What follows belongs to an exercise in optimizing a design on an open flow for small area; a production flow would make more cautious choices. In this exercise RTL edits were held to simulation tests only and were not proved equivalent to the original. The series may have gaps, and a smaller design here may also do less where the tests do not look.

==> run_1/ir_drop.png <==
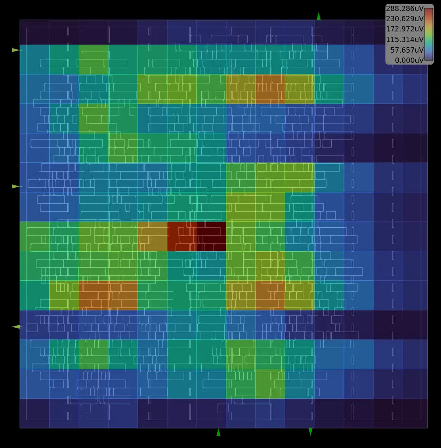
==> run_1/detail.png <==
Region (59, 32) to (79, 52) um. Cells in grey, sequential cells in the stronger grey; small squares are vias.
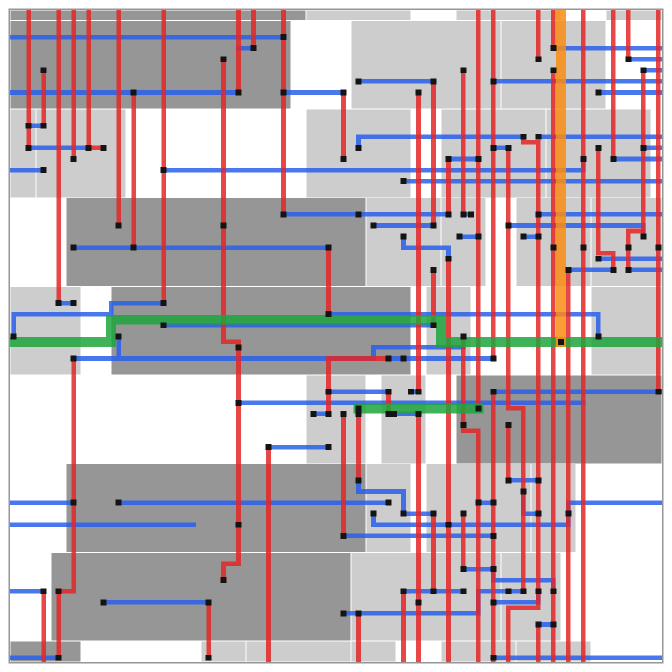
==> run_1/layout.png <==
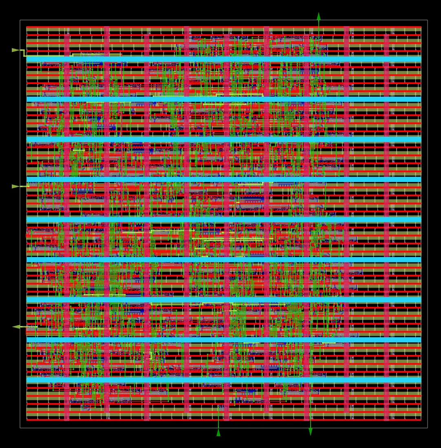
`design/flow/run.sh`:
```
#!/bin/bash
# synth_recipe.tcl (not shown) runs the flow's synth.tcl, then flattens the netlist and writes it again
# the make line also repeats each setting of config.mk as NAME=value (left out here)
make -C /OpenROAD-flow-scripts/flow DESIGN_CONFIG=/design/flow/config.mk WORK_HOME=/design/flow/orfs CLKGATE_MAP_FILE= SYNTH_SCRIPT=/design/flow/synth_recipe.tcl finish
```
`design/flow/config.mk`:
```
export PLATFORM = sky130hd
export DESIGN_NAME = color_pwm
export DESIGN_NICKNAME = color_pwm
export VERILOG_FILES = /design/flow/design.v
export SDC_FILE = /design/flow/constraint.sdc
export NUM_CORES = 4
export LEC_CHECK = 0
export CAP_MARGIN = 20
export CORE_MARGIN = 2
export CORE_UTILIZATION = 40
export PLACE_DENSITY = 0.6
export SLEW_MARGIN = 20
```
`design/flow/constraint.sdc`:
```
create_clock -name core_clock -period 4.0 [get_ports {CLK}]
set_input_delay 0.8000 -clock core_clock [delete_from_list [all_inputs] [get_ports {CLK}]]
set_output_delay 0.8000 -clock core_clock [all_outputs]
set_load 0.01 [all_outputs]
```
`design/flow/design.v`:
```
module pulse_generator
(
    input         clock,
    input         reset_n,
    input  [19:0] last_cycle,
    output        strobe
);
    reg [19:0] counter;
    always @(posedge clock or negedge reset_n)
    begin
        if (! reset_n)
            counter <= 0;
        else if (counter == last_cycle)
            counter <= 0;
        else
            counter <= counter + 1;
    end
    assign strobe = (counter == 0);
endmodule
module color_pwm
(
    input         CLK,          
    input         RST,          
    input         BUTTON,       
    output        RGB0_Red,     
    output        RGB0_Green,   
    output        RGB0_Blue     
);
    wire clock   = CLK;
    wire reset_n = ! RST;
    wire button  = BUTTON;
    wire red_strobe;
    wire green_strobe;
    wire blue_strobe;
    reg [19:0] last_cycle_red;
    reg [19:0] last_cycle_green;
    reg [19:0] last_cycle_blue;
    wire check_button;
    pulse_generator pulse_generator_red_strobe
    (
        .clock      ( clock            ),
        .reset_n    ( reset_n          ),
        .last_cycle ( last_cycle_red   ),
        .strobe     ( red_strobe       )
    );
    pulse_generator pulse_generator_green_strobe
    (
        .clock      ( clock            ),
        .reset_n    ( reset_n          ),
        .last_cycle ( last_cycle_green ),
        .strobe     ( green_strobe     )
    );
    pulse_generator pulse_generator_blue_strobe
    (
        .clock      ( clock            ),
        .reset_n    ( reset_n          ),
        .last_cycle ( last_cycle_blue  ),
        .strobe     ( blue_strobe      )
    );
    pulse_generator pulse_generator_check_button
    (
        .clock      ( clock         ),
        .reset_n    ( reset_n       ),
        .last_cycle ( 20'd11        ),
        .strobe     ( check_button  )
    );
    always @(posedge clock or negedge reset_n)
    begin
        if (! reset_n)
        begin
            last_cycle_red   <= 20;
            last_cycle_green <= 20;
            last_cycle_blue  <= 20;
        end
        else if (button & check_button)
        begin
            last_cycle_red   <= last_cycle_red   + 1;
            last_cycle_green <= last_cycle_green - 1;
            last_cycle_blue  <= last_cycle_blue  - 1;
        end
    end
    assign RGB0_Red   = ~ red_strobe;
    assign RGB0_Green = ~ green_strobe;
    assign RGB0_Blue  = ~ blue_strobe;
endmodule
```
==> flow_metrics.py, run 1 <==
metrics = {
    "outcome": {
        "outcome": "no timing/DRC/antenna violations",
    },
    "clocking": {
        "cts_buffers": 17,
        "clkLatencyLatePin_ns": 0.42,
        "cts_setup_buffers": 0,
        "clock-root-buffer": "clkbuf_16",
    },
    "setup_path": {
        "cpMaxStageDelayCell": "clkdlybuf4s50_1",
        "path_delay_family": "simple AND/OR/NAND/NOR gates",
        "worstSetupPathType": "flip-flop to output port",
        "startpoint_type": "flip-flop",
        "rr_startpoint": "pulse_generator_check_button.counter[13]$_DFF_PP0_",
        "cp.required_ns": 3.20,
        "path_cells": "inv_1 -> ha_1 -> nor4b_1 -> nand4_1 -> or4_1 -> clkdlybuf4s50_1",
        "cpPeakStageDelay_ns": 0.51,
        "cp_num_buf_inv": 2,
    },
    "global_routing": {
        "grt_pass1_vias": 4940,
        "grt_max_degree": 141,
        "grt_pass1_wl_um": 24310,
        "antenna_found_initial": 0,
        "grtUsageTotal_pct": 15.44,
        "grt-ovfl-total": 0,
    },
    "place": {
        "gp_congestion": 0.8292,
        "placed_area_um2": 7522,
    },
    "final_layout": {
        "post-route-util_pct": 45.66,
        "final_cells": 955,
        "final_cell_mix": "134 x dfrtp_1, 104 x xnor2_1, 90 x nor2_1",
        "final_common_cell": "dfrtp_1",
        "fillers": 1633,
        "layout-area-overhead-vs-synth_pct": 12.75,
        "final-seq-area_um2": 3511,
    },
    "sta": {
        "setup_viol": 0,
        "relSlewSlack_pct": 46.75,
        "final.setup.worst_slack_ns": 0.7376,
        "finalCriticalPeriod_ns": 3.262,
        "worstMarginPinSlew_ns": 0.7987,
        "setup_tns_ns": 0,
        "hold_ws_ns": 0.4879,
    },
    "synthesis": {
        "ys_types": 34,
        "synth_top_area_share_pct": 46.41,
        "yosysSeqAreaShare_pct": 48.60,
        "syn_area_per_cell_um2": 10.16,
        "syn_area_um2": 7224,
        "synth_fp_nets": 725,
    },
    "detailed_routing": {
        "drtIter0Drc": 243,
        "dr.pass1.iters": 4,
        "post-route-drc-count": 0,
        "vias": 4894,
    },
    "min_path": {
        "min-delay-start": "last_cycle_blue[19]$_DFFE_PP0P_",
    },
    "floorplan": {
        "start_util_pct": 40.49,
    },
    "flow_run": {
        "drv_cap": 0,
    },
}
-- ir_drop.png (at the start) --

-- detail.png (at the start) --
[blue] metal 1
[green] metal 3
[orange] metal 4
[red] metal 2
cells with their middle in the window: 25
most frequent: dfrtp_1 (6), xor2_1 (3), xnor2_1 (3)
sequential cells in the window: 6
netlist names of flops here include: `pulse_generator_red_strobe.counter` (4), `last_cycle_red` (2)

-- layout.png (at the start) --
die area: 19150 um^2
Total Wirelength: 13900 um
Final Cell Area: 8145 um^2
I/O pins: 6
Die Width: 138.4 um

## run 1: worst paths after layout
| path | end | slack, ns | cells past startpoint |
|---|---|---|---|
| setup / recovery | RGB0_Red | 0.74 | 6 |
| hold / removal | last_cycle_blue[19]$_DFFE_PP0P_ | 0.49 | 1 |
| setup reg to reg | last_cycle_blue[3]$_DFFE_PP0P_ | 1.62 | 5 |
| hold reg to reg | last_cycle_blue[19]$_DFFE_PP0P_ | 0.49 | 1 |
| max in group asynchronous | last_cycle_red[14]$_DFFE_PP0P_ | 2.44 | 3 |
| min in group asynchronous | pulse_generator_red_strobe.counter[4]$_DFF_PP0_ | 0.90 | 3 |
## run 1: Yosys cell counts
library cell,number
dfstp_2,6
clkbuf_1,20
nand2b_1,3
ha_1,11
and3_1,15
nor4_4,1
xnor2_1,104
nor3_2,1
buf_2,3
nor2_1,90
nor3_1,23
nor3b_2,1
inv_1,21
and2_1,2
or4_1,7
nor3b_1,3
and4_1,10
nor4_1,25
nand2_1,43
nand3b_1,6
and3b_1,1
nand4_4,1
or2_1,1
nor4_2,4
clkbuf_2,1
or3_1,4
nand4_1,29
nand4b_1,2
nor2b_1,6
xor2_1,85
nor4b_1,3
nand3_1,43
dfrtp_1,134
o21ai_0,2
## run 1: cells by family (layout without fill, tap and decap cells)
family	after synthesis	count (layout)	share of synthesized area (%)
simple gates	324	324	24.04
xor+xnor	189	189	22.91
flops	140	140	48.60
buf+inv	45	60	2.407
fa+ha+maj	11	11	1.905
compound gates	2	2	0.1386
## run 1: area by class of cell
cell class,instances,share of cell area (%)
Multi-Input combinational cell,526,43.79
Sequential cell,140,43.10
Clock buffer,26,6.252
Tap cell,229,3.518
Clock inverter,6,1.321
Inverter,21,1.014
Timing Repair Buffer,7,0.9985
## run 1: metal layers
| layer | part of all wire [%] | track usage, % | wire length (um) | vias to the layer above |
|---|---|---|---|---|
| met5 | 0 | 0 | 0 | - |
| met4 | 0.78 | 5.102 | 109 | 0 |
| met3 | 2.3 | 3.741 | 318 | 9 |
| met2 | 48 | 24.88 | 6724 | 42 |
| met1 | 49 | 20.57 | 6746 | 2441 |
| li1 | - | - | - | 2402 |
==> run_1/layer_met2.png <==
The bar under the picture is 50 um long. Cells faint in the background.
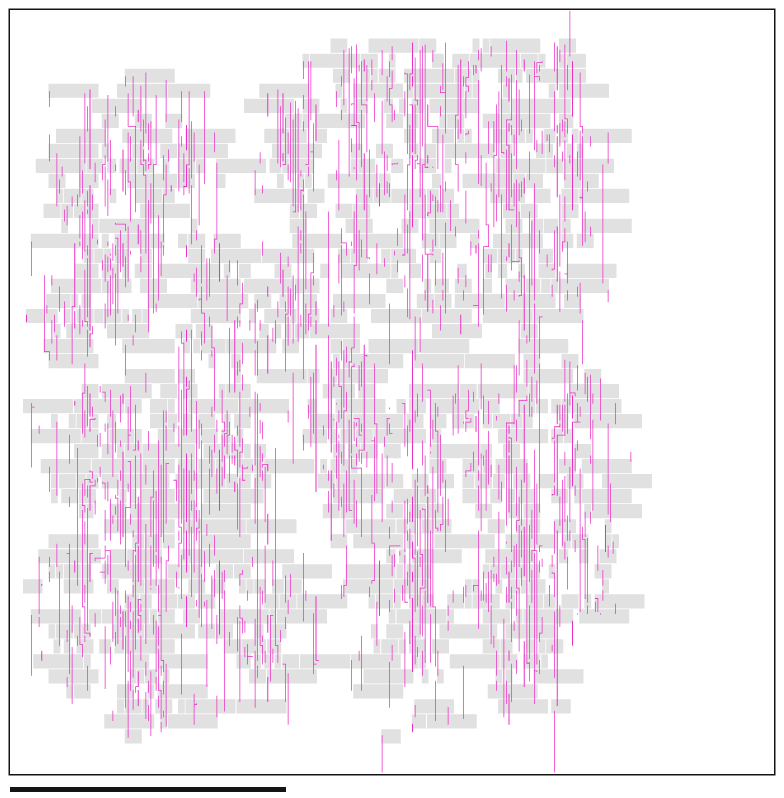

==> run 2: changes to the inputs <==
==> design/flow/design.v (replaced) <==
module color_pwm
(
    input         CLK,          
    input         RST,          
    input         BUTTON,       
    output        RGB0_Red,     
    output        RGB0_Green,   
    output        RGB0_Blue     
);
    localparam [19:0] MR = 20'haaaaa;
    localparam [19:0] MS = 20'hffffd;
    localparam [19:0] MG = 20'h00015;
    reg  [19:0] yr;    
    reg  [19:0] yg;    
    reg  [19:0] ys;    
    reg  [1:0]  ka;
    reg  [1:0]  kb;
    wire check_button = ~(ka[0] | ka[1] | kb[0] | kb[1]);
    wire step         = BUTTON & check_button;
    wire [19:0] xr = yr ^ MR;
    wire [19:0] xg = yg ^ MG;
    wire [19:0] xs = ys ^ MS;
    wire [19:0] xr_next = { xr[18:0], xr[19] ^ xr[16] ^ ~(|xr[18:0]) };
    wire [19:0] xs_next = { xs[18:0], xs[19] ^ xs[16] ^ ~(|xs[18:0]) };
    wire [19:0] xg_prev = { xg[0] ^ xg[17] ^ ~(|xg[19:1]), xg[19:1] };
    wire eq_r = (yr ^ ys) == (MR ^ MS);
    wire eq_g = (yg ^ ys) == (MG ^ MS);
    always @(posedge CLK or posedge RST)
    begin
        if (RST)
        begin
            yr <= 20'd0;
            yg <= 20'd0;
            ys <= 20'd0;
            ka <= 2'd0;
            kb <= 2'd0;
        end
        else
        begin
            yr <= eq_r ? 20'd0 : (xr_next ^ MR);
            yg <= eq_g ? 20'd0 : (xg_prev ^ MG);
            if (step)
                ys <= xs_next ^ MS;
            ka <= { ka[0], ~(ka[0] | ka[1]) };
            kb <= { kb[0], ~kb[1] };
        end
    end
    assign RGB0_Red   = | yr;
    assign RGB0_Green = | yg;
    assign RGB0_Blue  = | yg;
endmodule
==> run_2/layer_met2.png <==
The bar under the picture is 20 um long. Cells faint in the background.
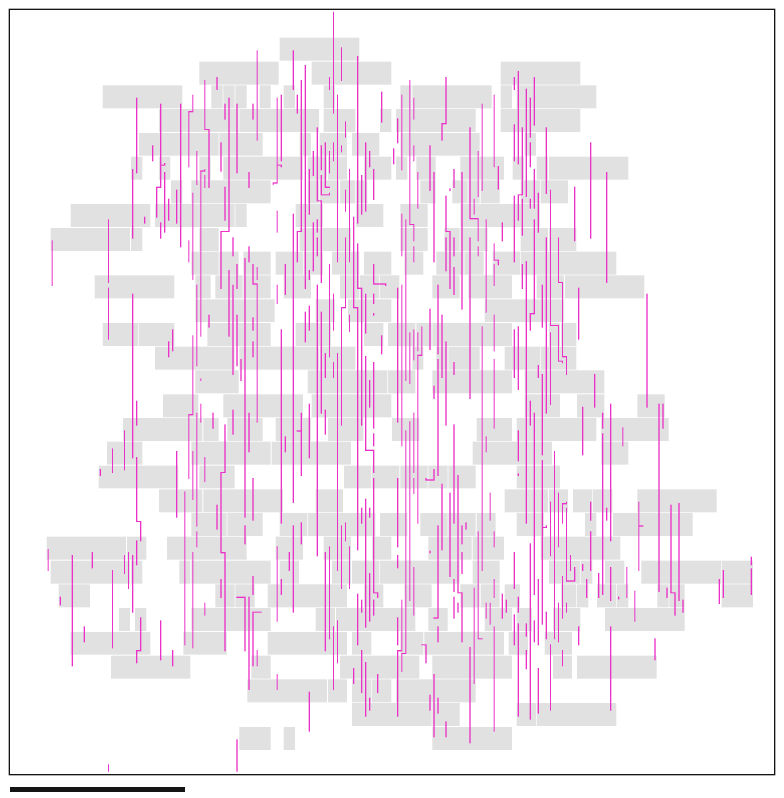
main direction: vertical
share of all routed wire: 46%
longest straight run: 33.0 um
wire length on this layer: 2390 um
nets with wire on the layer: 191
Total Wirelength: 5239 um
via count: 1676
grt met2 use: 23.42%

==> run_2/ir_drop.png <==
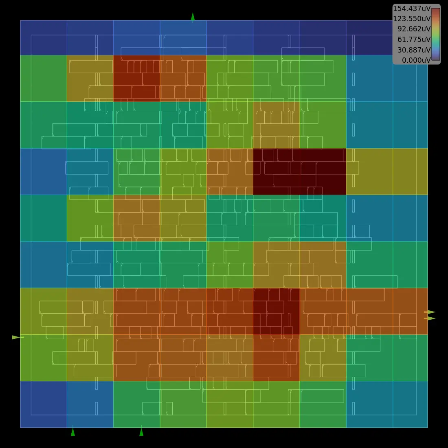

==> run_2/flops_by_reg.png <==
Other sequential cells in the stronger grey, the rest of the logic in the fainter grey.
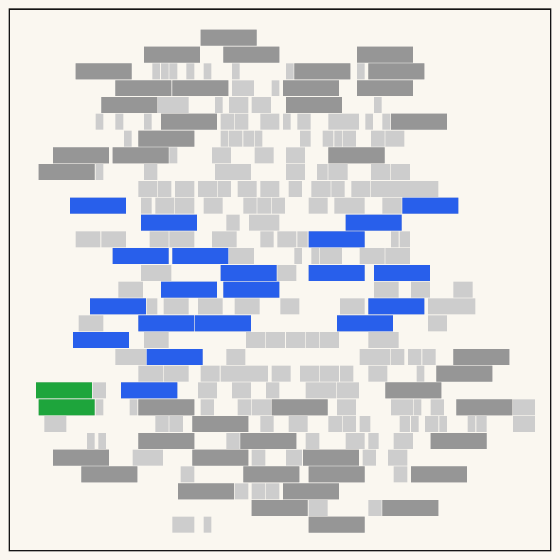
[blue] `ys` | flops: 20
[green] `ka` | flops: 2

==> flow_metrics.py, run 2 <==
metrics = {
    "synthesis": {
        "yosysSeqAreaShare_pct": 57.48,
        "synth_top_family_by_area": "simple AND/OR/NAND/NOR gates",
        "synthAdderAreaFrac_pct": 0,
        "ys_types": 25,
        "synth_fp_nets": 233,
        "synth_edf_count": 0,
        "synth-simple-area-share_pct": 17.24,
        "synth_compound_area_share_pct": 1.482,
        "synth_xor_area_share_pct": 14.46,
        "syn_area_per_cell_um2": 12.11,
        "synth-main-ff-cell": "dfrtp_1",
        "async_flop_share_pct": 100.0,
        "muxShareOfSynthArea_pct": 7.229,
        "synth.most_common_cell": "dfrtp_1",
        "netlist_top_cells_count": "64 x dfrtp_1, 28 x nor2_1, 25 x xnor2_1",
    },
    "sta": {
        "setup_viol": 0,
        "worstMarginPinSlew_ns": 0.9120,
        "setup_tns_ns": 0,
        "finalCriticalPeriod_ns": 2.749,
        "final.setup.worst_slack_ns": 1.251,
    },
    "outcome": {
        "outcome": "no timing/DRC/antenna violations",
    },
    "detailed_routing": {
        "drtIter0Drc": 95,
        "post-route-drc-count": 0,
    },
    "final_layout": {
        "post-route-util_pct": 45.80,
        "fillers": 619,
        "final_common_cell": "dfrtp_1",
    },
    "setup_path": {
        "cp.required_ns": 3.20,
        "startpoint_type": "flip-flop",
    },
    "clocking": {
        "cts_setup_buffers": 0,
        "clkLatencyLatePin_ns": 0.33,
        "clock-root-buffer": "clkbuf_8",
        "cts_buffers": 9,
    },
    "global_routing": {
        "antenna_found_initial": 0,
        "grtUsageTotal_pct": 16.07,
        "grt-ovfl-total": 0,
        "grt_pass1_wl_um": 9045,
        "grt_max_degree": 48,
    },
    "place": {
        "gp_congestion": 0.7720,
    },
    "floorplan": {
        "start_util_pct": 41.24,
        "die-area_um2": 7649,
    },
    "flow_run": {
        "drv_cap": 0,
    },
}
run 2: worst paths after layout:
kind | to | cells after the start | startpoint
max | RGB0_Blue | 5 | yg[13]$_DFF_PP0_
min | kb[1]$_DFF_PP0_ | 0 | kb[0]$_DFF_PP0_
max reg2reg | yr[0]$_DFF_PP0_ | 5 | ys[11]$_DFFE_PP0P_
min reg2reg | kb[1]$_DFF_PP0_ | 0 | kb[0]$_DFF_PP0_
max in group asynchronous | yr[6]$_DFF_PP0_ | 3 | RST
min in group asynchronous | yg[14]$_DFF_PP0_ | 2 | RST
run 2: final cells by class:
| type | count | area (um^2) | share of cell area, % |
|---|---|---|---|
| flip-flops and latches | 64 | 1602 | 51.76 |
| inverters | 3 | 11.26 | 0.3639 |
| clock buffers | 11 | 141.4 | 4.569 |
| clock inverters | 4 | 45.04 | 1.456 |
| well taps | 80 | 100.1 | 3.235 |
| multi-input cells | 155 | 1137 | 36.76 |
| repair buffers | 6 | 57.56 | 1.860 |
run 2: routing by layer:
layer  GRT usage, %  part of all wire [%]  vias up  routed length (um)
li1               -                     -      801                   -
met1          22.49                    50      848                2645
met2          23.42                    46       18                2387
met3          3.128                   1.9        9                  97
met4          8.811                   2.1        0                 109
met5              0                     0        -                   0
run 2: through the flow:
step	cells	hold WS, ns	instance area (um^2)
finish	323	0.3781	3094
global route	323	0.4042	3094
CTS	323	0.3813	3088
detailed placement	308	0.3678	2902
global placement	308	0.3601	2902
floorplan	230	0.3543	2786
run 2: cells by family (layout without fill, tap and decap cells):
group	count (synthesis)	in the layout
AO/OA/AOI/OAI	7	7
XOR/XNOR	46	46
buffers and inverters	11	24
flip-flops	64	64
multiplexers	18	18
AND/OR/NAND/NOR	84	84
run 2: critical path, stage by stage (launching register included):
cell and delay (ns):
dfrtp_1 0.42, nor4_1 0.38, nand3_1 0.15, nor2_1 0.12, nand2_1 0.08, clkdlybuf4s50_1 0.48
==> run_2/detail.png <==
Region (34, 16) to (54, 36) um. Cells in grey, sequential cells in the stronger grey; small squares are vias.
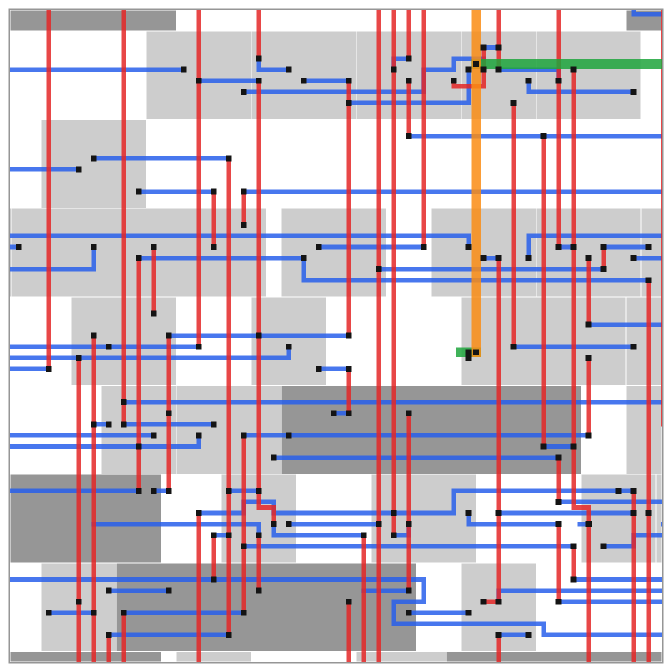

==> run 3: changes to the inputs <==
--- a/design/flow/design.v
+++ b/design/flow/design.v
@@ -9,5 +9,6 @@
 );
-    localparam [19:0] MR = 20'haaaaa;
-    localparam [19:0] MS = 20'hffffd;
-    localparam [19:0] MG = 20'h00015;
+    localparam [19:0] MR = 20'hfb20d;
+    localparam [19:0] MS = 20'h22264;
+    localparam [19:0] MG = 20'h33145;
+    reg         f;     
     reg  [19:0] yr;    
@@ -27,2 +28,17 @@
     wire eq_g = (yg ^ ys) == (MG ^ MS);
+    wire [19:0] yr_first = { MR[18:0], MR[19] ^ MR[16] ^ ~(|MR[18:0]) } ^ MR;
+    wire [19:0] yg_first = { MG[0] ^ MG[17] ^ ~(|MG[19:1]), MG[19:1] } ^ MG;
+    always @(posedge CLK)
+    begin
+        if (f)
+        begin
+            yr <= yr_first;
+            yg <= yg_first;
+        end
+        else
+        begin
+            yr <= eq_r ? 20'd0 : (xr_next ^ MR);
+            yg <= eq_g ? 20'd0 : (xg_prev ^ MG);
+        end
+    end
     always @(posedge CLK or posedge RST)
@@ -31,4 +47,3 @@
         begin
-            yr <= 20'd0;
-            yg <= 20'd0;
+            f  <= 1'b1;
             ys <= 20'd0;
@@ -39,4 +54,3 @@
         begin
-            yr <= eq_r ? 20'd0 : (xr_next ^ MR);
-            yg <= eq_g ? 20'd0 : (xg_prev ^ MG);
+            f  <= 1'b0;
             if (step)
@@ -47,5 +61,5 @@
     end
-    assign RGB0_Red   = | yr;
-    assign RGB0_Green = | yg;
-    assign RGB0_Blue  = | yg;
+    assign RGB0_Red   = ~f & (| yr);
+    assign RGB0_Green = ~f & (| yg);
+    assign RGB0_Blue  = ~f & (| yg);
 endmodule
==> run_3/detail.png <==
Region (32, 15) to (52, 35) um. Cells in grey, sequential cells in the stronger grey; small squares are vias.
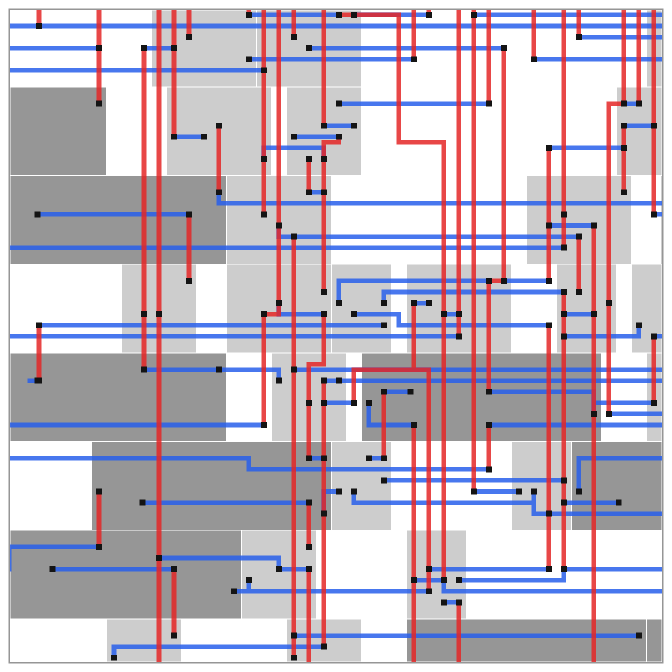
[blue] metal 1
[red] metal 2
sequential cells in the window: 5
cells with their middle in the window: 23
most frequent: xnor2_1 (6), dfxtp_1 (5), o21ai_0 (4)
netlist names of flops here include: `yr` (5)

==> run_3/layout.png <==
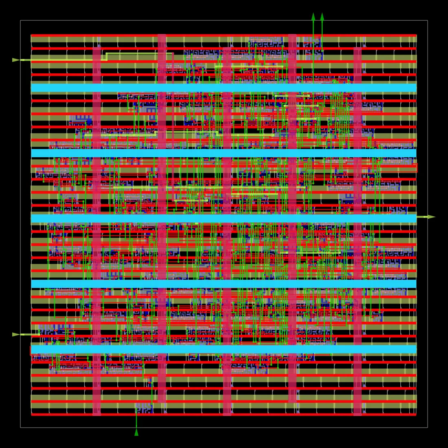
Die Width: 84.74 um
Final Non-Filler Cells: 335
Final Cell Area: 2890 um^2

==> flow_metrics.py, run 3 <==
metrics = {
    "outcome": {
        "outcome": "no timing/DRC/antenna violations",
    },
    "synthesis": {
        "netlist_top_cells_count": "40 x dfxtp_1, 30 x o21ai_0, 27 x xnor2_1",
        "synth_edf_count": 0,
        "synth_fp_nets": 250,
        "async_flop_share_pct": 38.46,
        "synth.most_common_cell": "dfxtp_1",
        "syn_area_per_cell_um2": 10.56,
        "synth-main-ff-cell": "dfxtp_1",
        "yosysSeqAreaShare_pct": 54.75,
        "ys_types": 27,
        "synth_top_area_share_pct": 30.71,
    },
    "flow_run": {
        "drv_cap": 0,
    },
    "global_routing": {
        "grt_pass1_wl_um": 9252,
        "grt-ovfl-total": 0,
        "grtUsageTotal_pct": 16.83,
        "grt_max_degree": 32,
        "antenna_found_initial": 0,
    },
    "place": {
        "gp_congestion": 0.7869,
    },
    "clocking": {
        "clkLatencyLatePin_ns": 0.33,
        "cts_tree": "done",
        "cts.sinks": 65,
        "cts_setup_buffers": 0,
        "cts_buffers": 9,
        "clock-root-buffer": "clkbuf_8",
    },
    "floorplan": {
        "start_util_pct": 41.30,
        "io-pin-count": 6,
        "fp.coreArea_um2": 6314,
        "die-area_um2": 7181,
    },
    "sta": {
        "finalCriticalPeriod_ns": 2.686,
        "relSlewSlack_pct": 36.48,
        "min_period_over_period_pct": 67.15,
        "worstMarginPinSlew_ns": 0.9455,
        "setup_viol": 0,
        "final.setup.worst_slack_ns": 1.314,
        "hold_ws_ns": 0.3756,
        "setup_tns_ns": 0,
    },
    "final_layout": {
        "layout-area-overhead-vs-synth_pct": 10.84,
        "fillers": 635,
        "final_cell_mix": "40 x dfxtp_1, 30 x o21ai_0, 27 x xnor2_1",
        "final_common_cell": "dfxtp_1",
        "antenna_cells": 0,
    },
    "setup_path": {
        "worstSetupPathType": "flip-flop to output port",
        "reg2reg_slack_ns": 1.58,
        "startpoint_type": "flip-flop",
        "cp.required_ns": 3.20,
    },
    "detailed_routing": {
        "drtIter0Drc": 131,
        "vias": 1752,
        "dr.pass1.iters": 4,
        "post-route-drc-count": 0,
        "wl_um": 5439,
    },
}
==> run_3/layer_met2.png <==
The bar under the picture is 20 um long. Cells faint in the background.
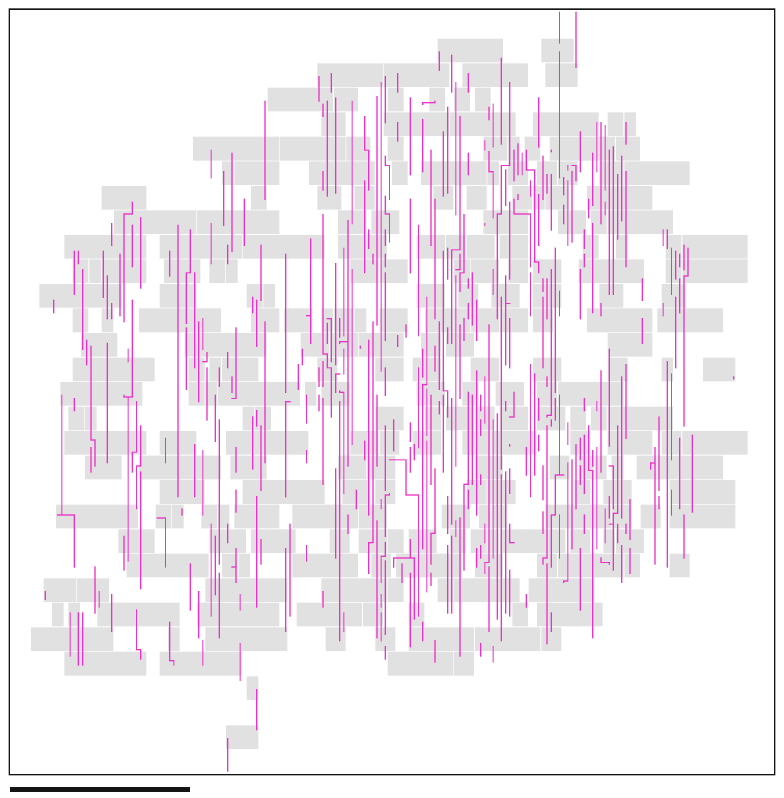
main direction: vertical
wire length on this layer: 2430 um
share of all routed wire: 45%

## run 3: per-layer routing
layer  global-route usage, %  wire, um
met5                       0         0
met4                   4.762        48
met3                   5.310       184
met2                   23.62      2429
met1                   24.94      2776
## run 3: cell families after synthesis
kind of cell / after synthesis / synth area share [%]
compound gates: 34 / 6.814
other cells: 1 / 0.1438
xor+xnor: 45 / 15.12
flops: 65 / 54.75
simple gates: 79 / 17.03
buf+inv: 14 / 2.255
mux: 9 / 3.887
## run 3: worst paths after layout
kind                                    from                  to  cells after the start
min                          ka[0]$_DFF_PP0_     ka[1]$_DFF_PP0_                      0
max reg2reg                ys[6]$_DFFE_PP0P_    yg[0]$_SDFF_PP1_                      6
min reg2reg                  ka[0]$_DFF_PP0_     ka[1]$_DFF_PP0_                      0
min in group asynchronous                RST     ka[1]$_DFF_PP0_                      2
max                         yr[6]$_SDFF_PP0_            RGB0_Red                      5
max in group asynchronous                RST  ys[17]$_DFFE_PP0P_                      2
## run 3: worst max-delay path, cell delays in order (launching register included)
cell and delay (ns):
dfxtp_1 0.34, nor4_1 0.35, nand3_1 0.18, nor2_1 0.16, nor2_1 0.05, clkdlybuf4s50_1 0.47
## run 3: stage by stage
stage	cells	utilization, %	area, um^2
6_report	335	45.78	2890
5_1_grt	335	45.78	2890
4_1_cts	335	45.70	2885
3_5_place_dp	319	42.98	2714
3_3_place_gp	319	42.98	2714
2_1_floorplan	247	-	2608
## run 3: final cells by class
type	instances	area [um^2]	area share, %
Timing Repair Buffer	6	57.56	1.991
Inverter	3	11.26	0.3896
Tap cell	77	96.34	3.333
Sequential cell	65	1428	49.39
Clock inverter	5	20.02	0.6926
Multi-Input combinational cell	168	1126	38.96
Clock buffer	11	151.4	5.238
==> run_3/clk_routes.png <==
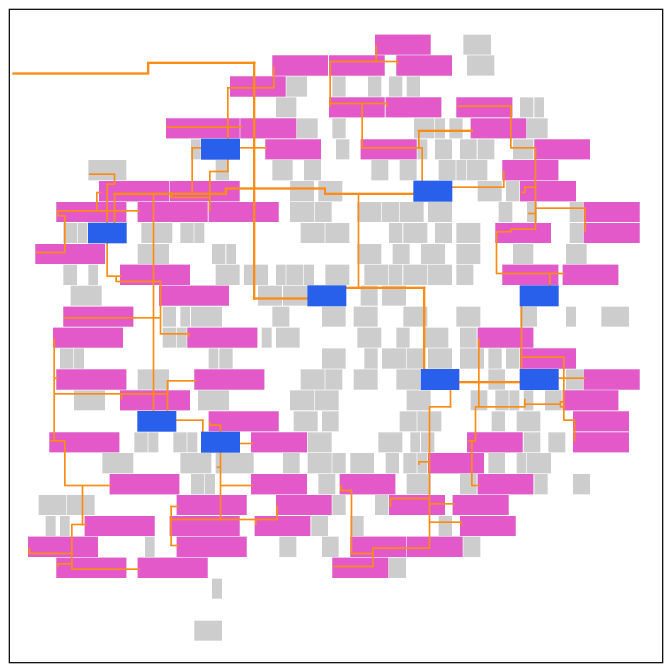

## Run 4: files that changed since run 3, shown whole
removed: design/flow/run.sh
==> design/flow/design.v <==
module color_pwm
(
    input         CLK,          
    input         RST,          
    input         BUTTON,       
    output        RGB0_Red,     
    output        RGB0_Green,   
    output        RGB0_Blue     
);
    localparam [19:0] MR = 20'h00000;
    localparam [19:0] MS = 20'h80004;
    localparam [19:0] MG = 20'h80020;
    reg  [19:0] yr;    
    reg  [19:0] yg;    
    reg  [19:0] ys;    
    reg  [1:0]  ka;
    reg  [1:0]  kb;
    wire ka0_next     = ~(ka[0] ^ ka[1]);
    wire f            = ka[0] & ka[1];           
    wire check_button = ka0_next & ~kb[0] & ~kb[1];
    wire step         = BUTTON & check_button;
    wire [19:0] xr = yr ^ MR;
    wire [19:0] xg = yg ^ MG;
    wire [19:0] xs = ys ^ MS;
    wire [19:0] xr_next = { xr[18:0], xr[19] ^ xr[16] ^ ~(|xr[18:0]) };
    wire [19:0] xs_next = { xs[18:0], xs[19] ^ xs[16] ^ ~(|xs[18:0]) };
    wire [19:0] xg_prev = { xg[0] ^ xg[17] ^ ~(|xg[19:1]), xg[19:1] };
    wire eq_r = (yr ^ ys) == (MR ^ MS);
    wire eq_g = (yg ^ ys) == (MG ^ MS);
    wire [19:0] yr_first = { MR[18:0], MR[19] ^ MR[16] ^ ~(|MR[18:0]) } ^ MR;
    wire [19:0] yg_first = { MG[0] ^ MG[17] ^ ~(|MG[19:1]), MG[19:1] } ^ MG;
    always @(posedge CLK)
    begin
        if (f)
        begin
            yr <= yr_first;
            yg <= yg_first;
        end
        else
        begin
            yr <= eq_r ? 20'd0 : (xr_next ^ MR);
            yg <= eq_g ? 20'd0 : (xg_prev ^ MG);
        end
    end
    always @(posedge CLK or posedge RST)
    begin
        if (RST)
        begin
            ys <= 20'd0;
            ka <= 2'b11;
            kb <= 2'b00;
        end
        else
        begin
            if (step)
                ys <= xs_next ^ MS;
            ka <= { ka[0] & ~ka[1], ka0_next };
            kb <= { kb[0], ~kb[1] };
        end
    end
    assign RGB0_Red   = ~f & (| yr);
    assign RGB0_Green = ~f & (| yg);
    assign RGB0_Blue  = ~f & (| yg);
endmodule
==> design/flow/flow/run.sh <==
#!/bin/bash
# Own layout flow: the standard synthesis, then the combinational logic
# re-mapped by ABC with an area-oriented script (registers, and their names
# and cell types, left exactly as the standard synthesis made them), then
# the standard layout from floorplan on, with the port buffers and the
# clock tree built from small cells and no CTS dummy loads.
# Each tool's output goes to a log file of its own in the work folder.
set -euo pipefail
W=$PWD
F=$W/flow
R=$W/orfs/results/$FLOW_PLATFORM/color_pwm/base
LIB=$FLOW_HOME/platforms/$FLOW_PLATFORM/lib/sky130_fd_sc_hd__tt_025C_1v80.lib

# 1. standard synthesis
bash standard.sh synth > $W/log_1_standard_synth.log 2>&1

# 2. re-map the combinational logic
cp $R/1_2_yosys.v $W/standard_1_2_yosys.v
DU=""
for c in $(cat $F/dont_use.txt); do DU="$DU -dont_use $c"; done
cat > $W/remap.ys <<EOF
read_liberty -ignore_miss_func $LIB
read_verilog $W/standard_1_2_yosys.v
hierarchy -top $FLOW_TOP
blackbox sky130_fd_sc_hd__*df* sky130_fd_sc_hd__dl* sky130_fd_sc_hd__conb*
flatten -noscopeinfo
opt_clean
stat -liberty $LIB
abc -script $F/remap.abc -liberty $LIB $DU
opt_clean -purge
splitnets
opt_clean -purge
insbuf -buf sky130_fd_sc_hd__buf_4 A X
write_verilog -noattr -noexpr -nohex -nodec $W/remapped_1_2_yosys.v
EOF
yosys -s $W/remap.ys > $W/log_2_remap_yosys.log 2>&1
yosys -p "read_liberty -lib $LIB; read_verilog $W/remapped_1_2_yosys.v; hierarchy -check -top $FLOW_TOP; check -assert; stat -liberty $LIB" > $W/log_2_check_yosys.log 2>&1
cp $W/remapped_1_2_yosys.v $R/1_2_yosys.v
rm -f $R/1_synth.odb $R/1_synth.sdc

# 3. standard layout from the re-mapped netlist
export BUFFER_PORTS_ARGS="-buffer_cell sky130_fd_sc_hd__buf_1"
export CTS_ARGS="-sink_clustering_enable -repair_clock_nets -dont_use_dummy_load -buf_list sky130_fd_sc_hd__clkbuf_4"
bash standard.sh finish > $W/log_3_standard_finish.log 2>&1
==> design/flow/flow/dont_use.txt <==
sky130_fd_sc_hd__probe_p_8
sky130_fd_sc_hd__probec_p_8
sky130_fd_sc_hd__lpflow_bleeder_1
sky130_fd_sc_hd__lpflow_clkbufkapwr_1
sky130_fd_sc_hd__lpflow_clkbufkapwr_16
sky130_fd_sc_hd__lpflow_clkbufkapwr_2
sky130_fd_sc_hd__lpflow_clkbufkapwr_4
sky130_fd_sc_hd__lpflow_clkbufkapwr_8
sky130_fd_sc_hd__lpflow_clkinvkapwr_1
sky130_fd_sc_hd__lpflow_clkinvkapwr_16
sky130_fd_sc_hd__lpflow_clkinvkapwr_2
sky130_fd_sc_hd__lpflow_clkinvkapwr_4
sky130_fd_sc_hd__lpflow_clkinvkapwr_8
sky130_fd_sc_hd__lpflow_decapkapwr_12
sky130_fd_sc_hd__lpflow_decapkapwr_3
sky130_fd_sc_hd__lpflow_decapkapwr_4
sky130_fd_sc_hd__lpflow_decapkapwr_6
sky130_fd_sc_hd__lpflow_decapkapwr_8
sky130_fd_sc_hd__lpflow_inputiso0n_1
sky130_fd_sc_hd__lpflow_inputiso0p_1
sky130_fd_sc_hd__lpflow_inputiso1n_1
sky130_fd_sc_hd__lpflow_inputiso1p_1
sky130_fd_sc_hd__lpflow_inputisolatch_1
sky130_fd_sc_hd__lpflow_isobufsrc_1
sky130_fd_sc_hd__lpflow_isobufsrc_16
sky130_fd_sc_hd__lpflow_isobufsrc_2
sky130_fd_sc_hd__lpflow_isobufsrc_4
sky130_fd_sc_hd__lpflow_isobufsrc_8
sky130_fd_sc_hd__lpflow_isobufsrckapwr_16
sky130_fd_sc_hd__lpflow_lsbuf_lh_hl_isowell_tap_1
sky130_fd_sc_hd__lpflow_lsbuf_lh_hl_isowell_tap_2
sky130_fd_sc_hd__lpflow_lsbuf_lh_hl_isowell_tap_4
sky130_fd_sc_hd__lpflow_lsbuf_lh_isowell_4
sky130_fd_sc_hd__lpflow_lsbuf_lh_isowell_tap_1
sky130_fd_sc_hd__lpflow_lsbuf_lh_isowell_tap_2
sky130_fd_sc_hd__lpflow_lsbuf_lh_isowell_tap_4
==> design/flow/flow/remap.abc <==
strash
ifraig
dc2
dch -f
amap
==> design/flow/standard.sh <==
#!/bin/bash
# synth_recipe.tcl (not shown) runs the flow's synth.tcl, then flattens the netlist and writes it again
# the make line also repeats each setting of config.mk as NAME=value (left out here)
make -C /OpenROAD-flow-scripts/flow DESIGN_CONFIG=/design/flow/config.mk WORK_HOME=/design/flow/orfs CLKGATE_MAP_FILE= SYNTH_SCRIPT=/design/flow/synth_recipe.tcl "${@:-finish}"
==> run_4/clk_routes.png <==
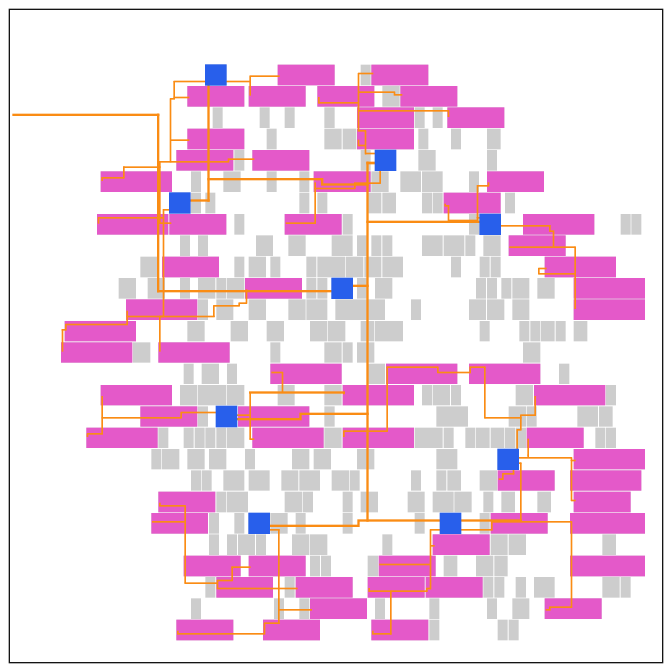
[orange] clock wires | length: 726 um
[magenta] flip-flops | count: 64
[blue] clock drivers | count: 9
routed clock nets: 10

==> run_4/flops_by_reg.png <==
Other sequential cells in the stronger grey, the rest of the logic in the fainter grey.
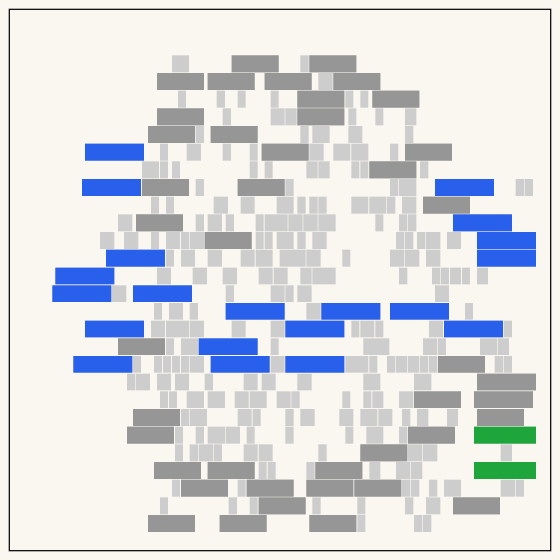
[green] `ka` | flops: 2
[blue] `ys` | flops: 20
not coloured: 42

==> flow_metrics.py, run 4 <==
metrics = {
    "outcome": {
        "outcome": "no timing/DRC/antenna violations",
    },
    "detailed_routing": {
        "post-route-drc-count": 0,
        "vias": 2149,
        "drtIter0Drc": 252,
        "dr.pass1.iters": 4,
        "wl_um": 6441,
    },
    "sta": {
        "setup_tns_ns": 0,
        "min_period_over_period_pct": 80.24,
        "relSlewSlack_pct": 42.16,
        "setup_viol": 0,
        "worstMarginPinSlew_ns": 0.8676,
        "finalCriticalPeriod_ns": 3.210,
    },
    "global_routing": {
        "top_usage_layer": "met2",
        "grt_pass1_vias": 2114,
        "antenna_found_initial": 0,
        "grtUsageTotal_pct": 19.95,
        "grt_max_degree": 25,
        "grt-ovfl-total": 0,
        "grt_pass1_wl_um": 10740,
        "met3_usage_pct": 6.064,
        "grtUsageMet1_pct": 26.98,
    },
    "place": {
        "gp_congestion": 0.9035,
        "placed_area_um2": 2614,
    },
    "final_layout": {
        "antenna_cells": 0,
        "final_common_cell": "clkinv_1",
        "layout-area-overhead-vs-synth_pct": 7.204,
        "post-route-util_pct": 44.76,
        "fin_area_um2": 2681,
        "final_cell_mix": "59 x clkinv_1, 47 x o22ai_1, 46 x nor2_1",
    },
    "setup_path": {
        "cpMaxStageDelayCell": "or2_0",
        "path_cells": "clkinv_1 -> a221o_1 -> a2111o_1 -> or4_1 -> nor4_1 -> or2_0 -> nor2_1",
        "cpPeakStageDelay_ns": 0.75,
        "cp_num_buf_inv": 1,
        "startpoint_type": "flip-flop",
        "worstSetupPathType": "flip-flop to flip-flop",
        "cp.required_ns": 4.25,
    },
    "flow_run": {
        "drv_cap": 0,
    },
    "synthesis": {
        "syn_area_um2": 2501,
        "synth_fp_nets": 283,
        "syn_area_per_cell_um2": 8.933,
    },
    "floorplan": {
        "fp.coreArea_um2": 5991,
        "die-area_um2": 6901,
        "start_util_pct": 41.75,
        "die_w_um": 83.08,
    },
    "clocking": {
        "cts_tree": "done",
        "cts_setup_buffers": 0,
        "cts_buffers": 9,
        "cts_buffer_depth": 2,
        "clkLatencyLatePin_ns": 0.40,
        "cts.sinks": 64,
    },
}
==> run_4/detail.png <==
Region (32, 15) to (52, 35) um. Cells in grey, sequential cells in the stronger grey; small squares are vias.
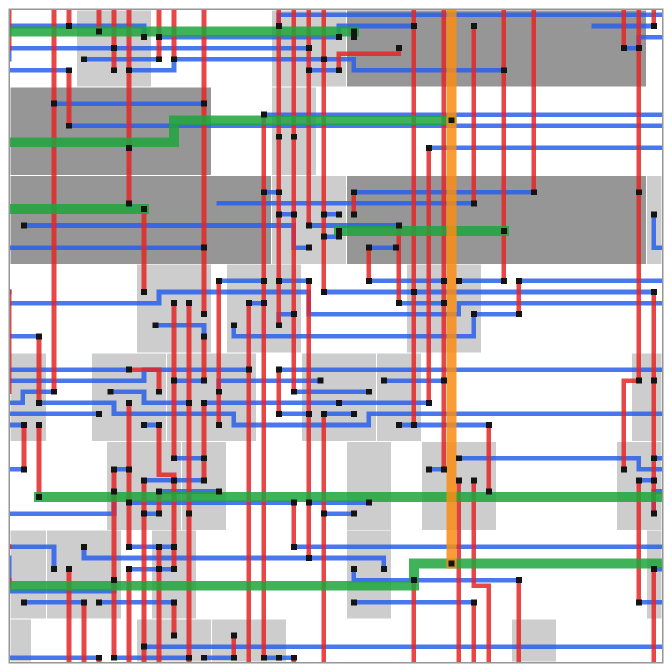
[red] metal 2
[blue] metal 1
[green] metal 3
[orange] metal 4
most frequent: o22ai_1 (10), clkinv_1 (6), dfrtp_1 (4)
cells with their middle in the window: 24
netlist names of flops here include: `ys` (4)
sequential cells in the window: 4

==> run 4: cell count changes in the layout (fill, tap and decap cells not counted), moves of 18 or more <==
cell      delta
clkinv_1    +55
o22ai_1     +47
nor2_1      +37
xnor2_1     -27
o21ai_0     -25
xor2_1      -18
==> run 4: metal layers <==
metal | wire [um] | share of wire [%] | vias up
li1 | - | - | 1025
met1 | 2894 | 45 | 1034
met2 | 2942 | 46 | 79
met3 | 521 | 8.1 | 11
met4 | 83 | 1.3 | 0
met5 | 0 | 0 | -
==> run 4: worst register-to-register path: stages (launching register included) <==
cell and delay, ns:
dfrtp_1 0.38, clkinv_1 0.21, a221o_1 0.37, a2111o_1 0.28, or4_1 0.40, nor4_1 0.59, or2_0 0.75, nor2_1 0.09
==> run 4: worst paths after layout <==
check                                         from                 end  slack (ns)  cells after the start
worst max-delay path            ys[13]$_DFFE_PP0P_    yg[9]$_SDFF_PP0_        0.79                      7
min in group asynchronous                      RST  ys[19]$_DFFE_PP0P_        0.43                      2
worst min-delay path               kb[0]$_DFF_PP0_     kb[1]$_DFF_PP0_        0.39                      0
worst min register to register     kb[0]$_DFF_PP0_     kb[1]$_DFF_PP0_        0.39                      0
worst max register to register  ys[13]$_DFFE_PP0P_    yg[9]$_SDFF_PP0_        0.79                      7
max in group asynchronous                      RST  ys[10]$_DFFE_PP0P_        3.16                      2
==> run 4: area by class of cell <==
cell class	instances	area, um^2
fill	583	3309
timing repair buffer	6	26.28
sequential	64	1404
clock buffer	9	67.56
multi-input combinational	156	868.3
inverter	59	221.5
tap	75	93.84
==> run 4: through the flow <==
stage          hold slack (ns)  instances
2_1_floorplan           0.3543        280
3_3_place_gp            0.3653        360
3_5_place_dp            0.3738        360
4_1_cts                 0.3952        369
5_1_grt                 0.4096        369
6_report                0.3902        369
==> run_4/ir_drop.png <==
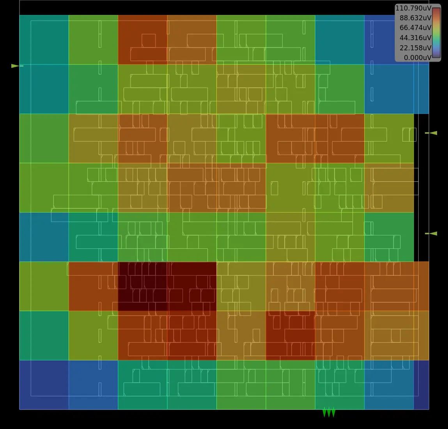

==> run 5: changes to the inputs <==
--- a/design/flow/design.v
+++ b/design/flow/design.v
@@ -9,5 +9,5 @@
 );
-    localparam [19:0] MR = 20'h00000;
-    localparam [19:0] MS = 20'h80004;
-    localparam [19:0] MG = 20'h80020;
+    localparam [19:0] MR = 20'h49249;
+    localparam [19:0] MS = 20'h00000;
+    localparam [19:0] MG = 20'h80004;
     reg  [19:0] yr;    
@@ -31,2 +31,3 @@
     wire [19:0] yg_first = { MG[0] ^ MG[17] ^ ~(|MG[19:1]), MG[19:1] } ^ MG;
+    wire [19:0] ys_first = { MS[18:0], MS[19] ^ MS[16] ^ ~(|MS[18:0]) } ^ MS;
     always @(posedge CLK)
@@ -37,2 +38,3 @@
             yg <= yg_first;
+            ys <= ys_first & {20{step}};
         end
@@ -42,2 +44,3 @@
             yg <= eq_g ? 20'd0 : (xg_prev ^ MG);
+            ys <= ((xs_next ^ MS) & {20{step}}) | (ys & ~{20{step}});
         end
@@ -48,3 +51,2 @@
         begin
-            ys <= 20'd0;
             ka <= 2'b11;
@@ -54,4 +56,2 @@
         begin
-            if (step)
-                ys <= xs_next ^ MS;
             ka <= { ka[0] & ~ka[1], ka0_next };
==> run_5/ir_drop.png <==
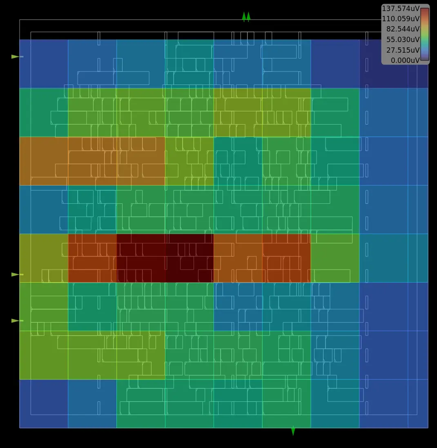

==> run_5/detail.png <==
Region (32, 15) to (52, 35) um. Cells in grey, sequential cells in the stronger grey; small squares are vias.
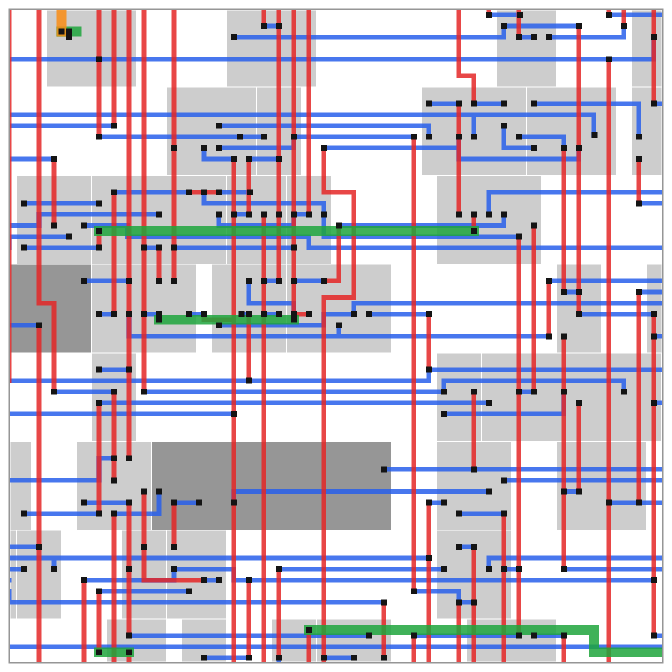
[red] metal 2
[green] metal 3
[blue] metal 1
[orange] metal 4
netlist names of flops here include: `yr` (1)
most frequent: clkinv_1 (3), nor2_1 (3), nor4_1 (3)
cells with their middle in the window: 27
sequential cells in the window: 1

==> flow_metrics.py, run 5 <==
metrics = {
    "floorplan": {
        "fp.coreArea_um2": 6277,
        "io-pin-count": 6,
        "die_w_um": 84.14,
        "start_util_pct": 40.92,
    },
    "outcome": {
        "outcome": "no timing/DRC/antenna violations",
    },
    "sta": {
        "hold_ws_ns": 0.2110,
        "setup_viol": 0,
        "finalCriticalPeriod_ns": 2.730,
        "max_freq_ghz": 0.3663,
        "maxSlewViolCount": 0,
        "worstMarginPinSlew_ns": 0.5490,
        "min_period_over_period_pct": 68.25,
        "relSlewSlack_pct": 63.18,
    },
    "setup_path": {
        "cp.depth": 5,
        "cp_max_fo": 5,
        "startpoint_type": "flip-flop",
        "path_cells": "nor4_1 -> nand4_1 -> nor3_1 -> a21oi_1 -> buf_1",
        "cp_num_buf_inv": 1,
        "cpPeakStageDelay_ns": 0.37,
        "reg2reg_depth": 8,
        "worstSetupPathType": "flip-flop to output port",
        "cpMaxStageDelayCell": "dfxtp_1",
        "path_delay_family": "simple AND/OR/NAND/NOR gates",
        "cp.required_ns": 3.20,
        "reg2reg_slack_ns": 1.51,
    },
    "final_layout": {
        "antenna_cells": 0,
        "fin_area_um2": 2794,
        "final_cells": 394,
        "layout-area-overhead-vs-synth_pct": 8.768,
        "final_cell_mix": "59 x dfxtp_1, 48 x clkinv_1, 31 x nor2_1",
    },
    "global_routing": {
        "grt_max_degree": 34,
        "antenna_found_initial": 0,
        "grtUsageTotal_pct": 19.39,
        "grt_pass1_vias": 2157,
        "grt-ovfl-total": 0,
        "grt_pass1_wl_um": 10670,
    },
    "clocking": {
        "cts.sinks": 64,
        "cts_buffers": 9,
        "cts_tree": "done",
        "cts_buffer_depth": 2,
        "cts_setup_buffers": 0,
        "clkLatencyLatePin_ns": 0.41,
        "clock-root-buffer": "clkbuf_4",
    },
    "place": {
        "gp_congestion": 0.8392,
        "placed_area_um2": 2726,
        "dpl.cell_count": 385,
    },
    "synthesis": {
        "synth_cells": 299,
        "syn_area_um2": 2569,
        "synth_fp_nets": 302,
        "syn_area_per_cell_um2": 8.591,
    },
    "detailed_routing": {
        "drtIter0Drc": 190,
        "post-route-drc-count": 0,
        "dr.pass1.iters": 4,
    },
    "flow_run": {
        "drv_cap": 0,
    },
}
==> run_5/layer_met2.png <==
The bar under the picture is 20 um long. Cells faint in the background.
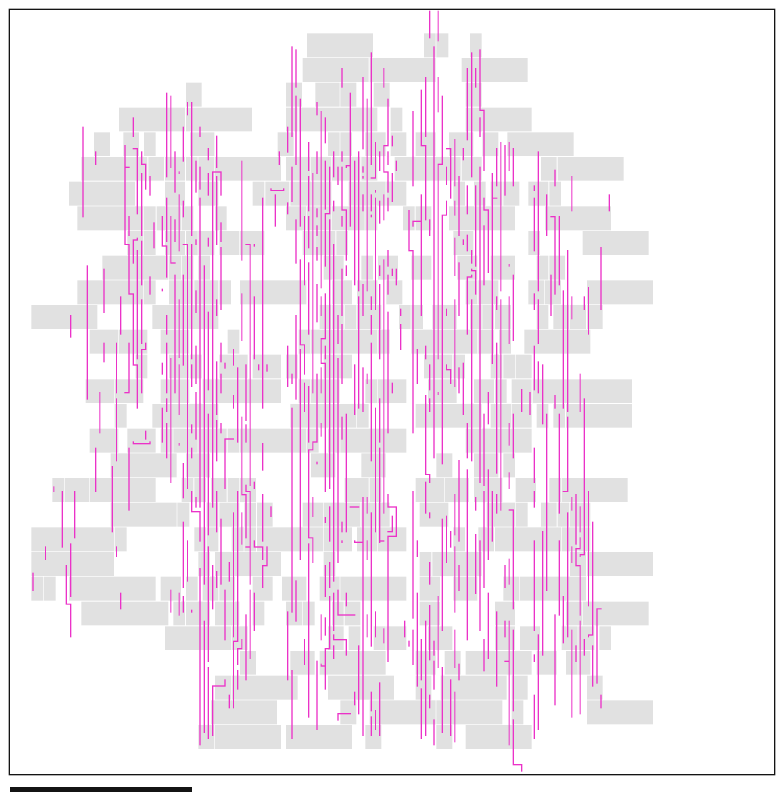
wire length on this layer: 2940 um
nets with wire on the layer: 257
longest straight run: 45.2 um
share of all routed wire: 45%
main direction: vertical
Total Wirelength: 6495 um
via count: 2222
grt met2 use: 29.65%

run 5: cell count changes in the layout (fill, tap and decap cells not counted), moves of 16 or more:
cell,previous run,this run
o22a_1,0,16
o21ai_0,5,27
dfrtp_1,22,2
dfxtp_1,40,59
nor3_1,3,23
o22ai_1,47,21
run 5: worst register-to-register path: stages, from the launching register on:
cell	delay, ns
dfstp_2	0.55
nand2_1	0.05
buf_4	0.19
clkinv_1	0.21
nor2_1	0.10
nor2_1	0.11
buf_4	0.22
clkinv_1	0.49
nand2_1	0.26
run 5: worst max-delay path by stage:
stage                            startpoint                to  slack (ns)
final                     yg[17]$_SDFF_PP0_         RGB0_Blue        1.27
after detailed placement    ka[1]$_DFF_PP1_         flip-flop        1.58
after global placement      ka[1]$_DFF_PP1_         flip-flop        1.59
after CTS                 yg[17]$_SDFF_PP0_         RGB0_Blue        1.25
after floorplan           yr[13]$_SDFF_PP1_  yr[0]$_SDFF_PP1_        0.38
after global routing      yg[17]$_SDFF_PP0_         RGB0_Blue        1.10
run 5: layout make-up:
class / instances / area (um^2)
tap: 77 / 96.34
timing repair buffer: 10 / 56.30
fill: 632 / 3483
multi-input combinational: 186 / 1080
clock buffer: 9 / 67.56
inverter: 48 / 180.2
sequential: 64 / 1314
run 5: stage by stage:
step	setup slack [ns]	util [%]
detailed placement	1.580	43.43
CTS	1.254	44.51
finish	1.270	44.51
global placement	1.594	43.43
floorplan	0.3795	-
global route	1.098	44.51
run 5: routing by layer:
metal / routed length, um / global-route usage [%] / up-vias
met1: 3148 / 26.75 / 1032
met5: 0 / 0 / -
met2: 2940 / 29.65 / 54
met4: 103 / 9.677 / 0
li1: - / - / 1128
met3: 303 / 2.950 / 8
==> run_5/flops_by_reg.png <==
Other sequential cells in the stronger grey, the rest of the logic in the fainter grey.
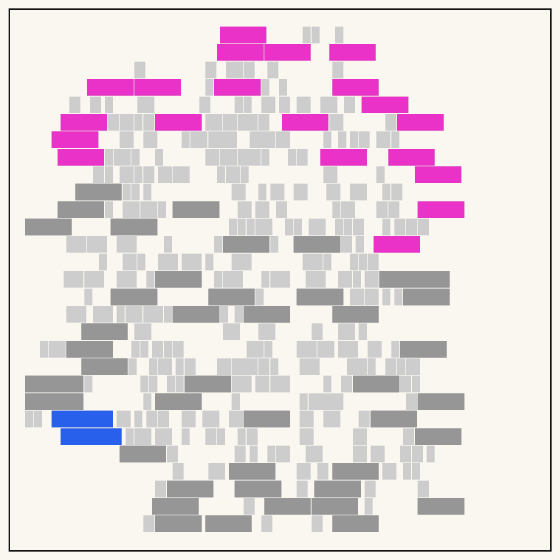

==> run 6: changes to the inputs <==
--- a/design/flow/design.v
+++ b/design/flow/design.v
@@ -9,5 +9,5 @@
 );
-    localparam [19:0] MR = 20'h49249;
-    localparam [19:0] MS = 20'h00000;
-    localparam [19:0] MG = 20'h80004;
+    localparam [19:0] MR = 20'h80000;
+    localparam [19:0] MS = 20'h40002;
+    localparam [19:0] MG = 20'h40010;
     reg  [19:0] yr;    
--- a/design/flow/flow/run.sh
+++ b/design/flow/flow/run.sh
@@ -2,3 +2,4 @@
 # Own layout flow: the standard synthesis, then the combinational logic
-# re-mapped by ABC with an area-oriented script (registers, and their names
+# re-mapped by ABC with area-oriented scripts, keeping the smallest result
+# (registers, and their names
 # and cell types, left exactly as the standard synthesis made them), then
@@ -20,3 +21,7 @@
 for c in $(cat $F/dont_use.txt); do DU="$DU -dont_use $c"; done
-cat > $W/remap.ys <<EOF
+# each ABC script in flow/remap_*.abc is tried; the smallest result is kept
+best=""; best_area=""
+for s in $F/remap_*.abc; do
+  n=$(basename $s .abc)
+  cat > $W/$n.ys <<EOF
 read_liberty -ignore_miss_func $LIB
@@ -27,4 +32,3 @@
 opt_clean
-stat -liberty $LIB
-abc -script $F/remap.abc -liberty $LIB $DU
+abc -script $s -liberty $LIB $DU
 opt_clean -purge
@@ -33,6 +37,16 @@
 insbuf -buf sky130_fd_sc_hd__buf_4 A X
-write_verilog -noattr -noexpr -nohex -nodec $W/remapped_1_2_yosys.v
+write_verilog -noattr -noexpr -nohex -nodec $W/$n.v
 EOF
-yosys -s $W/remap.ys > $W/log_2_remap_yosys.log 2>&1
-yosys -p "read_liberty -lib $LIB; read_verilog $W/remapped_1_2_yosys.v; hierarchy -check -top $FLOW_TOP; check -assert; stat -liberty $LIB" > $W/log_2_check_yosys.log 2>&1
+  if yosys -s $W/$n.ys > $W/log_2_${n}_yosys.log 2>&1 && \
+     yosys -p "read_liberty -lib $LIB; read_verilog $W/$n.v; hierarchy -check -top $FLOW_TOP; check -assert; stat -liberty $LIB" > $W/log_2_${n}_check_yosys.log 2>&1; then
+    a=$(grep "Chip area" $W/log_2_${n}_check_yosys.log | tail -1 | awk '{print $NF}')
+    echo "$n $a" >> $W/remap_areas.txt
+    if [[ -n "$a" ]] && { [[ -z "$best_area" ]] || python3 -c "import sys; sys.exit(0 if $a < $best_area else 1)"; }; then
+      best=$n; best_area=$a
+    fi
+  fi
+done
+echo "chosen $best $best_area" >> $W/remap_areas.txt
+[[ -n "$best" ]]
+cp $W/$best.v $W/remapped_1_2_yosys.v
 cp $W/remapped_1_2_yosys.v $R/1_2_yosys.v
==> design/flow/flow/remap_1.abc (new file) <==
strash
ifraig
dc2
dch -f
amap
topo
==> design/flow/flow/remap_2.abc (new file) <==
strash
ifraig
dc2
dch -f
amap -F 4 -A 8
topo
==> design/flow/flow/remap_3.abc (new file) <==
strash
ifraig
dc2
rewrite -z
refactor -z
dch -f
amap -F 4 -A 8
topo
==> design/flow/flow/remap_4.abc (new file) <==
strash
ifraig
dc2
rewrite -z
resub -z
refactor -z
dch -f
amap -F 4 -A 8
topo
==> design/flow/flow/remap_5.abc (new file) <==
strash
ifraig
dc2
rewrite -z
refactor -z
dch -f
amap
topo
==> design/flow/flow/remap_6.abc (new file) <==
strash
ifraig
dc2
dch -f
amap -F 8 -A 16
topo
removed: design/flow/flow/remap.abc
==> run_6/flops_by_reg.png <==
Other sequential cells in the stronger grey, the rest of the logic in the fainter grey.
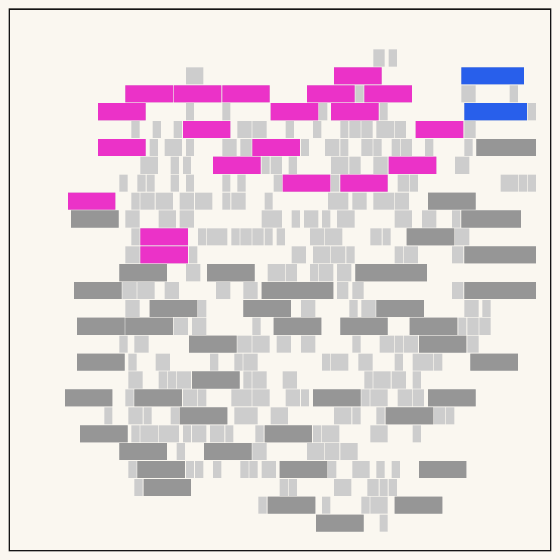
[blue] `ka` | flops: 2
[magenta] `yg` | flops: 20
Seq/total area: 51.14%
Reg area: 1344 um^2
post-layout util: 44.38%

==> run_6/layer_met2.png <==
The bar under the picture is 20 um long. Cells faint in the background.
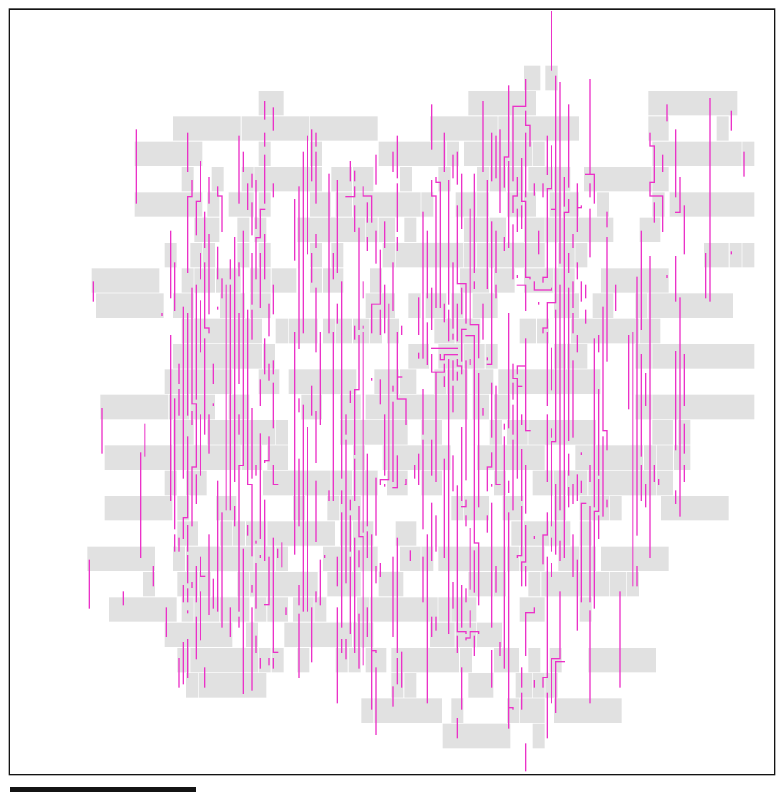
longest straight run: 37.1 um
nets with wire on the layer: 240
share of all routed wire: 44%
via count: 2068
Total Wirelength: 6196 um
grt met2 use: 30.57%

==> run_6/clk_routes.png <==
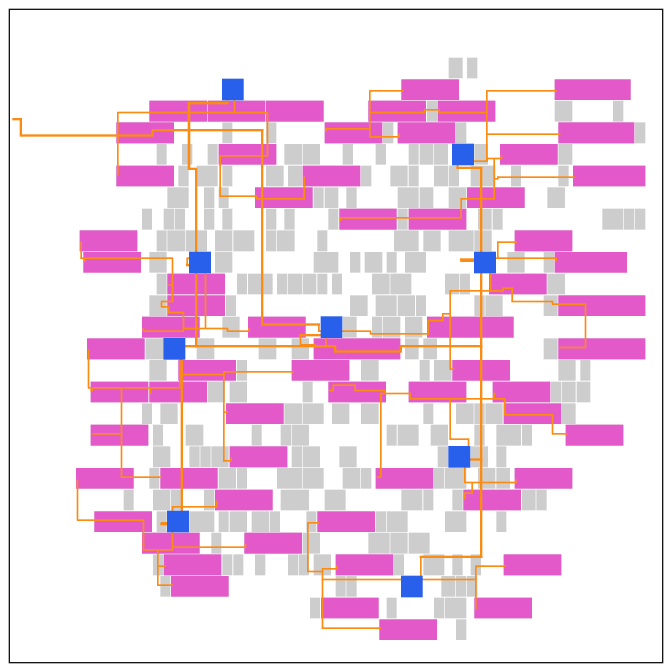
[orange] clock wires | length: 793 um
[magenta] flip-flops | count: 64
[blue] clock drivers | count: 9
flops lie: spread over the die

==> flow_metrics.py, run 6 <==
metrics = {
    "sta": {
        "setup_tns_ns": 0,
        "relSlewSlack_pct": 53.73,
        "worstMarginPinSlew_ns": 0.6924,
        "setup_viol": 0,
        "min_period_over_period_pct": 80.63,
        "max_freq_ghz": 0.3101,
    },
    "clocking": {
        "cts_buffers": 9,
        "cts_buffer_depth": 2,
        "cts_setup_buffers": 0,
        "clock-root-buffer": "clkbuf_4",
        "cts.sinks": 64,
        "clkLatencyLatePin_ns": 0.44,
        "cts_tree": "done",
    },
    "setup_path": {
        "cp.required_ns": 3.20,
        "cpMaxStageDelayCell": "or4_1",
        "path_delay_family": "simple AND/OR/NAND/NOR gates",
        "startpoint_type": "flip-flop",
        "reg2reg_slack_ns": 0.98,
        "cpPeakStageDelay_ns": 0.43,
        "cp_max_fo": 3,
        "cp_num_buf_inv": 2,
        "timing.rr.end": "yg[12]$_SDFF_PP0_",
        "cpMostUsedCell": "or4_1",
        "reg2reg_depth": 9,
    },
    "final_layout": {
        "layout-area-overhead-vs-synth_pct": 7.692,
        "final_common_cell": "clkinv_1",
        "final_cells": 368,
        "antenna_cells": 0,
    },
    "floorplan": {
        "die_w_um": 82.10,
        "fp.coreArea_um2": 5921,
        "io-pin-count": 6,
        "start_util_pct": 41.21,
    },
    "global_routing": {
        "grt_pass1_wl_um": 10340,
        "grt_max_degree": 22,
        "grt_pass1_vias": 1994,
        "grtUsageTotal_pct": 20.91,
        "antenna_found_initial": 0,
        "grt-ovfl-total": 0,
    },
    "detailed_routing": {
        "wl_per_cell_um": 16.84,
        "drtIter0Drc": 187,
        "dr.pass1.iters": 5,
        "post-route-drc-count": 0,
    },
    "place": {
        "dpl.cell_count": 359,
    },
    "synthesis": {
        "syn_area_per_cell_um2": 8.776,
        "synth_fp_nets": 281,
        "syn_area_um2": 2440,
        "synth_cells": 278,
    },
    "outcome": {
        "outcome": "no timing/DRC/antenna violations",
    },
    "flow_run": {
        "drv_cap": 0,
    },
}
run 6: cell count changes in the layout (fill, tap and decap cells not counted), sizes merged, moves of 5 or more:
cell    delta
clkinv    +10
nand2     -11
nor2      +10
nor3      -18
nor4       -5
o21ai     -13
o22a      -16
o22ai     +20
or4        +7
run 6: final cells by class:
type | instances | area, um^2
clock buffers | 9 | 67.56
fillers | 590 | 3293
inverters | 58 | 217.7
multi-input cells | 155 | 870.8
flip-flops and latches | 64 | 1344
well taps | 75 | 93.84
repair buffers | 7 | 33.78
run 6: through the flow:
| stage | setup slack (ns) | cell area (um^2) | util, % | hold slack, ns |
|---|---|---|---|---|
| after global placement | 1.144 | 2560 | 43.24 | 0.3527 |
| after floorplan | 1.075 | 2440 | - | 0.3454 |
| after detailed placement | 1.105 | 2560 | 43.24 | 0.3677 |
| after CTS | 0.7712 | 2628 | 44.38 | 0.1778 |
| final | 0.7748 | 2628 | 44.38 | 0.1738 |
| after global routing | 0.6075 | 2628 | 44.38 | 0.1666 |
run 6: how the worst max path moves through the flow:
stage | startpoint | endpoint | slack, ns | cells past startpoint
finish | yr[8]$_SDFF_PP0_ | RGB0_Red | 0.77 | 8
CTS | yr[8]$_SDFF_PP0_ | RGB0_Red | 0.77 | 8
detailed placement | flip-flop | yg[12]$_SDFF_PP0_ | 1.11 | 9
floorplan | flip-flop | yg[19]$_SDFF_PP0_ | 1.07 | 8
global route | yr[8]$_SDFF_PP0_ | RGB0_Red | 0.61 | 8
global placement | flip-flop | yg[7]$_SDFF_PP0_ | 1.14 | 9
run 6: layer usage:
metal  vias up  routed length (um)  part of all wire (%)  GRT usage [%]
met5         -                   0                     0              0
met4         0                 179                   2.9          10.83
met3        18                 257                   4.1          4.022
met2        61                2754                    44          30.57
met1       968                3004                    48          29.24
li1       1021                   -                     -              -
==> run_6/detail.png <==
Region (31, 15) to (51, 35) um. Cells in grey, sequential cells in the stronger grey; small squares are vias.
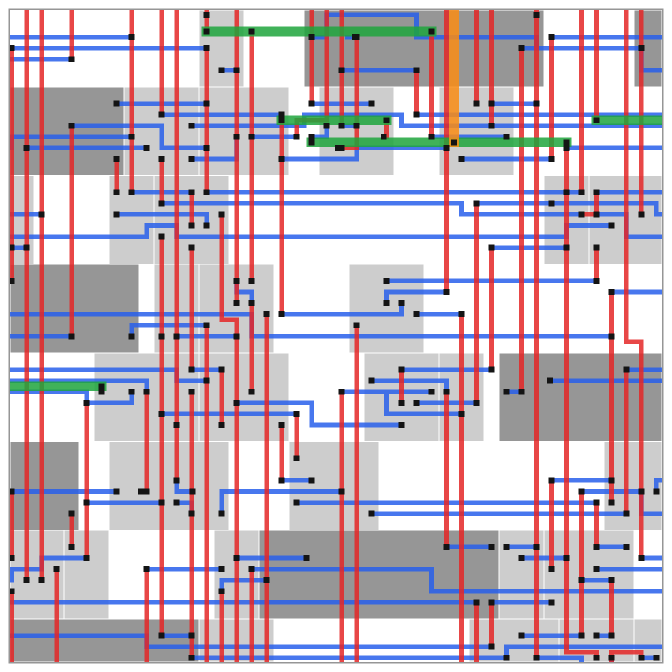

==> run 7: changes to the inputs <==
--- a/design/flow/design.v
+++ b/design/flow/design.v
@@ -19,3 +19,3 @@
     wire f            = ka[0] & ka[1];           
-    wire check_button = ka0_next & ~kb[0] & ~kb[1];
+    wire check_button = f | (~ka[0] & ~ka[1] & ~kb[0] & ~kb[1]);
     wire step         = BUTTON & check_button;
@@ -39,2 +39,3 @@
             ys <= ys_first & {20{step}};
+            kb <= 2'b01;
         end
@@ -45,2 +46,3 @@
             ys <= ((xs_next ^ MS) & {20{step}}) | (ys & ~{20{step}});
+            kb <= { kb[0], ~kb[1] };
         end
@@ -52,3 +54,2 @@
             ka <= 2'b11;
-            kb <= 2'b00;
         end
@@ -57,3 +58,2 @@
             ka <= { ka[0] & ~ka[1], ka0_next };
-            kb <= { kb[0], ~kb[1] };
         end
==> design/flow/flow/remap_01.abc (new file) <==
strash
ifraig
dc2
dch -f
amap
topo
==> design/flow/flow/remap_02.abc (new file) <==
strash
ifraig
dc2
dch -f
amap -F 4 -A 8
topo
==> design/flow/flow/remap_03.abc (new file) <==
strash
ifraig
dc2
rewrite -z
refactor -z
dch -f
amap -F 4 -A 8
topo
==> design/flow/flow/remap_04.abc (new file) <==
strash
ifraig
dc2
rewrite -z
resub -z
refactor -z
dch -f
amap -F 4 -A 8
topo
==> design/flow/flow/remap_05.abc (new file) <==
strash
ifraig
dc2
rewrite -z
refactor -z
dch -f
amap
topo
==> design/flow/flow/remap_06.abc (new file) <==
strash
ifraig
dc2
dch -f
amap -F 8 -A 16
topo
==> design/flow/flow/remap_07.abc (new file) <==
strash
&get -n
&synch2
&put
dch -f
amap -F 4 -A 8
topo
==> design/flow/flow/remap_08.abc (new file) <==
strash
&get -n
&syn4
&put
dch -f
amap -F 4 -A 8
topo
==> design/flow/flow/remap_09.abc (new file) <==
strash
balance
dc2
dch -f
amap -F 4 -A 8
topo
==> design/flow/flow/remap_10.abc (new file) <==
strash
&get -n
&dch -f
&put
amap -F 4 -A 8
topo
==> design/flow/flow/remap_11.abc (new file) <==
strash
&get -n
&dc2
&put
dch -f
amap -F 4 -A 8
topo
==> design/flow/flow/remap_12.abc (new file) <==
strash
&get -n
&syn2
&put
dch -f
amap -F 4 -A 8
topo
removed: design/flow/flow/remap_1.abc
removed: design/flow/flow/remap_2.abc
removed: design/flow/flow/remap_3.abc
removed: design/flow/flow/remap_4.abc
removed: design/flow/flow/remap_5.abc
removed: design/flow/flow/remap_6.abc
==> run_7/detail.png <==
Region (31, 14) to (51, 34) um. Cells in grey, sequential cells in the stronger grey; small squares are vias.
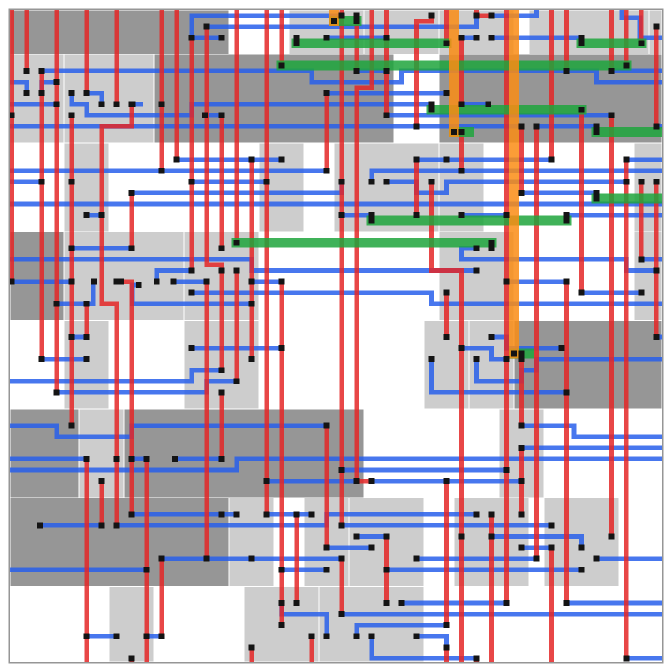
[blue] metal 1
[green] metal 3
[red] metal 2
[orange] metal 4
sequential cells in the window: 5
most frequent: clkinv_1 (8), o22ai_1 (6), dfxtp_1 (5)
netlist names of flops here include: `yr` (2)
cells with their middle in the window: 28

==> run_7/layer_met2.png <==
The bar under the picture is 20 um long. Cells faint in the background.
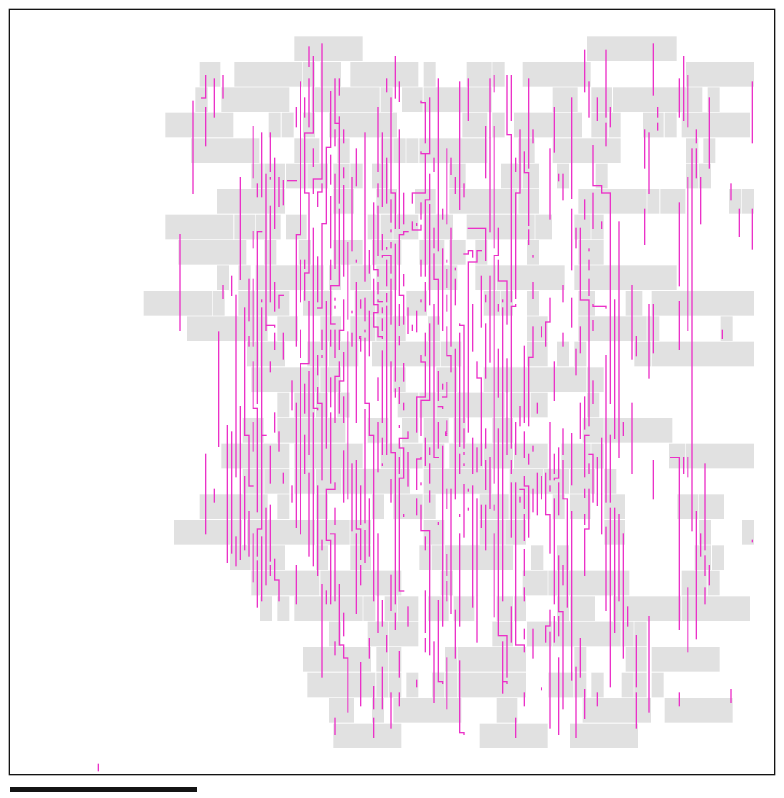
nets with wire on the layer: 241
longest straight run: 40.8 um
wire length on this layer: 2790 um
via count: 2153
Total Wirelength: 6278 um
grt met2 use: 30.00%

==> flow_metrics.py, run 7 <==
metrics = {
    "flow_run": {
        "drv_cap": 0,
    },
    "global_routing": {
        "antenna_found_initial": 0,
        "grt_max_degree": 21,
        "top_usage_layer": "met2",
        "grtUsageMet1_pct": 27.48,
        "grt_pass1_wl_um": 9949,
        "grt-ovfl-total": 0,
        "grt_pass1_vias": 1952,
        "grtUsageTotal_pct": 20.54,
    },
    "setup_path": {
        "worstSetupPathType": "flip-flop to output port",
        "path_cells": "clkinv_1 -> nand4_1 -> or4_1 -> or4_1 -> or4_1 -> nor2_1 -> nor2_1 -> buf_1",
        "cp.required_ns": 3.20,
        "crit_start": "yr[3]$_SDFF_PP0_",
        "cpPeakStageDelay_ns": 0.46,
        "cpMostUsedCell": "or4_1",
        "cp_max_fo": 4,
    },
    "synthesis": {
        "synth_cells": 268,
        "synth_fp_nets": 271,
        "syn_area_per_cell_um2": 9.001,
        "syn_area_um2": 2412,
    },
    "final_layout": {
        "layout-area-overhead-vs-synth_pct": 7.780,
        "final_common_cell": "dfxtp_1",
        "fin_area_um2": 2600,
        "antenna_cells": 0,
        "fillers": 588,
        "final_cell_mix": "58 x dfxtp_1, 49 x clkinv_1, 36 x nor2_1",
    },
    "sta": {
        "max_freq_ghz": 0.3033,
        "relSlewSlack_pct": 43.35,
        "grt_setup_unrepaired": "no",
        "maxSlewViolCount": 0,
        "setup_viol": 0,
        "setup_tns_ns": 0,
        "min_period_over_period_pct": 82.43,
    },
    "floorplan": {
        "start_util_pct": 40.99,
        "die-area_um2": 6668,
        "die_w_um": 81.66,
        "fp.coreArea_um2": 5886,
        "io-pin-count": 6,
    },
    "clocking": {
        "cts_tree": "done",
        "cts_setup_buffers": 0,
        "clock-root-buffer": "clkbuf_4",
        "cts_buffers": 9,
        "cts_buffer_depth": 2,
        "clkLatencyLatePin_ns": 0.42,
    },
    "place": {
        "placed_area_um2": 2532,
        "gp_congestion": 0.9201,
    },
    "detailed_routing": {
        "post-route-drc-count": 0,
        "dr.pass1.iters": 5,
        "drtIter0Drc": 237,
        "wl_per_cell_um": 17.54,
    },
    "outcome": {
        "outcome": "no timing/DRC/antenna violations",
    },
}
==> run_7/clk_routes.png <==
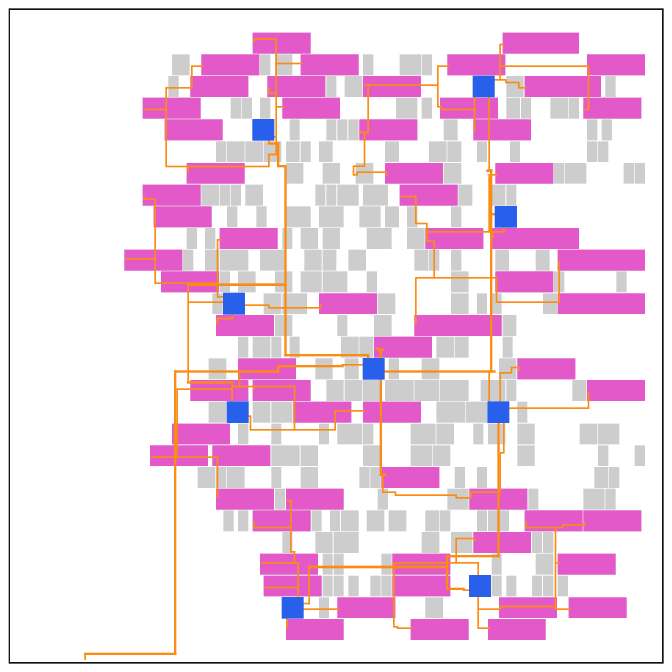
[orange] clock wires | length: 754 um
[blue] clock drivers | count: 9
[magenta] flip-flops | count: 64
routed clock nets: 10
flops lie: spread over the die

==> run 7: critical path, delay by kind of cell, from the launching register on <==
family                 cells  cell delay [ns]
flip-flops                 1             0.32
buffers and inverters      2             0.22
AND/OR/NAND/NOR            6             1.55
==> run 7: path summary, 6_finish.rpt <==
path / to / slack, ns / cells after the start
max: RGB0_Red / 0.70 / 8
min: ka[1]$_DFF_PP1_ / 0.34 / 2
max reg2reg: yg[19]$_SDFF_PP0_ / 1.08 / 8
min reg2reg: kb[0]$_SDFF_PN1_ / 0.40 / 1
max in group asynchronous: ka[0]$_DFF_PP1_ / 3.64 / 2
min in group core_clock: kb[0]$_SDFF_PN1_ / 0.40 / 1
==> run 7: area by class of cell <==
class                           count  area (um^2)  area share, %
Tap cell                           75        93.84          3.609
Clock buffer                        9        67.56          2.599
Sequential cell                    64         1334          51.30
Timing Repair Buffer                7        33.78          1.299
Inverter                           49        183.9          7.074
Multi-Input combinational cell    154        887.1          34.12
==> run 7: stage by stage <==
stage / setup WS (ns) / util, % / hold WS [ns] / instances
after floorplan: 1.404 / - / 0.3581 / 268
after global placement: 1.191 / 43.03 / 0.3658 / 349
after detailed placement: 1.149 / 43.03 / 0.3797 / 349
after CTS: 0.7008 / 44.18 / 0.3376 / 358
after global routing: 0.5672 / 44.18 / 0.3536 / 358
final: 0.7027 / 44.18 / 0.3399 / 358
==> run 7: per-layer routing <==
metal / routed length (um) / part of all wire (%)
met4: 204 / 3.2
met5: 0 / 0
met1: 2867 / 46
met3: 418 / 6.7
met2: 2787 / 44
==> run_7/layout.png <==
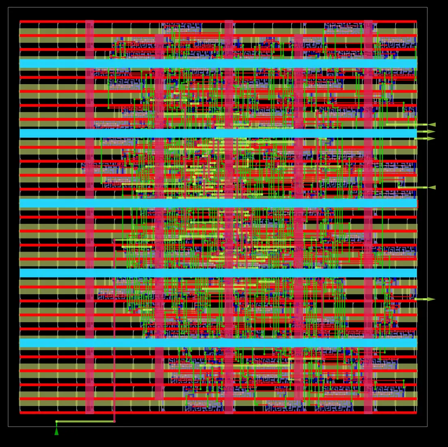

==> run 8: changes to the inputs <==
--- a/design/flow/flow/run.sh
+++ b/design/flow/flow/run.sh
@@ -3,2 +3,3 @@
 # re-mapped by ABC with area-oriented scripts, keeping the smallest result
+# over a few rounds
 # (registers, and their names
@@ -21,9 +22,13 @@
 for c in $(cat $F/dont_use.txt); do DU="$DU -dont_use $c"; done
-# each ABC script in flow/remap_*.abc is tried; the smallest result is kept
-best=""; best_area=""
-for s in $F/remap_*.abc; do
-  n=$(basename $s .abc)
-  cat > $W/$n.ys <<EOF
+# Each ABC script in flow/remap_*.abc is tried on the netlist and the
+# smallest result kept; this is repeated on the kept netlist for up to
+# three rounds, while the area keeps going down.
+remap_round() {  # $1 input netlist, $2 round tag; sets best_v, best_a
+  local in=$1 tag=$2 s n a
+  best_v=""; best_a=""
+  for s in $F/remap_*.abc; do
+    n=${tag}_$(basename $s .abc)
+    cat > $W/$n.ys <<EOF
 read_liberty -ignore_miss_func $LIB
-read_verilog $W/standard_1_2_yosys.v
+read_verilog $in
 hierarchy -top $FLOW_TOP
@@ -39,14 +44,22 @@
 EOF
-  if yosys -s $W/$n.ys > $W/log_2_${n}_yosys.log 2>&1 && \
-     yosys -p "read_liberty -lib $LIB; read_verilog $W/$n.v; hierarchy -check -top $FLOW_TOP; check -assert; stat -liberty $LIB" > $W/log_2_${n}_check_yosys.log 2>&1; then
-    a=$(grep "Chip area" $W/log_2_${n}_check_yosys.log | tail -1 | awk '{print $NF}')
-    echo "$n $a" >> $W/remap_areas.txt
-    if [[ -n "$a" ]] && { [[ -z "$best_area" ]] || python3 -c "import sys; sys.exit(0 if $a < $best_area else 1)"; }; then
-      best=$n; best_area=$a
+    if yosys -s $W/$n.ys > $W/log_2_${n}_yosys.log 2>&1 && \
+       yosys -p "read_liberty -lib $LIB; read_verilog $W/$n.v; hierarchy -check -top $FLOW_TOP; check -assert; stat -liberty $LIB" > $W/log_2_${n}_check_yosys.log 2>&1; then
+      a=$(grep "Chip area" $W/log_2_${n}_check_yosys.log | tail -1 | awk '{print $NF}')
+      echo "$n $a" >> $W/remap_areas.txt
+      if [[ -n "$a" ]] && { [[ -z "$best_a" ]] || python3 -c "import sys; sys.exit(0 if $a < $best_a else 1)"; }; then
+        best_v=$W/$n.v; best_a=$a
+      fi
     fi
-  fi
+  done
+}
+cur=$W/standard_1_2_yosys.v; cur_a=""
+for round in r1 r2 r3; do
+  remap_round $cur $round
+  [[ -n "$best_v" ]] || break
+  if [[ -n "$cur_a" ]] && ! python3 -c "import sys; sys.exit(0 if $best_a < $cur_a else 1)"; then break; fi
+  cur=$best_v; cur_a=$best_a
+  echo "kept $cur $cur_a" >> $W/remap_areas.txt
 done
-echo "chosen $best $best_area" >> $W/remap_areas.txt
-[[ -n "$best" ]]
-cp $W/$best.v $W/remapped_1_2_yosys.v
+[[ -n "$cur_a" ]]
+cp $cur $W/remapped_1_2_yosys.v
 cp $W/remapped_1_2_yosys.v $R/1_2_yosys.v
==> run_8/layout.png <==
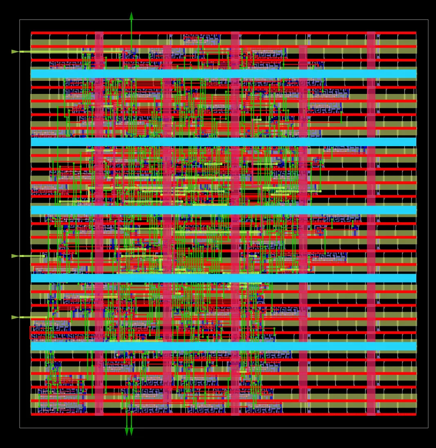
Final Non-Filler Cells: 352
Die Width: 81.54 um
Total Wirelength: 5887 um
die area: 6648 um^2

==> run_8/flops_by_reg.png <==
Other sequential cells in the stronger grey, the rest of the logic in the fainter grey.
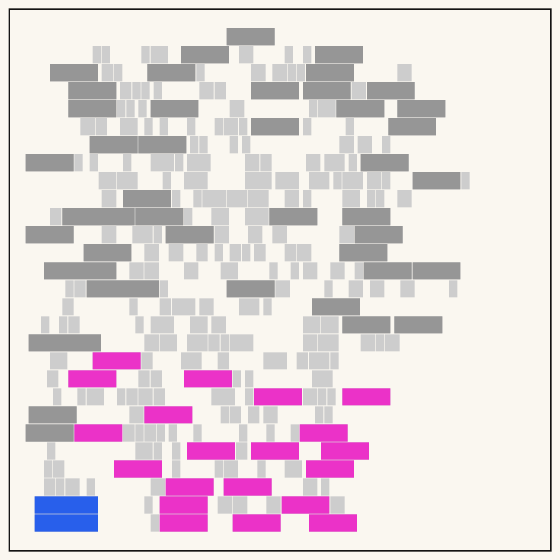
[blue] `ka` | flops: 2
[magenta] `yg` | flops: 20
not coloured: 42

==> run_8/ir_drop.png <==
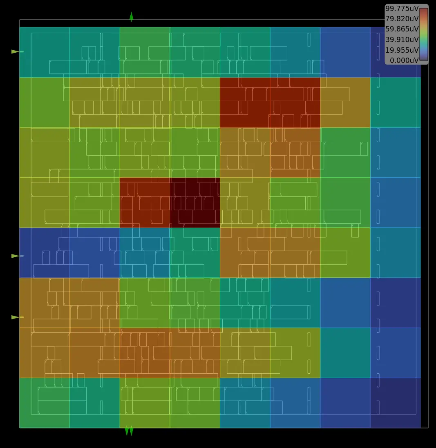

==> flow_metrics.py, run 8 <==
metrics = {
    "detailed_routing": {
        "avgViaCountPerCell": 5.801,
        "drtIter0Drc": 213,
        "wl_per_cell_um": 16.72,
        "vias": 2042,
        "dr.pass1.iters": 5,
        "post-route-drc-count": 0,
    },
    "sta": {
        "setup_tns_ns": 0,
        "worstMarginPinSlew_ns": 0.8451,
        "setup_viol": 0,
        "max_freq_ghz": 0.3172,
        "finalCriticalPeriod_ns": 3.152,
        "min_period_over_period_pct": 78.81,
        "maxSlewViolCount": 0,
        "final.setup.worst_slack_ns": 0.8477,
    },
    "synthesis": {
        "syn_area_per_cell_um2": 9.179,
        "syn_area_um2": 2405,
        "synth_cells": 262,
        "synth_fp_nets": 265,
    },
    "global_routing": {
        "grt_max_degree": 22,
        "grtUsageTotal_pct": 19.75,
        "antenna_found_initial": 0,
        "grt_pass1_wl_um": 9784,
    },
    "setup_path": {
        "endpoint": "yg[19]$_SDFF_PP0_",
        "reg2reg_depth": 7,
        "cp.required_ns": 4.26,
        "startpoint_type": "flip-flop",
        "cpPeakStageDelay_ns": 0.73,
        "timing.rr.end": "yg[19]$_SDFF_PP0_",
        "worstSetupPathType": "flip-flop to flip-flop",
        "path_cells": "clkinv_1 -> a222oi_1 -> o2111ai_1 -> or4_1 -> nor4b_1 -> or2_0 -> nor2_1",
        "cpMaxStageDelayCell": "or2_0",
        "cp_max_fo": 16,
        "reg2reg_slack_ns": 0.85,
    },
    "floorplan": {
        "fp.coreArea_um2": 5851,
        "io-pin-count": 6,
    },
    "clocking": {
        "clkLatencyLatePin_ns": 0.42,
        "clock-root-buffer": "clkbuf_4",
        "cts.sinks": 64,
        "cts_setup_buffers": 0,
        "cts_buffer_depth": 2,
        "cts_tree": "done",
        "cts_buffers": 9,
    },
    "final_layout": {
        "final_common_cell": "dfxtp_1",
        "final_cell_mix": "58 x dfxtp_1, 46 x clkinv_1, 34 x nor2_1",
        "fillers": 581,
        "antenna_cells": 0,
    },
    "outcome": {
        "outcome": "no timing/DRC/antenna violations",
    },
    "place": {
        "gp_congestion": 0.9590,
    },
}
[run 8: critical path: cells and delay by family, from the launching register on]
kind	cells	cell delay (ns)
AO/OA/AOI/OAI	2	0.52
buffers and inverters	1	0.19
AND/OR/NAND/NOR	4	1.82
flip-flops	1	0.47
[run 8: worst min path at each step]
stage / slack, ns / startpoint / depth (start not counted) / end
6_report: 0.36 / RST / 2 / ka[1]$_DFF_PP1_
5_1_grt: 0.37 / RST / 2 / ka[0]$_DFF_PP1_
4_1_cts: 0.35 / RST / 2 / ka[0]$_DFF_PP1_
3_5_place_dp: 0.38 / kb[1]$_SDFF_PN0_ / 1 / kb[0]$_SDFF_PN1_
3_3_place_gp: 0.37 / kb[1]$_SDFF_PN0_ / 1 / kb[0]$_SDFF_PN1_
2_1_floorplan: 0.36 / kb[1]$_SDFF_PN0_ / 1 / kb[0]$_SDFF_PN1_
[run 8: metrics by stage]
stage	util, %	cell area, um^2	cells	hold WS (ns)
global route	44.31	2592	352	0.3663
global placement	43.16	2525	343	0.3738
floorplan	-	2405	262	0.3576
CTS	44.31	2592	352	0.3525
finish	44.31	2592	352	0.3617
detailed placement	43.16	2525	343	0.3767
[run 8: per-layer routing]
| layer | vias up | part of all wire, % | GRT usage, % |
|---|---|---|---|
| met5 | - | 0 | 0 |
| met4 | 0 | 2.8 | 10.85 |
| met2 | 69 | 44 | 29.34 |
| li1 | 994 | - | - |
| met1 | 963 | 48 | 27.10 |
| met3 | 16 | 5.1 | 3.626 |
[run 8: cell type report]
cell class,instances,area (um^2),area share [%]
multi-input combinational,151,890.9,34.36
clock buffer,9,67.56,2.606
tap,75,93.84,3.620
inverter,46,172.7,6.660
sequential,64,1334,51.45
timing repair buffer,7,33.78,1.303
==> run_8/layer_met2.png <==
The bar under the picture is 20 um long. Cells faint in the background.
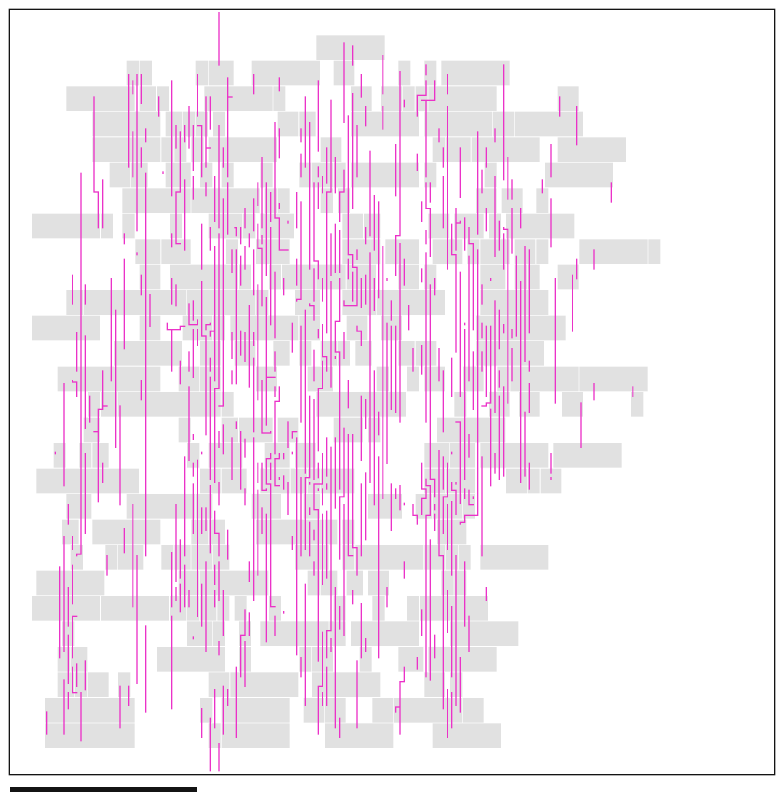

==> run 9: changes to the inputs <==
--- a/design/flow/flow/run.sh
+++ b/design/flow/flow/run.sh
@@ -24,3 +24,3 @@
 # smallest result kept; this is repeated on the kept netlist for up to
-# three rounds, while the area keeps going down.
+# four rounds, while the area keeps going down.
 remap_round() {  # $1 input netlist, $2 round tag; sets best_v, best_a
@@ -41,3 +41,2 @@
 opt_clean -purge
-insbuf -buf sky130_fd_sc_hd__buf_4 A X
 write_verilog -noattr -noexpr -nohex -nodec $W/$n.v
@@ -55,3 +54,3 @@
 cur=$W/standard_1_2_yosys.v; cur_a=""
-for round in r1 r2 r3; do
+for round in r1 r2 r3 r4; do
   remap_round $cur $round
@@ -63,3 +62,4 @@
 [[ -n "$cur_a" ]]
-cp $cur $W/remapped_1_2_yosys.v
+# buffer the wire that feeds two output ports, as the standard synthesis does
+yosys -p "read_liberty -lib $LIB; read_verilog $cur; hierarchy -check -top $FLOW_TOP; insbuf -buf sky130_fd_sc_hd__buf_4 A X; check -assert; stat -liberty $LIB; write_verilog -noattr -noexpr -nohex -nodec $W/remapped_1_2_yosys.v" > $W/log_2_final_yosys.log 2>&1
 cp $W/remapped_1_2_yosys.v $R/1_2_yosys.v
==> design/flow/flow/remap_13.abc (new file) <==
strash
ifraig
dc2
rewrite -z
refactor -z
dch -f
amap -F 8 -A 16
topo
==> design/flow/flow/remap_14.abc (new file) <==
strash
&get -n
&dch -f
&put
amap -F 8 -A 16
topo
==> design/flow/flow/remap_15.abc (new file) <==
strash
dc2
dch -f
amap -F 4 -A 8
topo
==> design/flow/flow/remap_16.abc (new file) <==
strash
ifraig
dc2
resub -K 6 -z
dch -f
amap -F 4 -A 8
topo
==> run_9/layer_met2.png <==
The bar under the picture is 20 um long. Cells faint in the background.
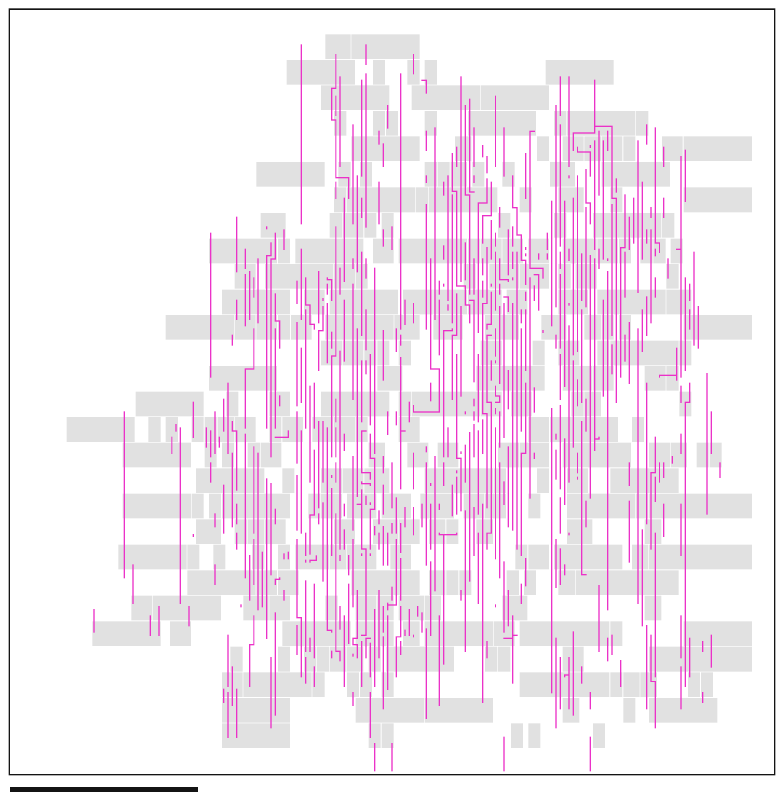
nets with wire on the layer: 241
longest straight run: 36.0 um
main direction: vertical
share of all routed wire: 45%

==> run_9/detail.png <==
Region (31, 14) to (51, 34) um. Cells in grey, sequential cells in the stronger grey; small squares are vias.
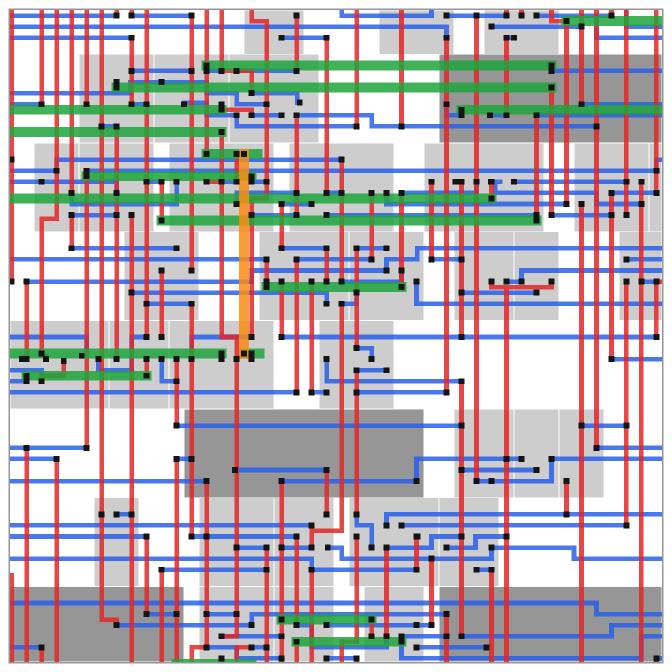
[orange] metal 4
[blue] metal 1
[red] metal 2
[green] metal 3
netlist names of flops here include: `yg` (3)
cells with their middle in the window: 34
sequential cells in the window: 4

==> flow_metrics.py, run 9 <==
metrics = {
    "outcome": {
        "outcome": "no timing/DRC/antenna violations",
    },
    "detailed_routing": {
        "post-route-drc-count": 0,
        "dr.pass1.iters": 6,
        "drtIter0Drc": 243,
        "avgViaCountPerCell": 5.852,
        "vias": 2095,
        "wl_per_cell_um": 17.67,
    },
    "final_layout": {
        "final_cells": 358,
        "fin_area_um2": 2571,
        "fillers": 568,
        "final-seq-area_um2": 1334,
    },
    "clocking": {
        "cts_tree": "done",
        "cts_buffer_depth": 2,
        "cts_buffers": 9,
    },
    "synthesis": {
        "syn_area_per_cell_um2": 8.884,
        "synth_fp_nets": 273,
        "syn_area_um2": 2399,
        "synth_cells": 270,
    },
    "place": {
        "gp_congestion": 0.9086,
        "placed_area_um2": 2504,
    },
    "floorplan": {
        "die-area_um2": 6632,
        "die_w_um": 81.44,
    },
    "sta": {
        "finalCriticalPeriod_ns": 3.042,
        "min_period_over_period_pct": 76.04,
        "relSlewSlack_pct": 32.66,
        "maxSlewViolCount": 0,
        "grt_setup_unrepaired": "no",
        "hold_ws_ns": 0.3349,
    },
    "global_routing": {
        "antenna_found_initial": 0,
        "grtUsageTotal_pct": 21.45,
    },
    "setup_path": {
        "cpPeakStageDelay_ns": 0.82,
        "path_cells": "clkinv_1 -> a222oi_1 -> o221ai_1 -> or4_1 -> nor4b_1 -> or2_0 -> nor2_1",
        "reg2reg_depth": 7,
    },
}
==> run_9/flops_by_reg.png <==
Other sequential cells in the stronger grey, the rest of the logic in the fainter grey.
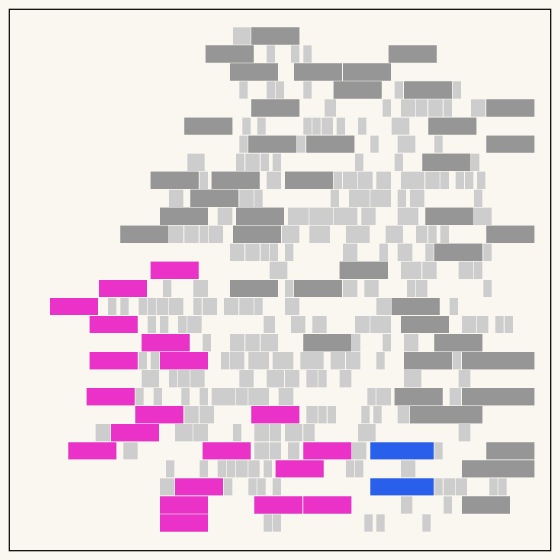
[magenta] `yg` | flops: 20
[blue] `ka` | flops: 2

## run 9: final cells by class
type                       count  share of cell area (%)
clock buffer                   9                   2.628
inverter                      53                   7.737
multi-input combinational    152                   33.38
sequential                    64                   51.87
tap                           75                   3.650
timing repair buffer           5                  0.7299
## run 9: stage by stage
step / worst slack [ns]
2_1_floorplan: 1.559
3_3_place_gp: 1.012
3_5_place_dp: 1.058
4_1_cts: 1.002
5_1_grt: 0.6595
6_report: 0.9584
## run 9: worst max path at each step
stage,slack (ns),endpoint,from
after global placement,1.01,yr[2]$_SDFF_PP0_,flip-flop
after detailed placement,1.06,yr[11]$_SDFF_PP0_,flip-flop
after global routing,0.66,yr[9]$_SDFF_PP0_,flip-flop
final,0.96,yr[11]$_SDFF_PP0_,flip-flop
after CTS,1.00,yr[11]$_SDFF_PP0_,flip-flop
after floorplan,1.56,yr[2]$_SDFF_PP0_,flip-flop
## run 9: worst max-delay path, delay by kind of cell (launching register included)
family | cells | cell delay, ns
simple gates | 4 | 1.75
compound gates | 2 | 0.57
flops | 1 | 0.38
buf+inv | 1 | 0.17
## run 9: layer usage
layer	track usage (%)	vias to the layer above	part of all wire, %
li1	-	1005	-
met1	28.54	973	46
met2	32.21	96	45
met3	4.945	21	6.0
met4	11.53	0	2.4
met5	0	-	0

static timing again, ports no longer ideal:
In the flow no input, the clock included, has a driving cell. The finished layouts below were timed again as built, in two steps.
Step 1 assumes that a clkbuf_16 drives the clock port and a buf_2 every other input.
Step 2 also shifts input and output timing later by t, the mid clock arrival at the registers, as if the neighbouring blocks saw the same clock.
a / b / c = no drivers / after step 1 / after step 2; a / b = the first two.
run	t, ns	slack for setup (ns)	worst hold slack (ns)	worst setup path at the end	cell pins on the clock port's net
run 1	0.457	0.738 / 0.695 / 1.089	0.488 / 0.488 / 0.488	input to register	1
run 2	0.356	1.251 / 1.222 / 1.439	0.378 / 0.378 / 0.378	input to register	1
run 3	0.354	1.314 / 1.286 / 1.576	0.376 / 0.376 / 0.376	register to register	1
run 4	0.421	0.790 / 0.790 / 0.790	0.390 / 0.390 / 0.390	register to register	1
run 5	0.425	1.270 / 1.240 / 1.506	0.211 / 0.200 / 0.386	register to register	1
run 6	0.444	0.775 / 0.749 / 0.985	0.174 / 0.167 / 0.368	register to register	1
run 7	0.432	0.703 / 0.677 / 1.081	0.340 / 0.338 / 0.403	register to register	1
run 8	0.432	0.848 / 0.848 / 0.848	0.362 / 0.362 / 0.392	register to register	1
run 9	0.427	0.958 / 0.958 / 0.958	0.335 / 0.329 / 0.411	register to register	1
After both steps setup and hold are still met in every run listed.
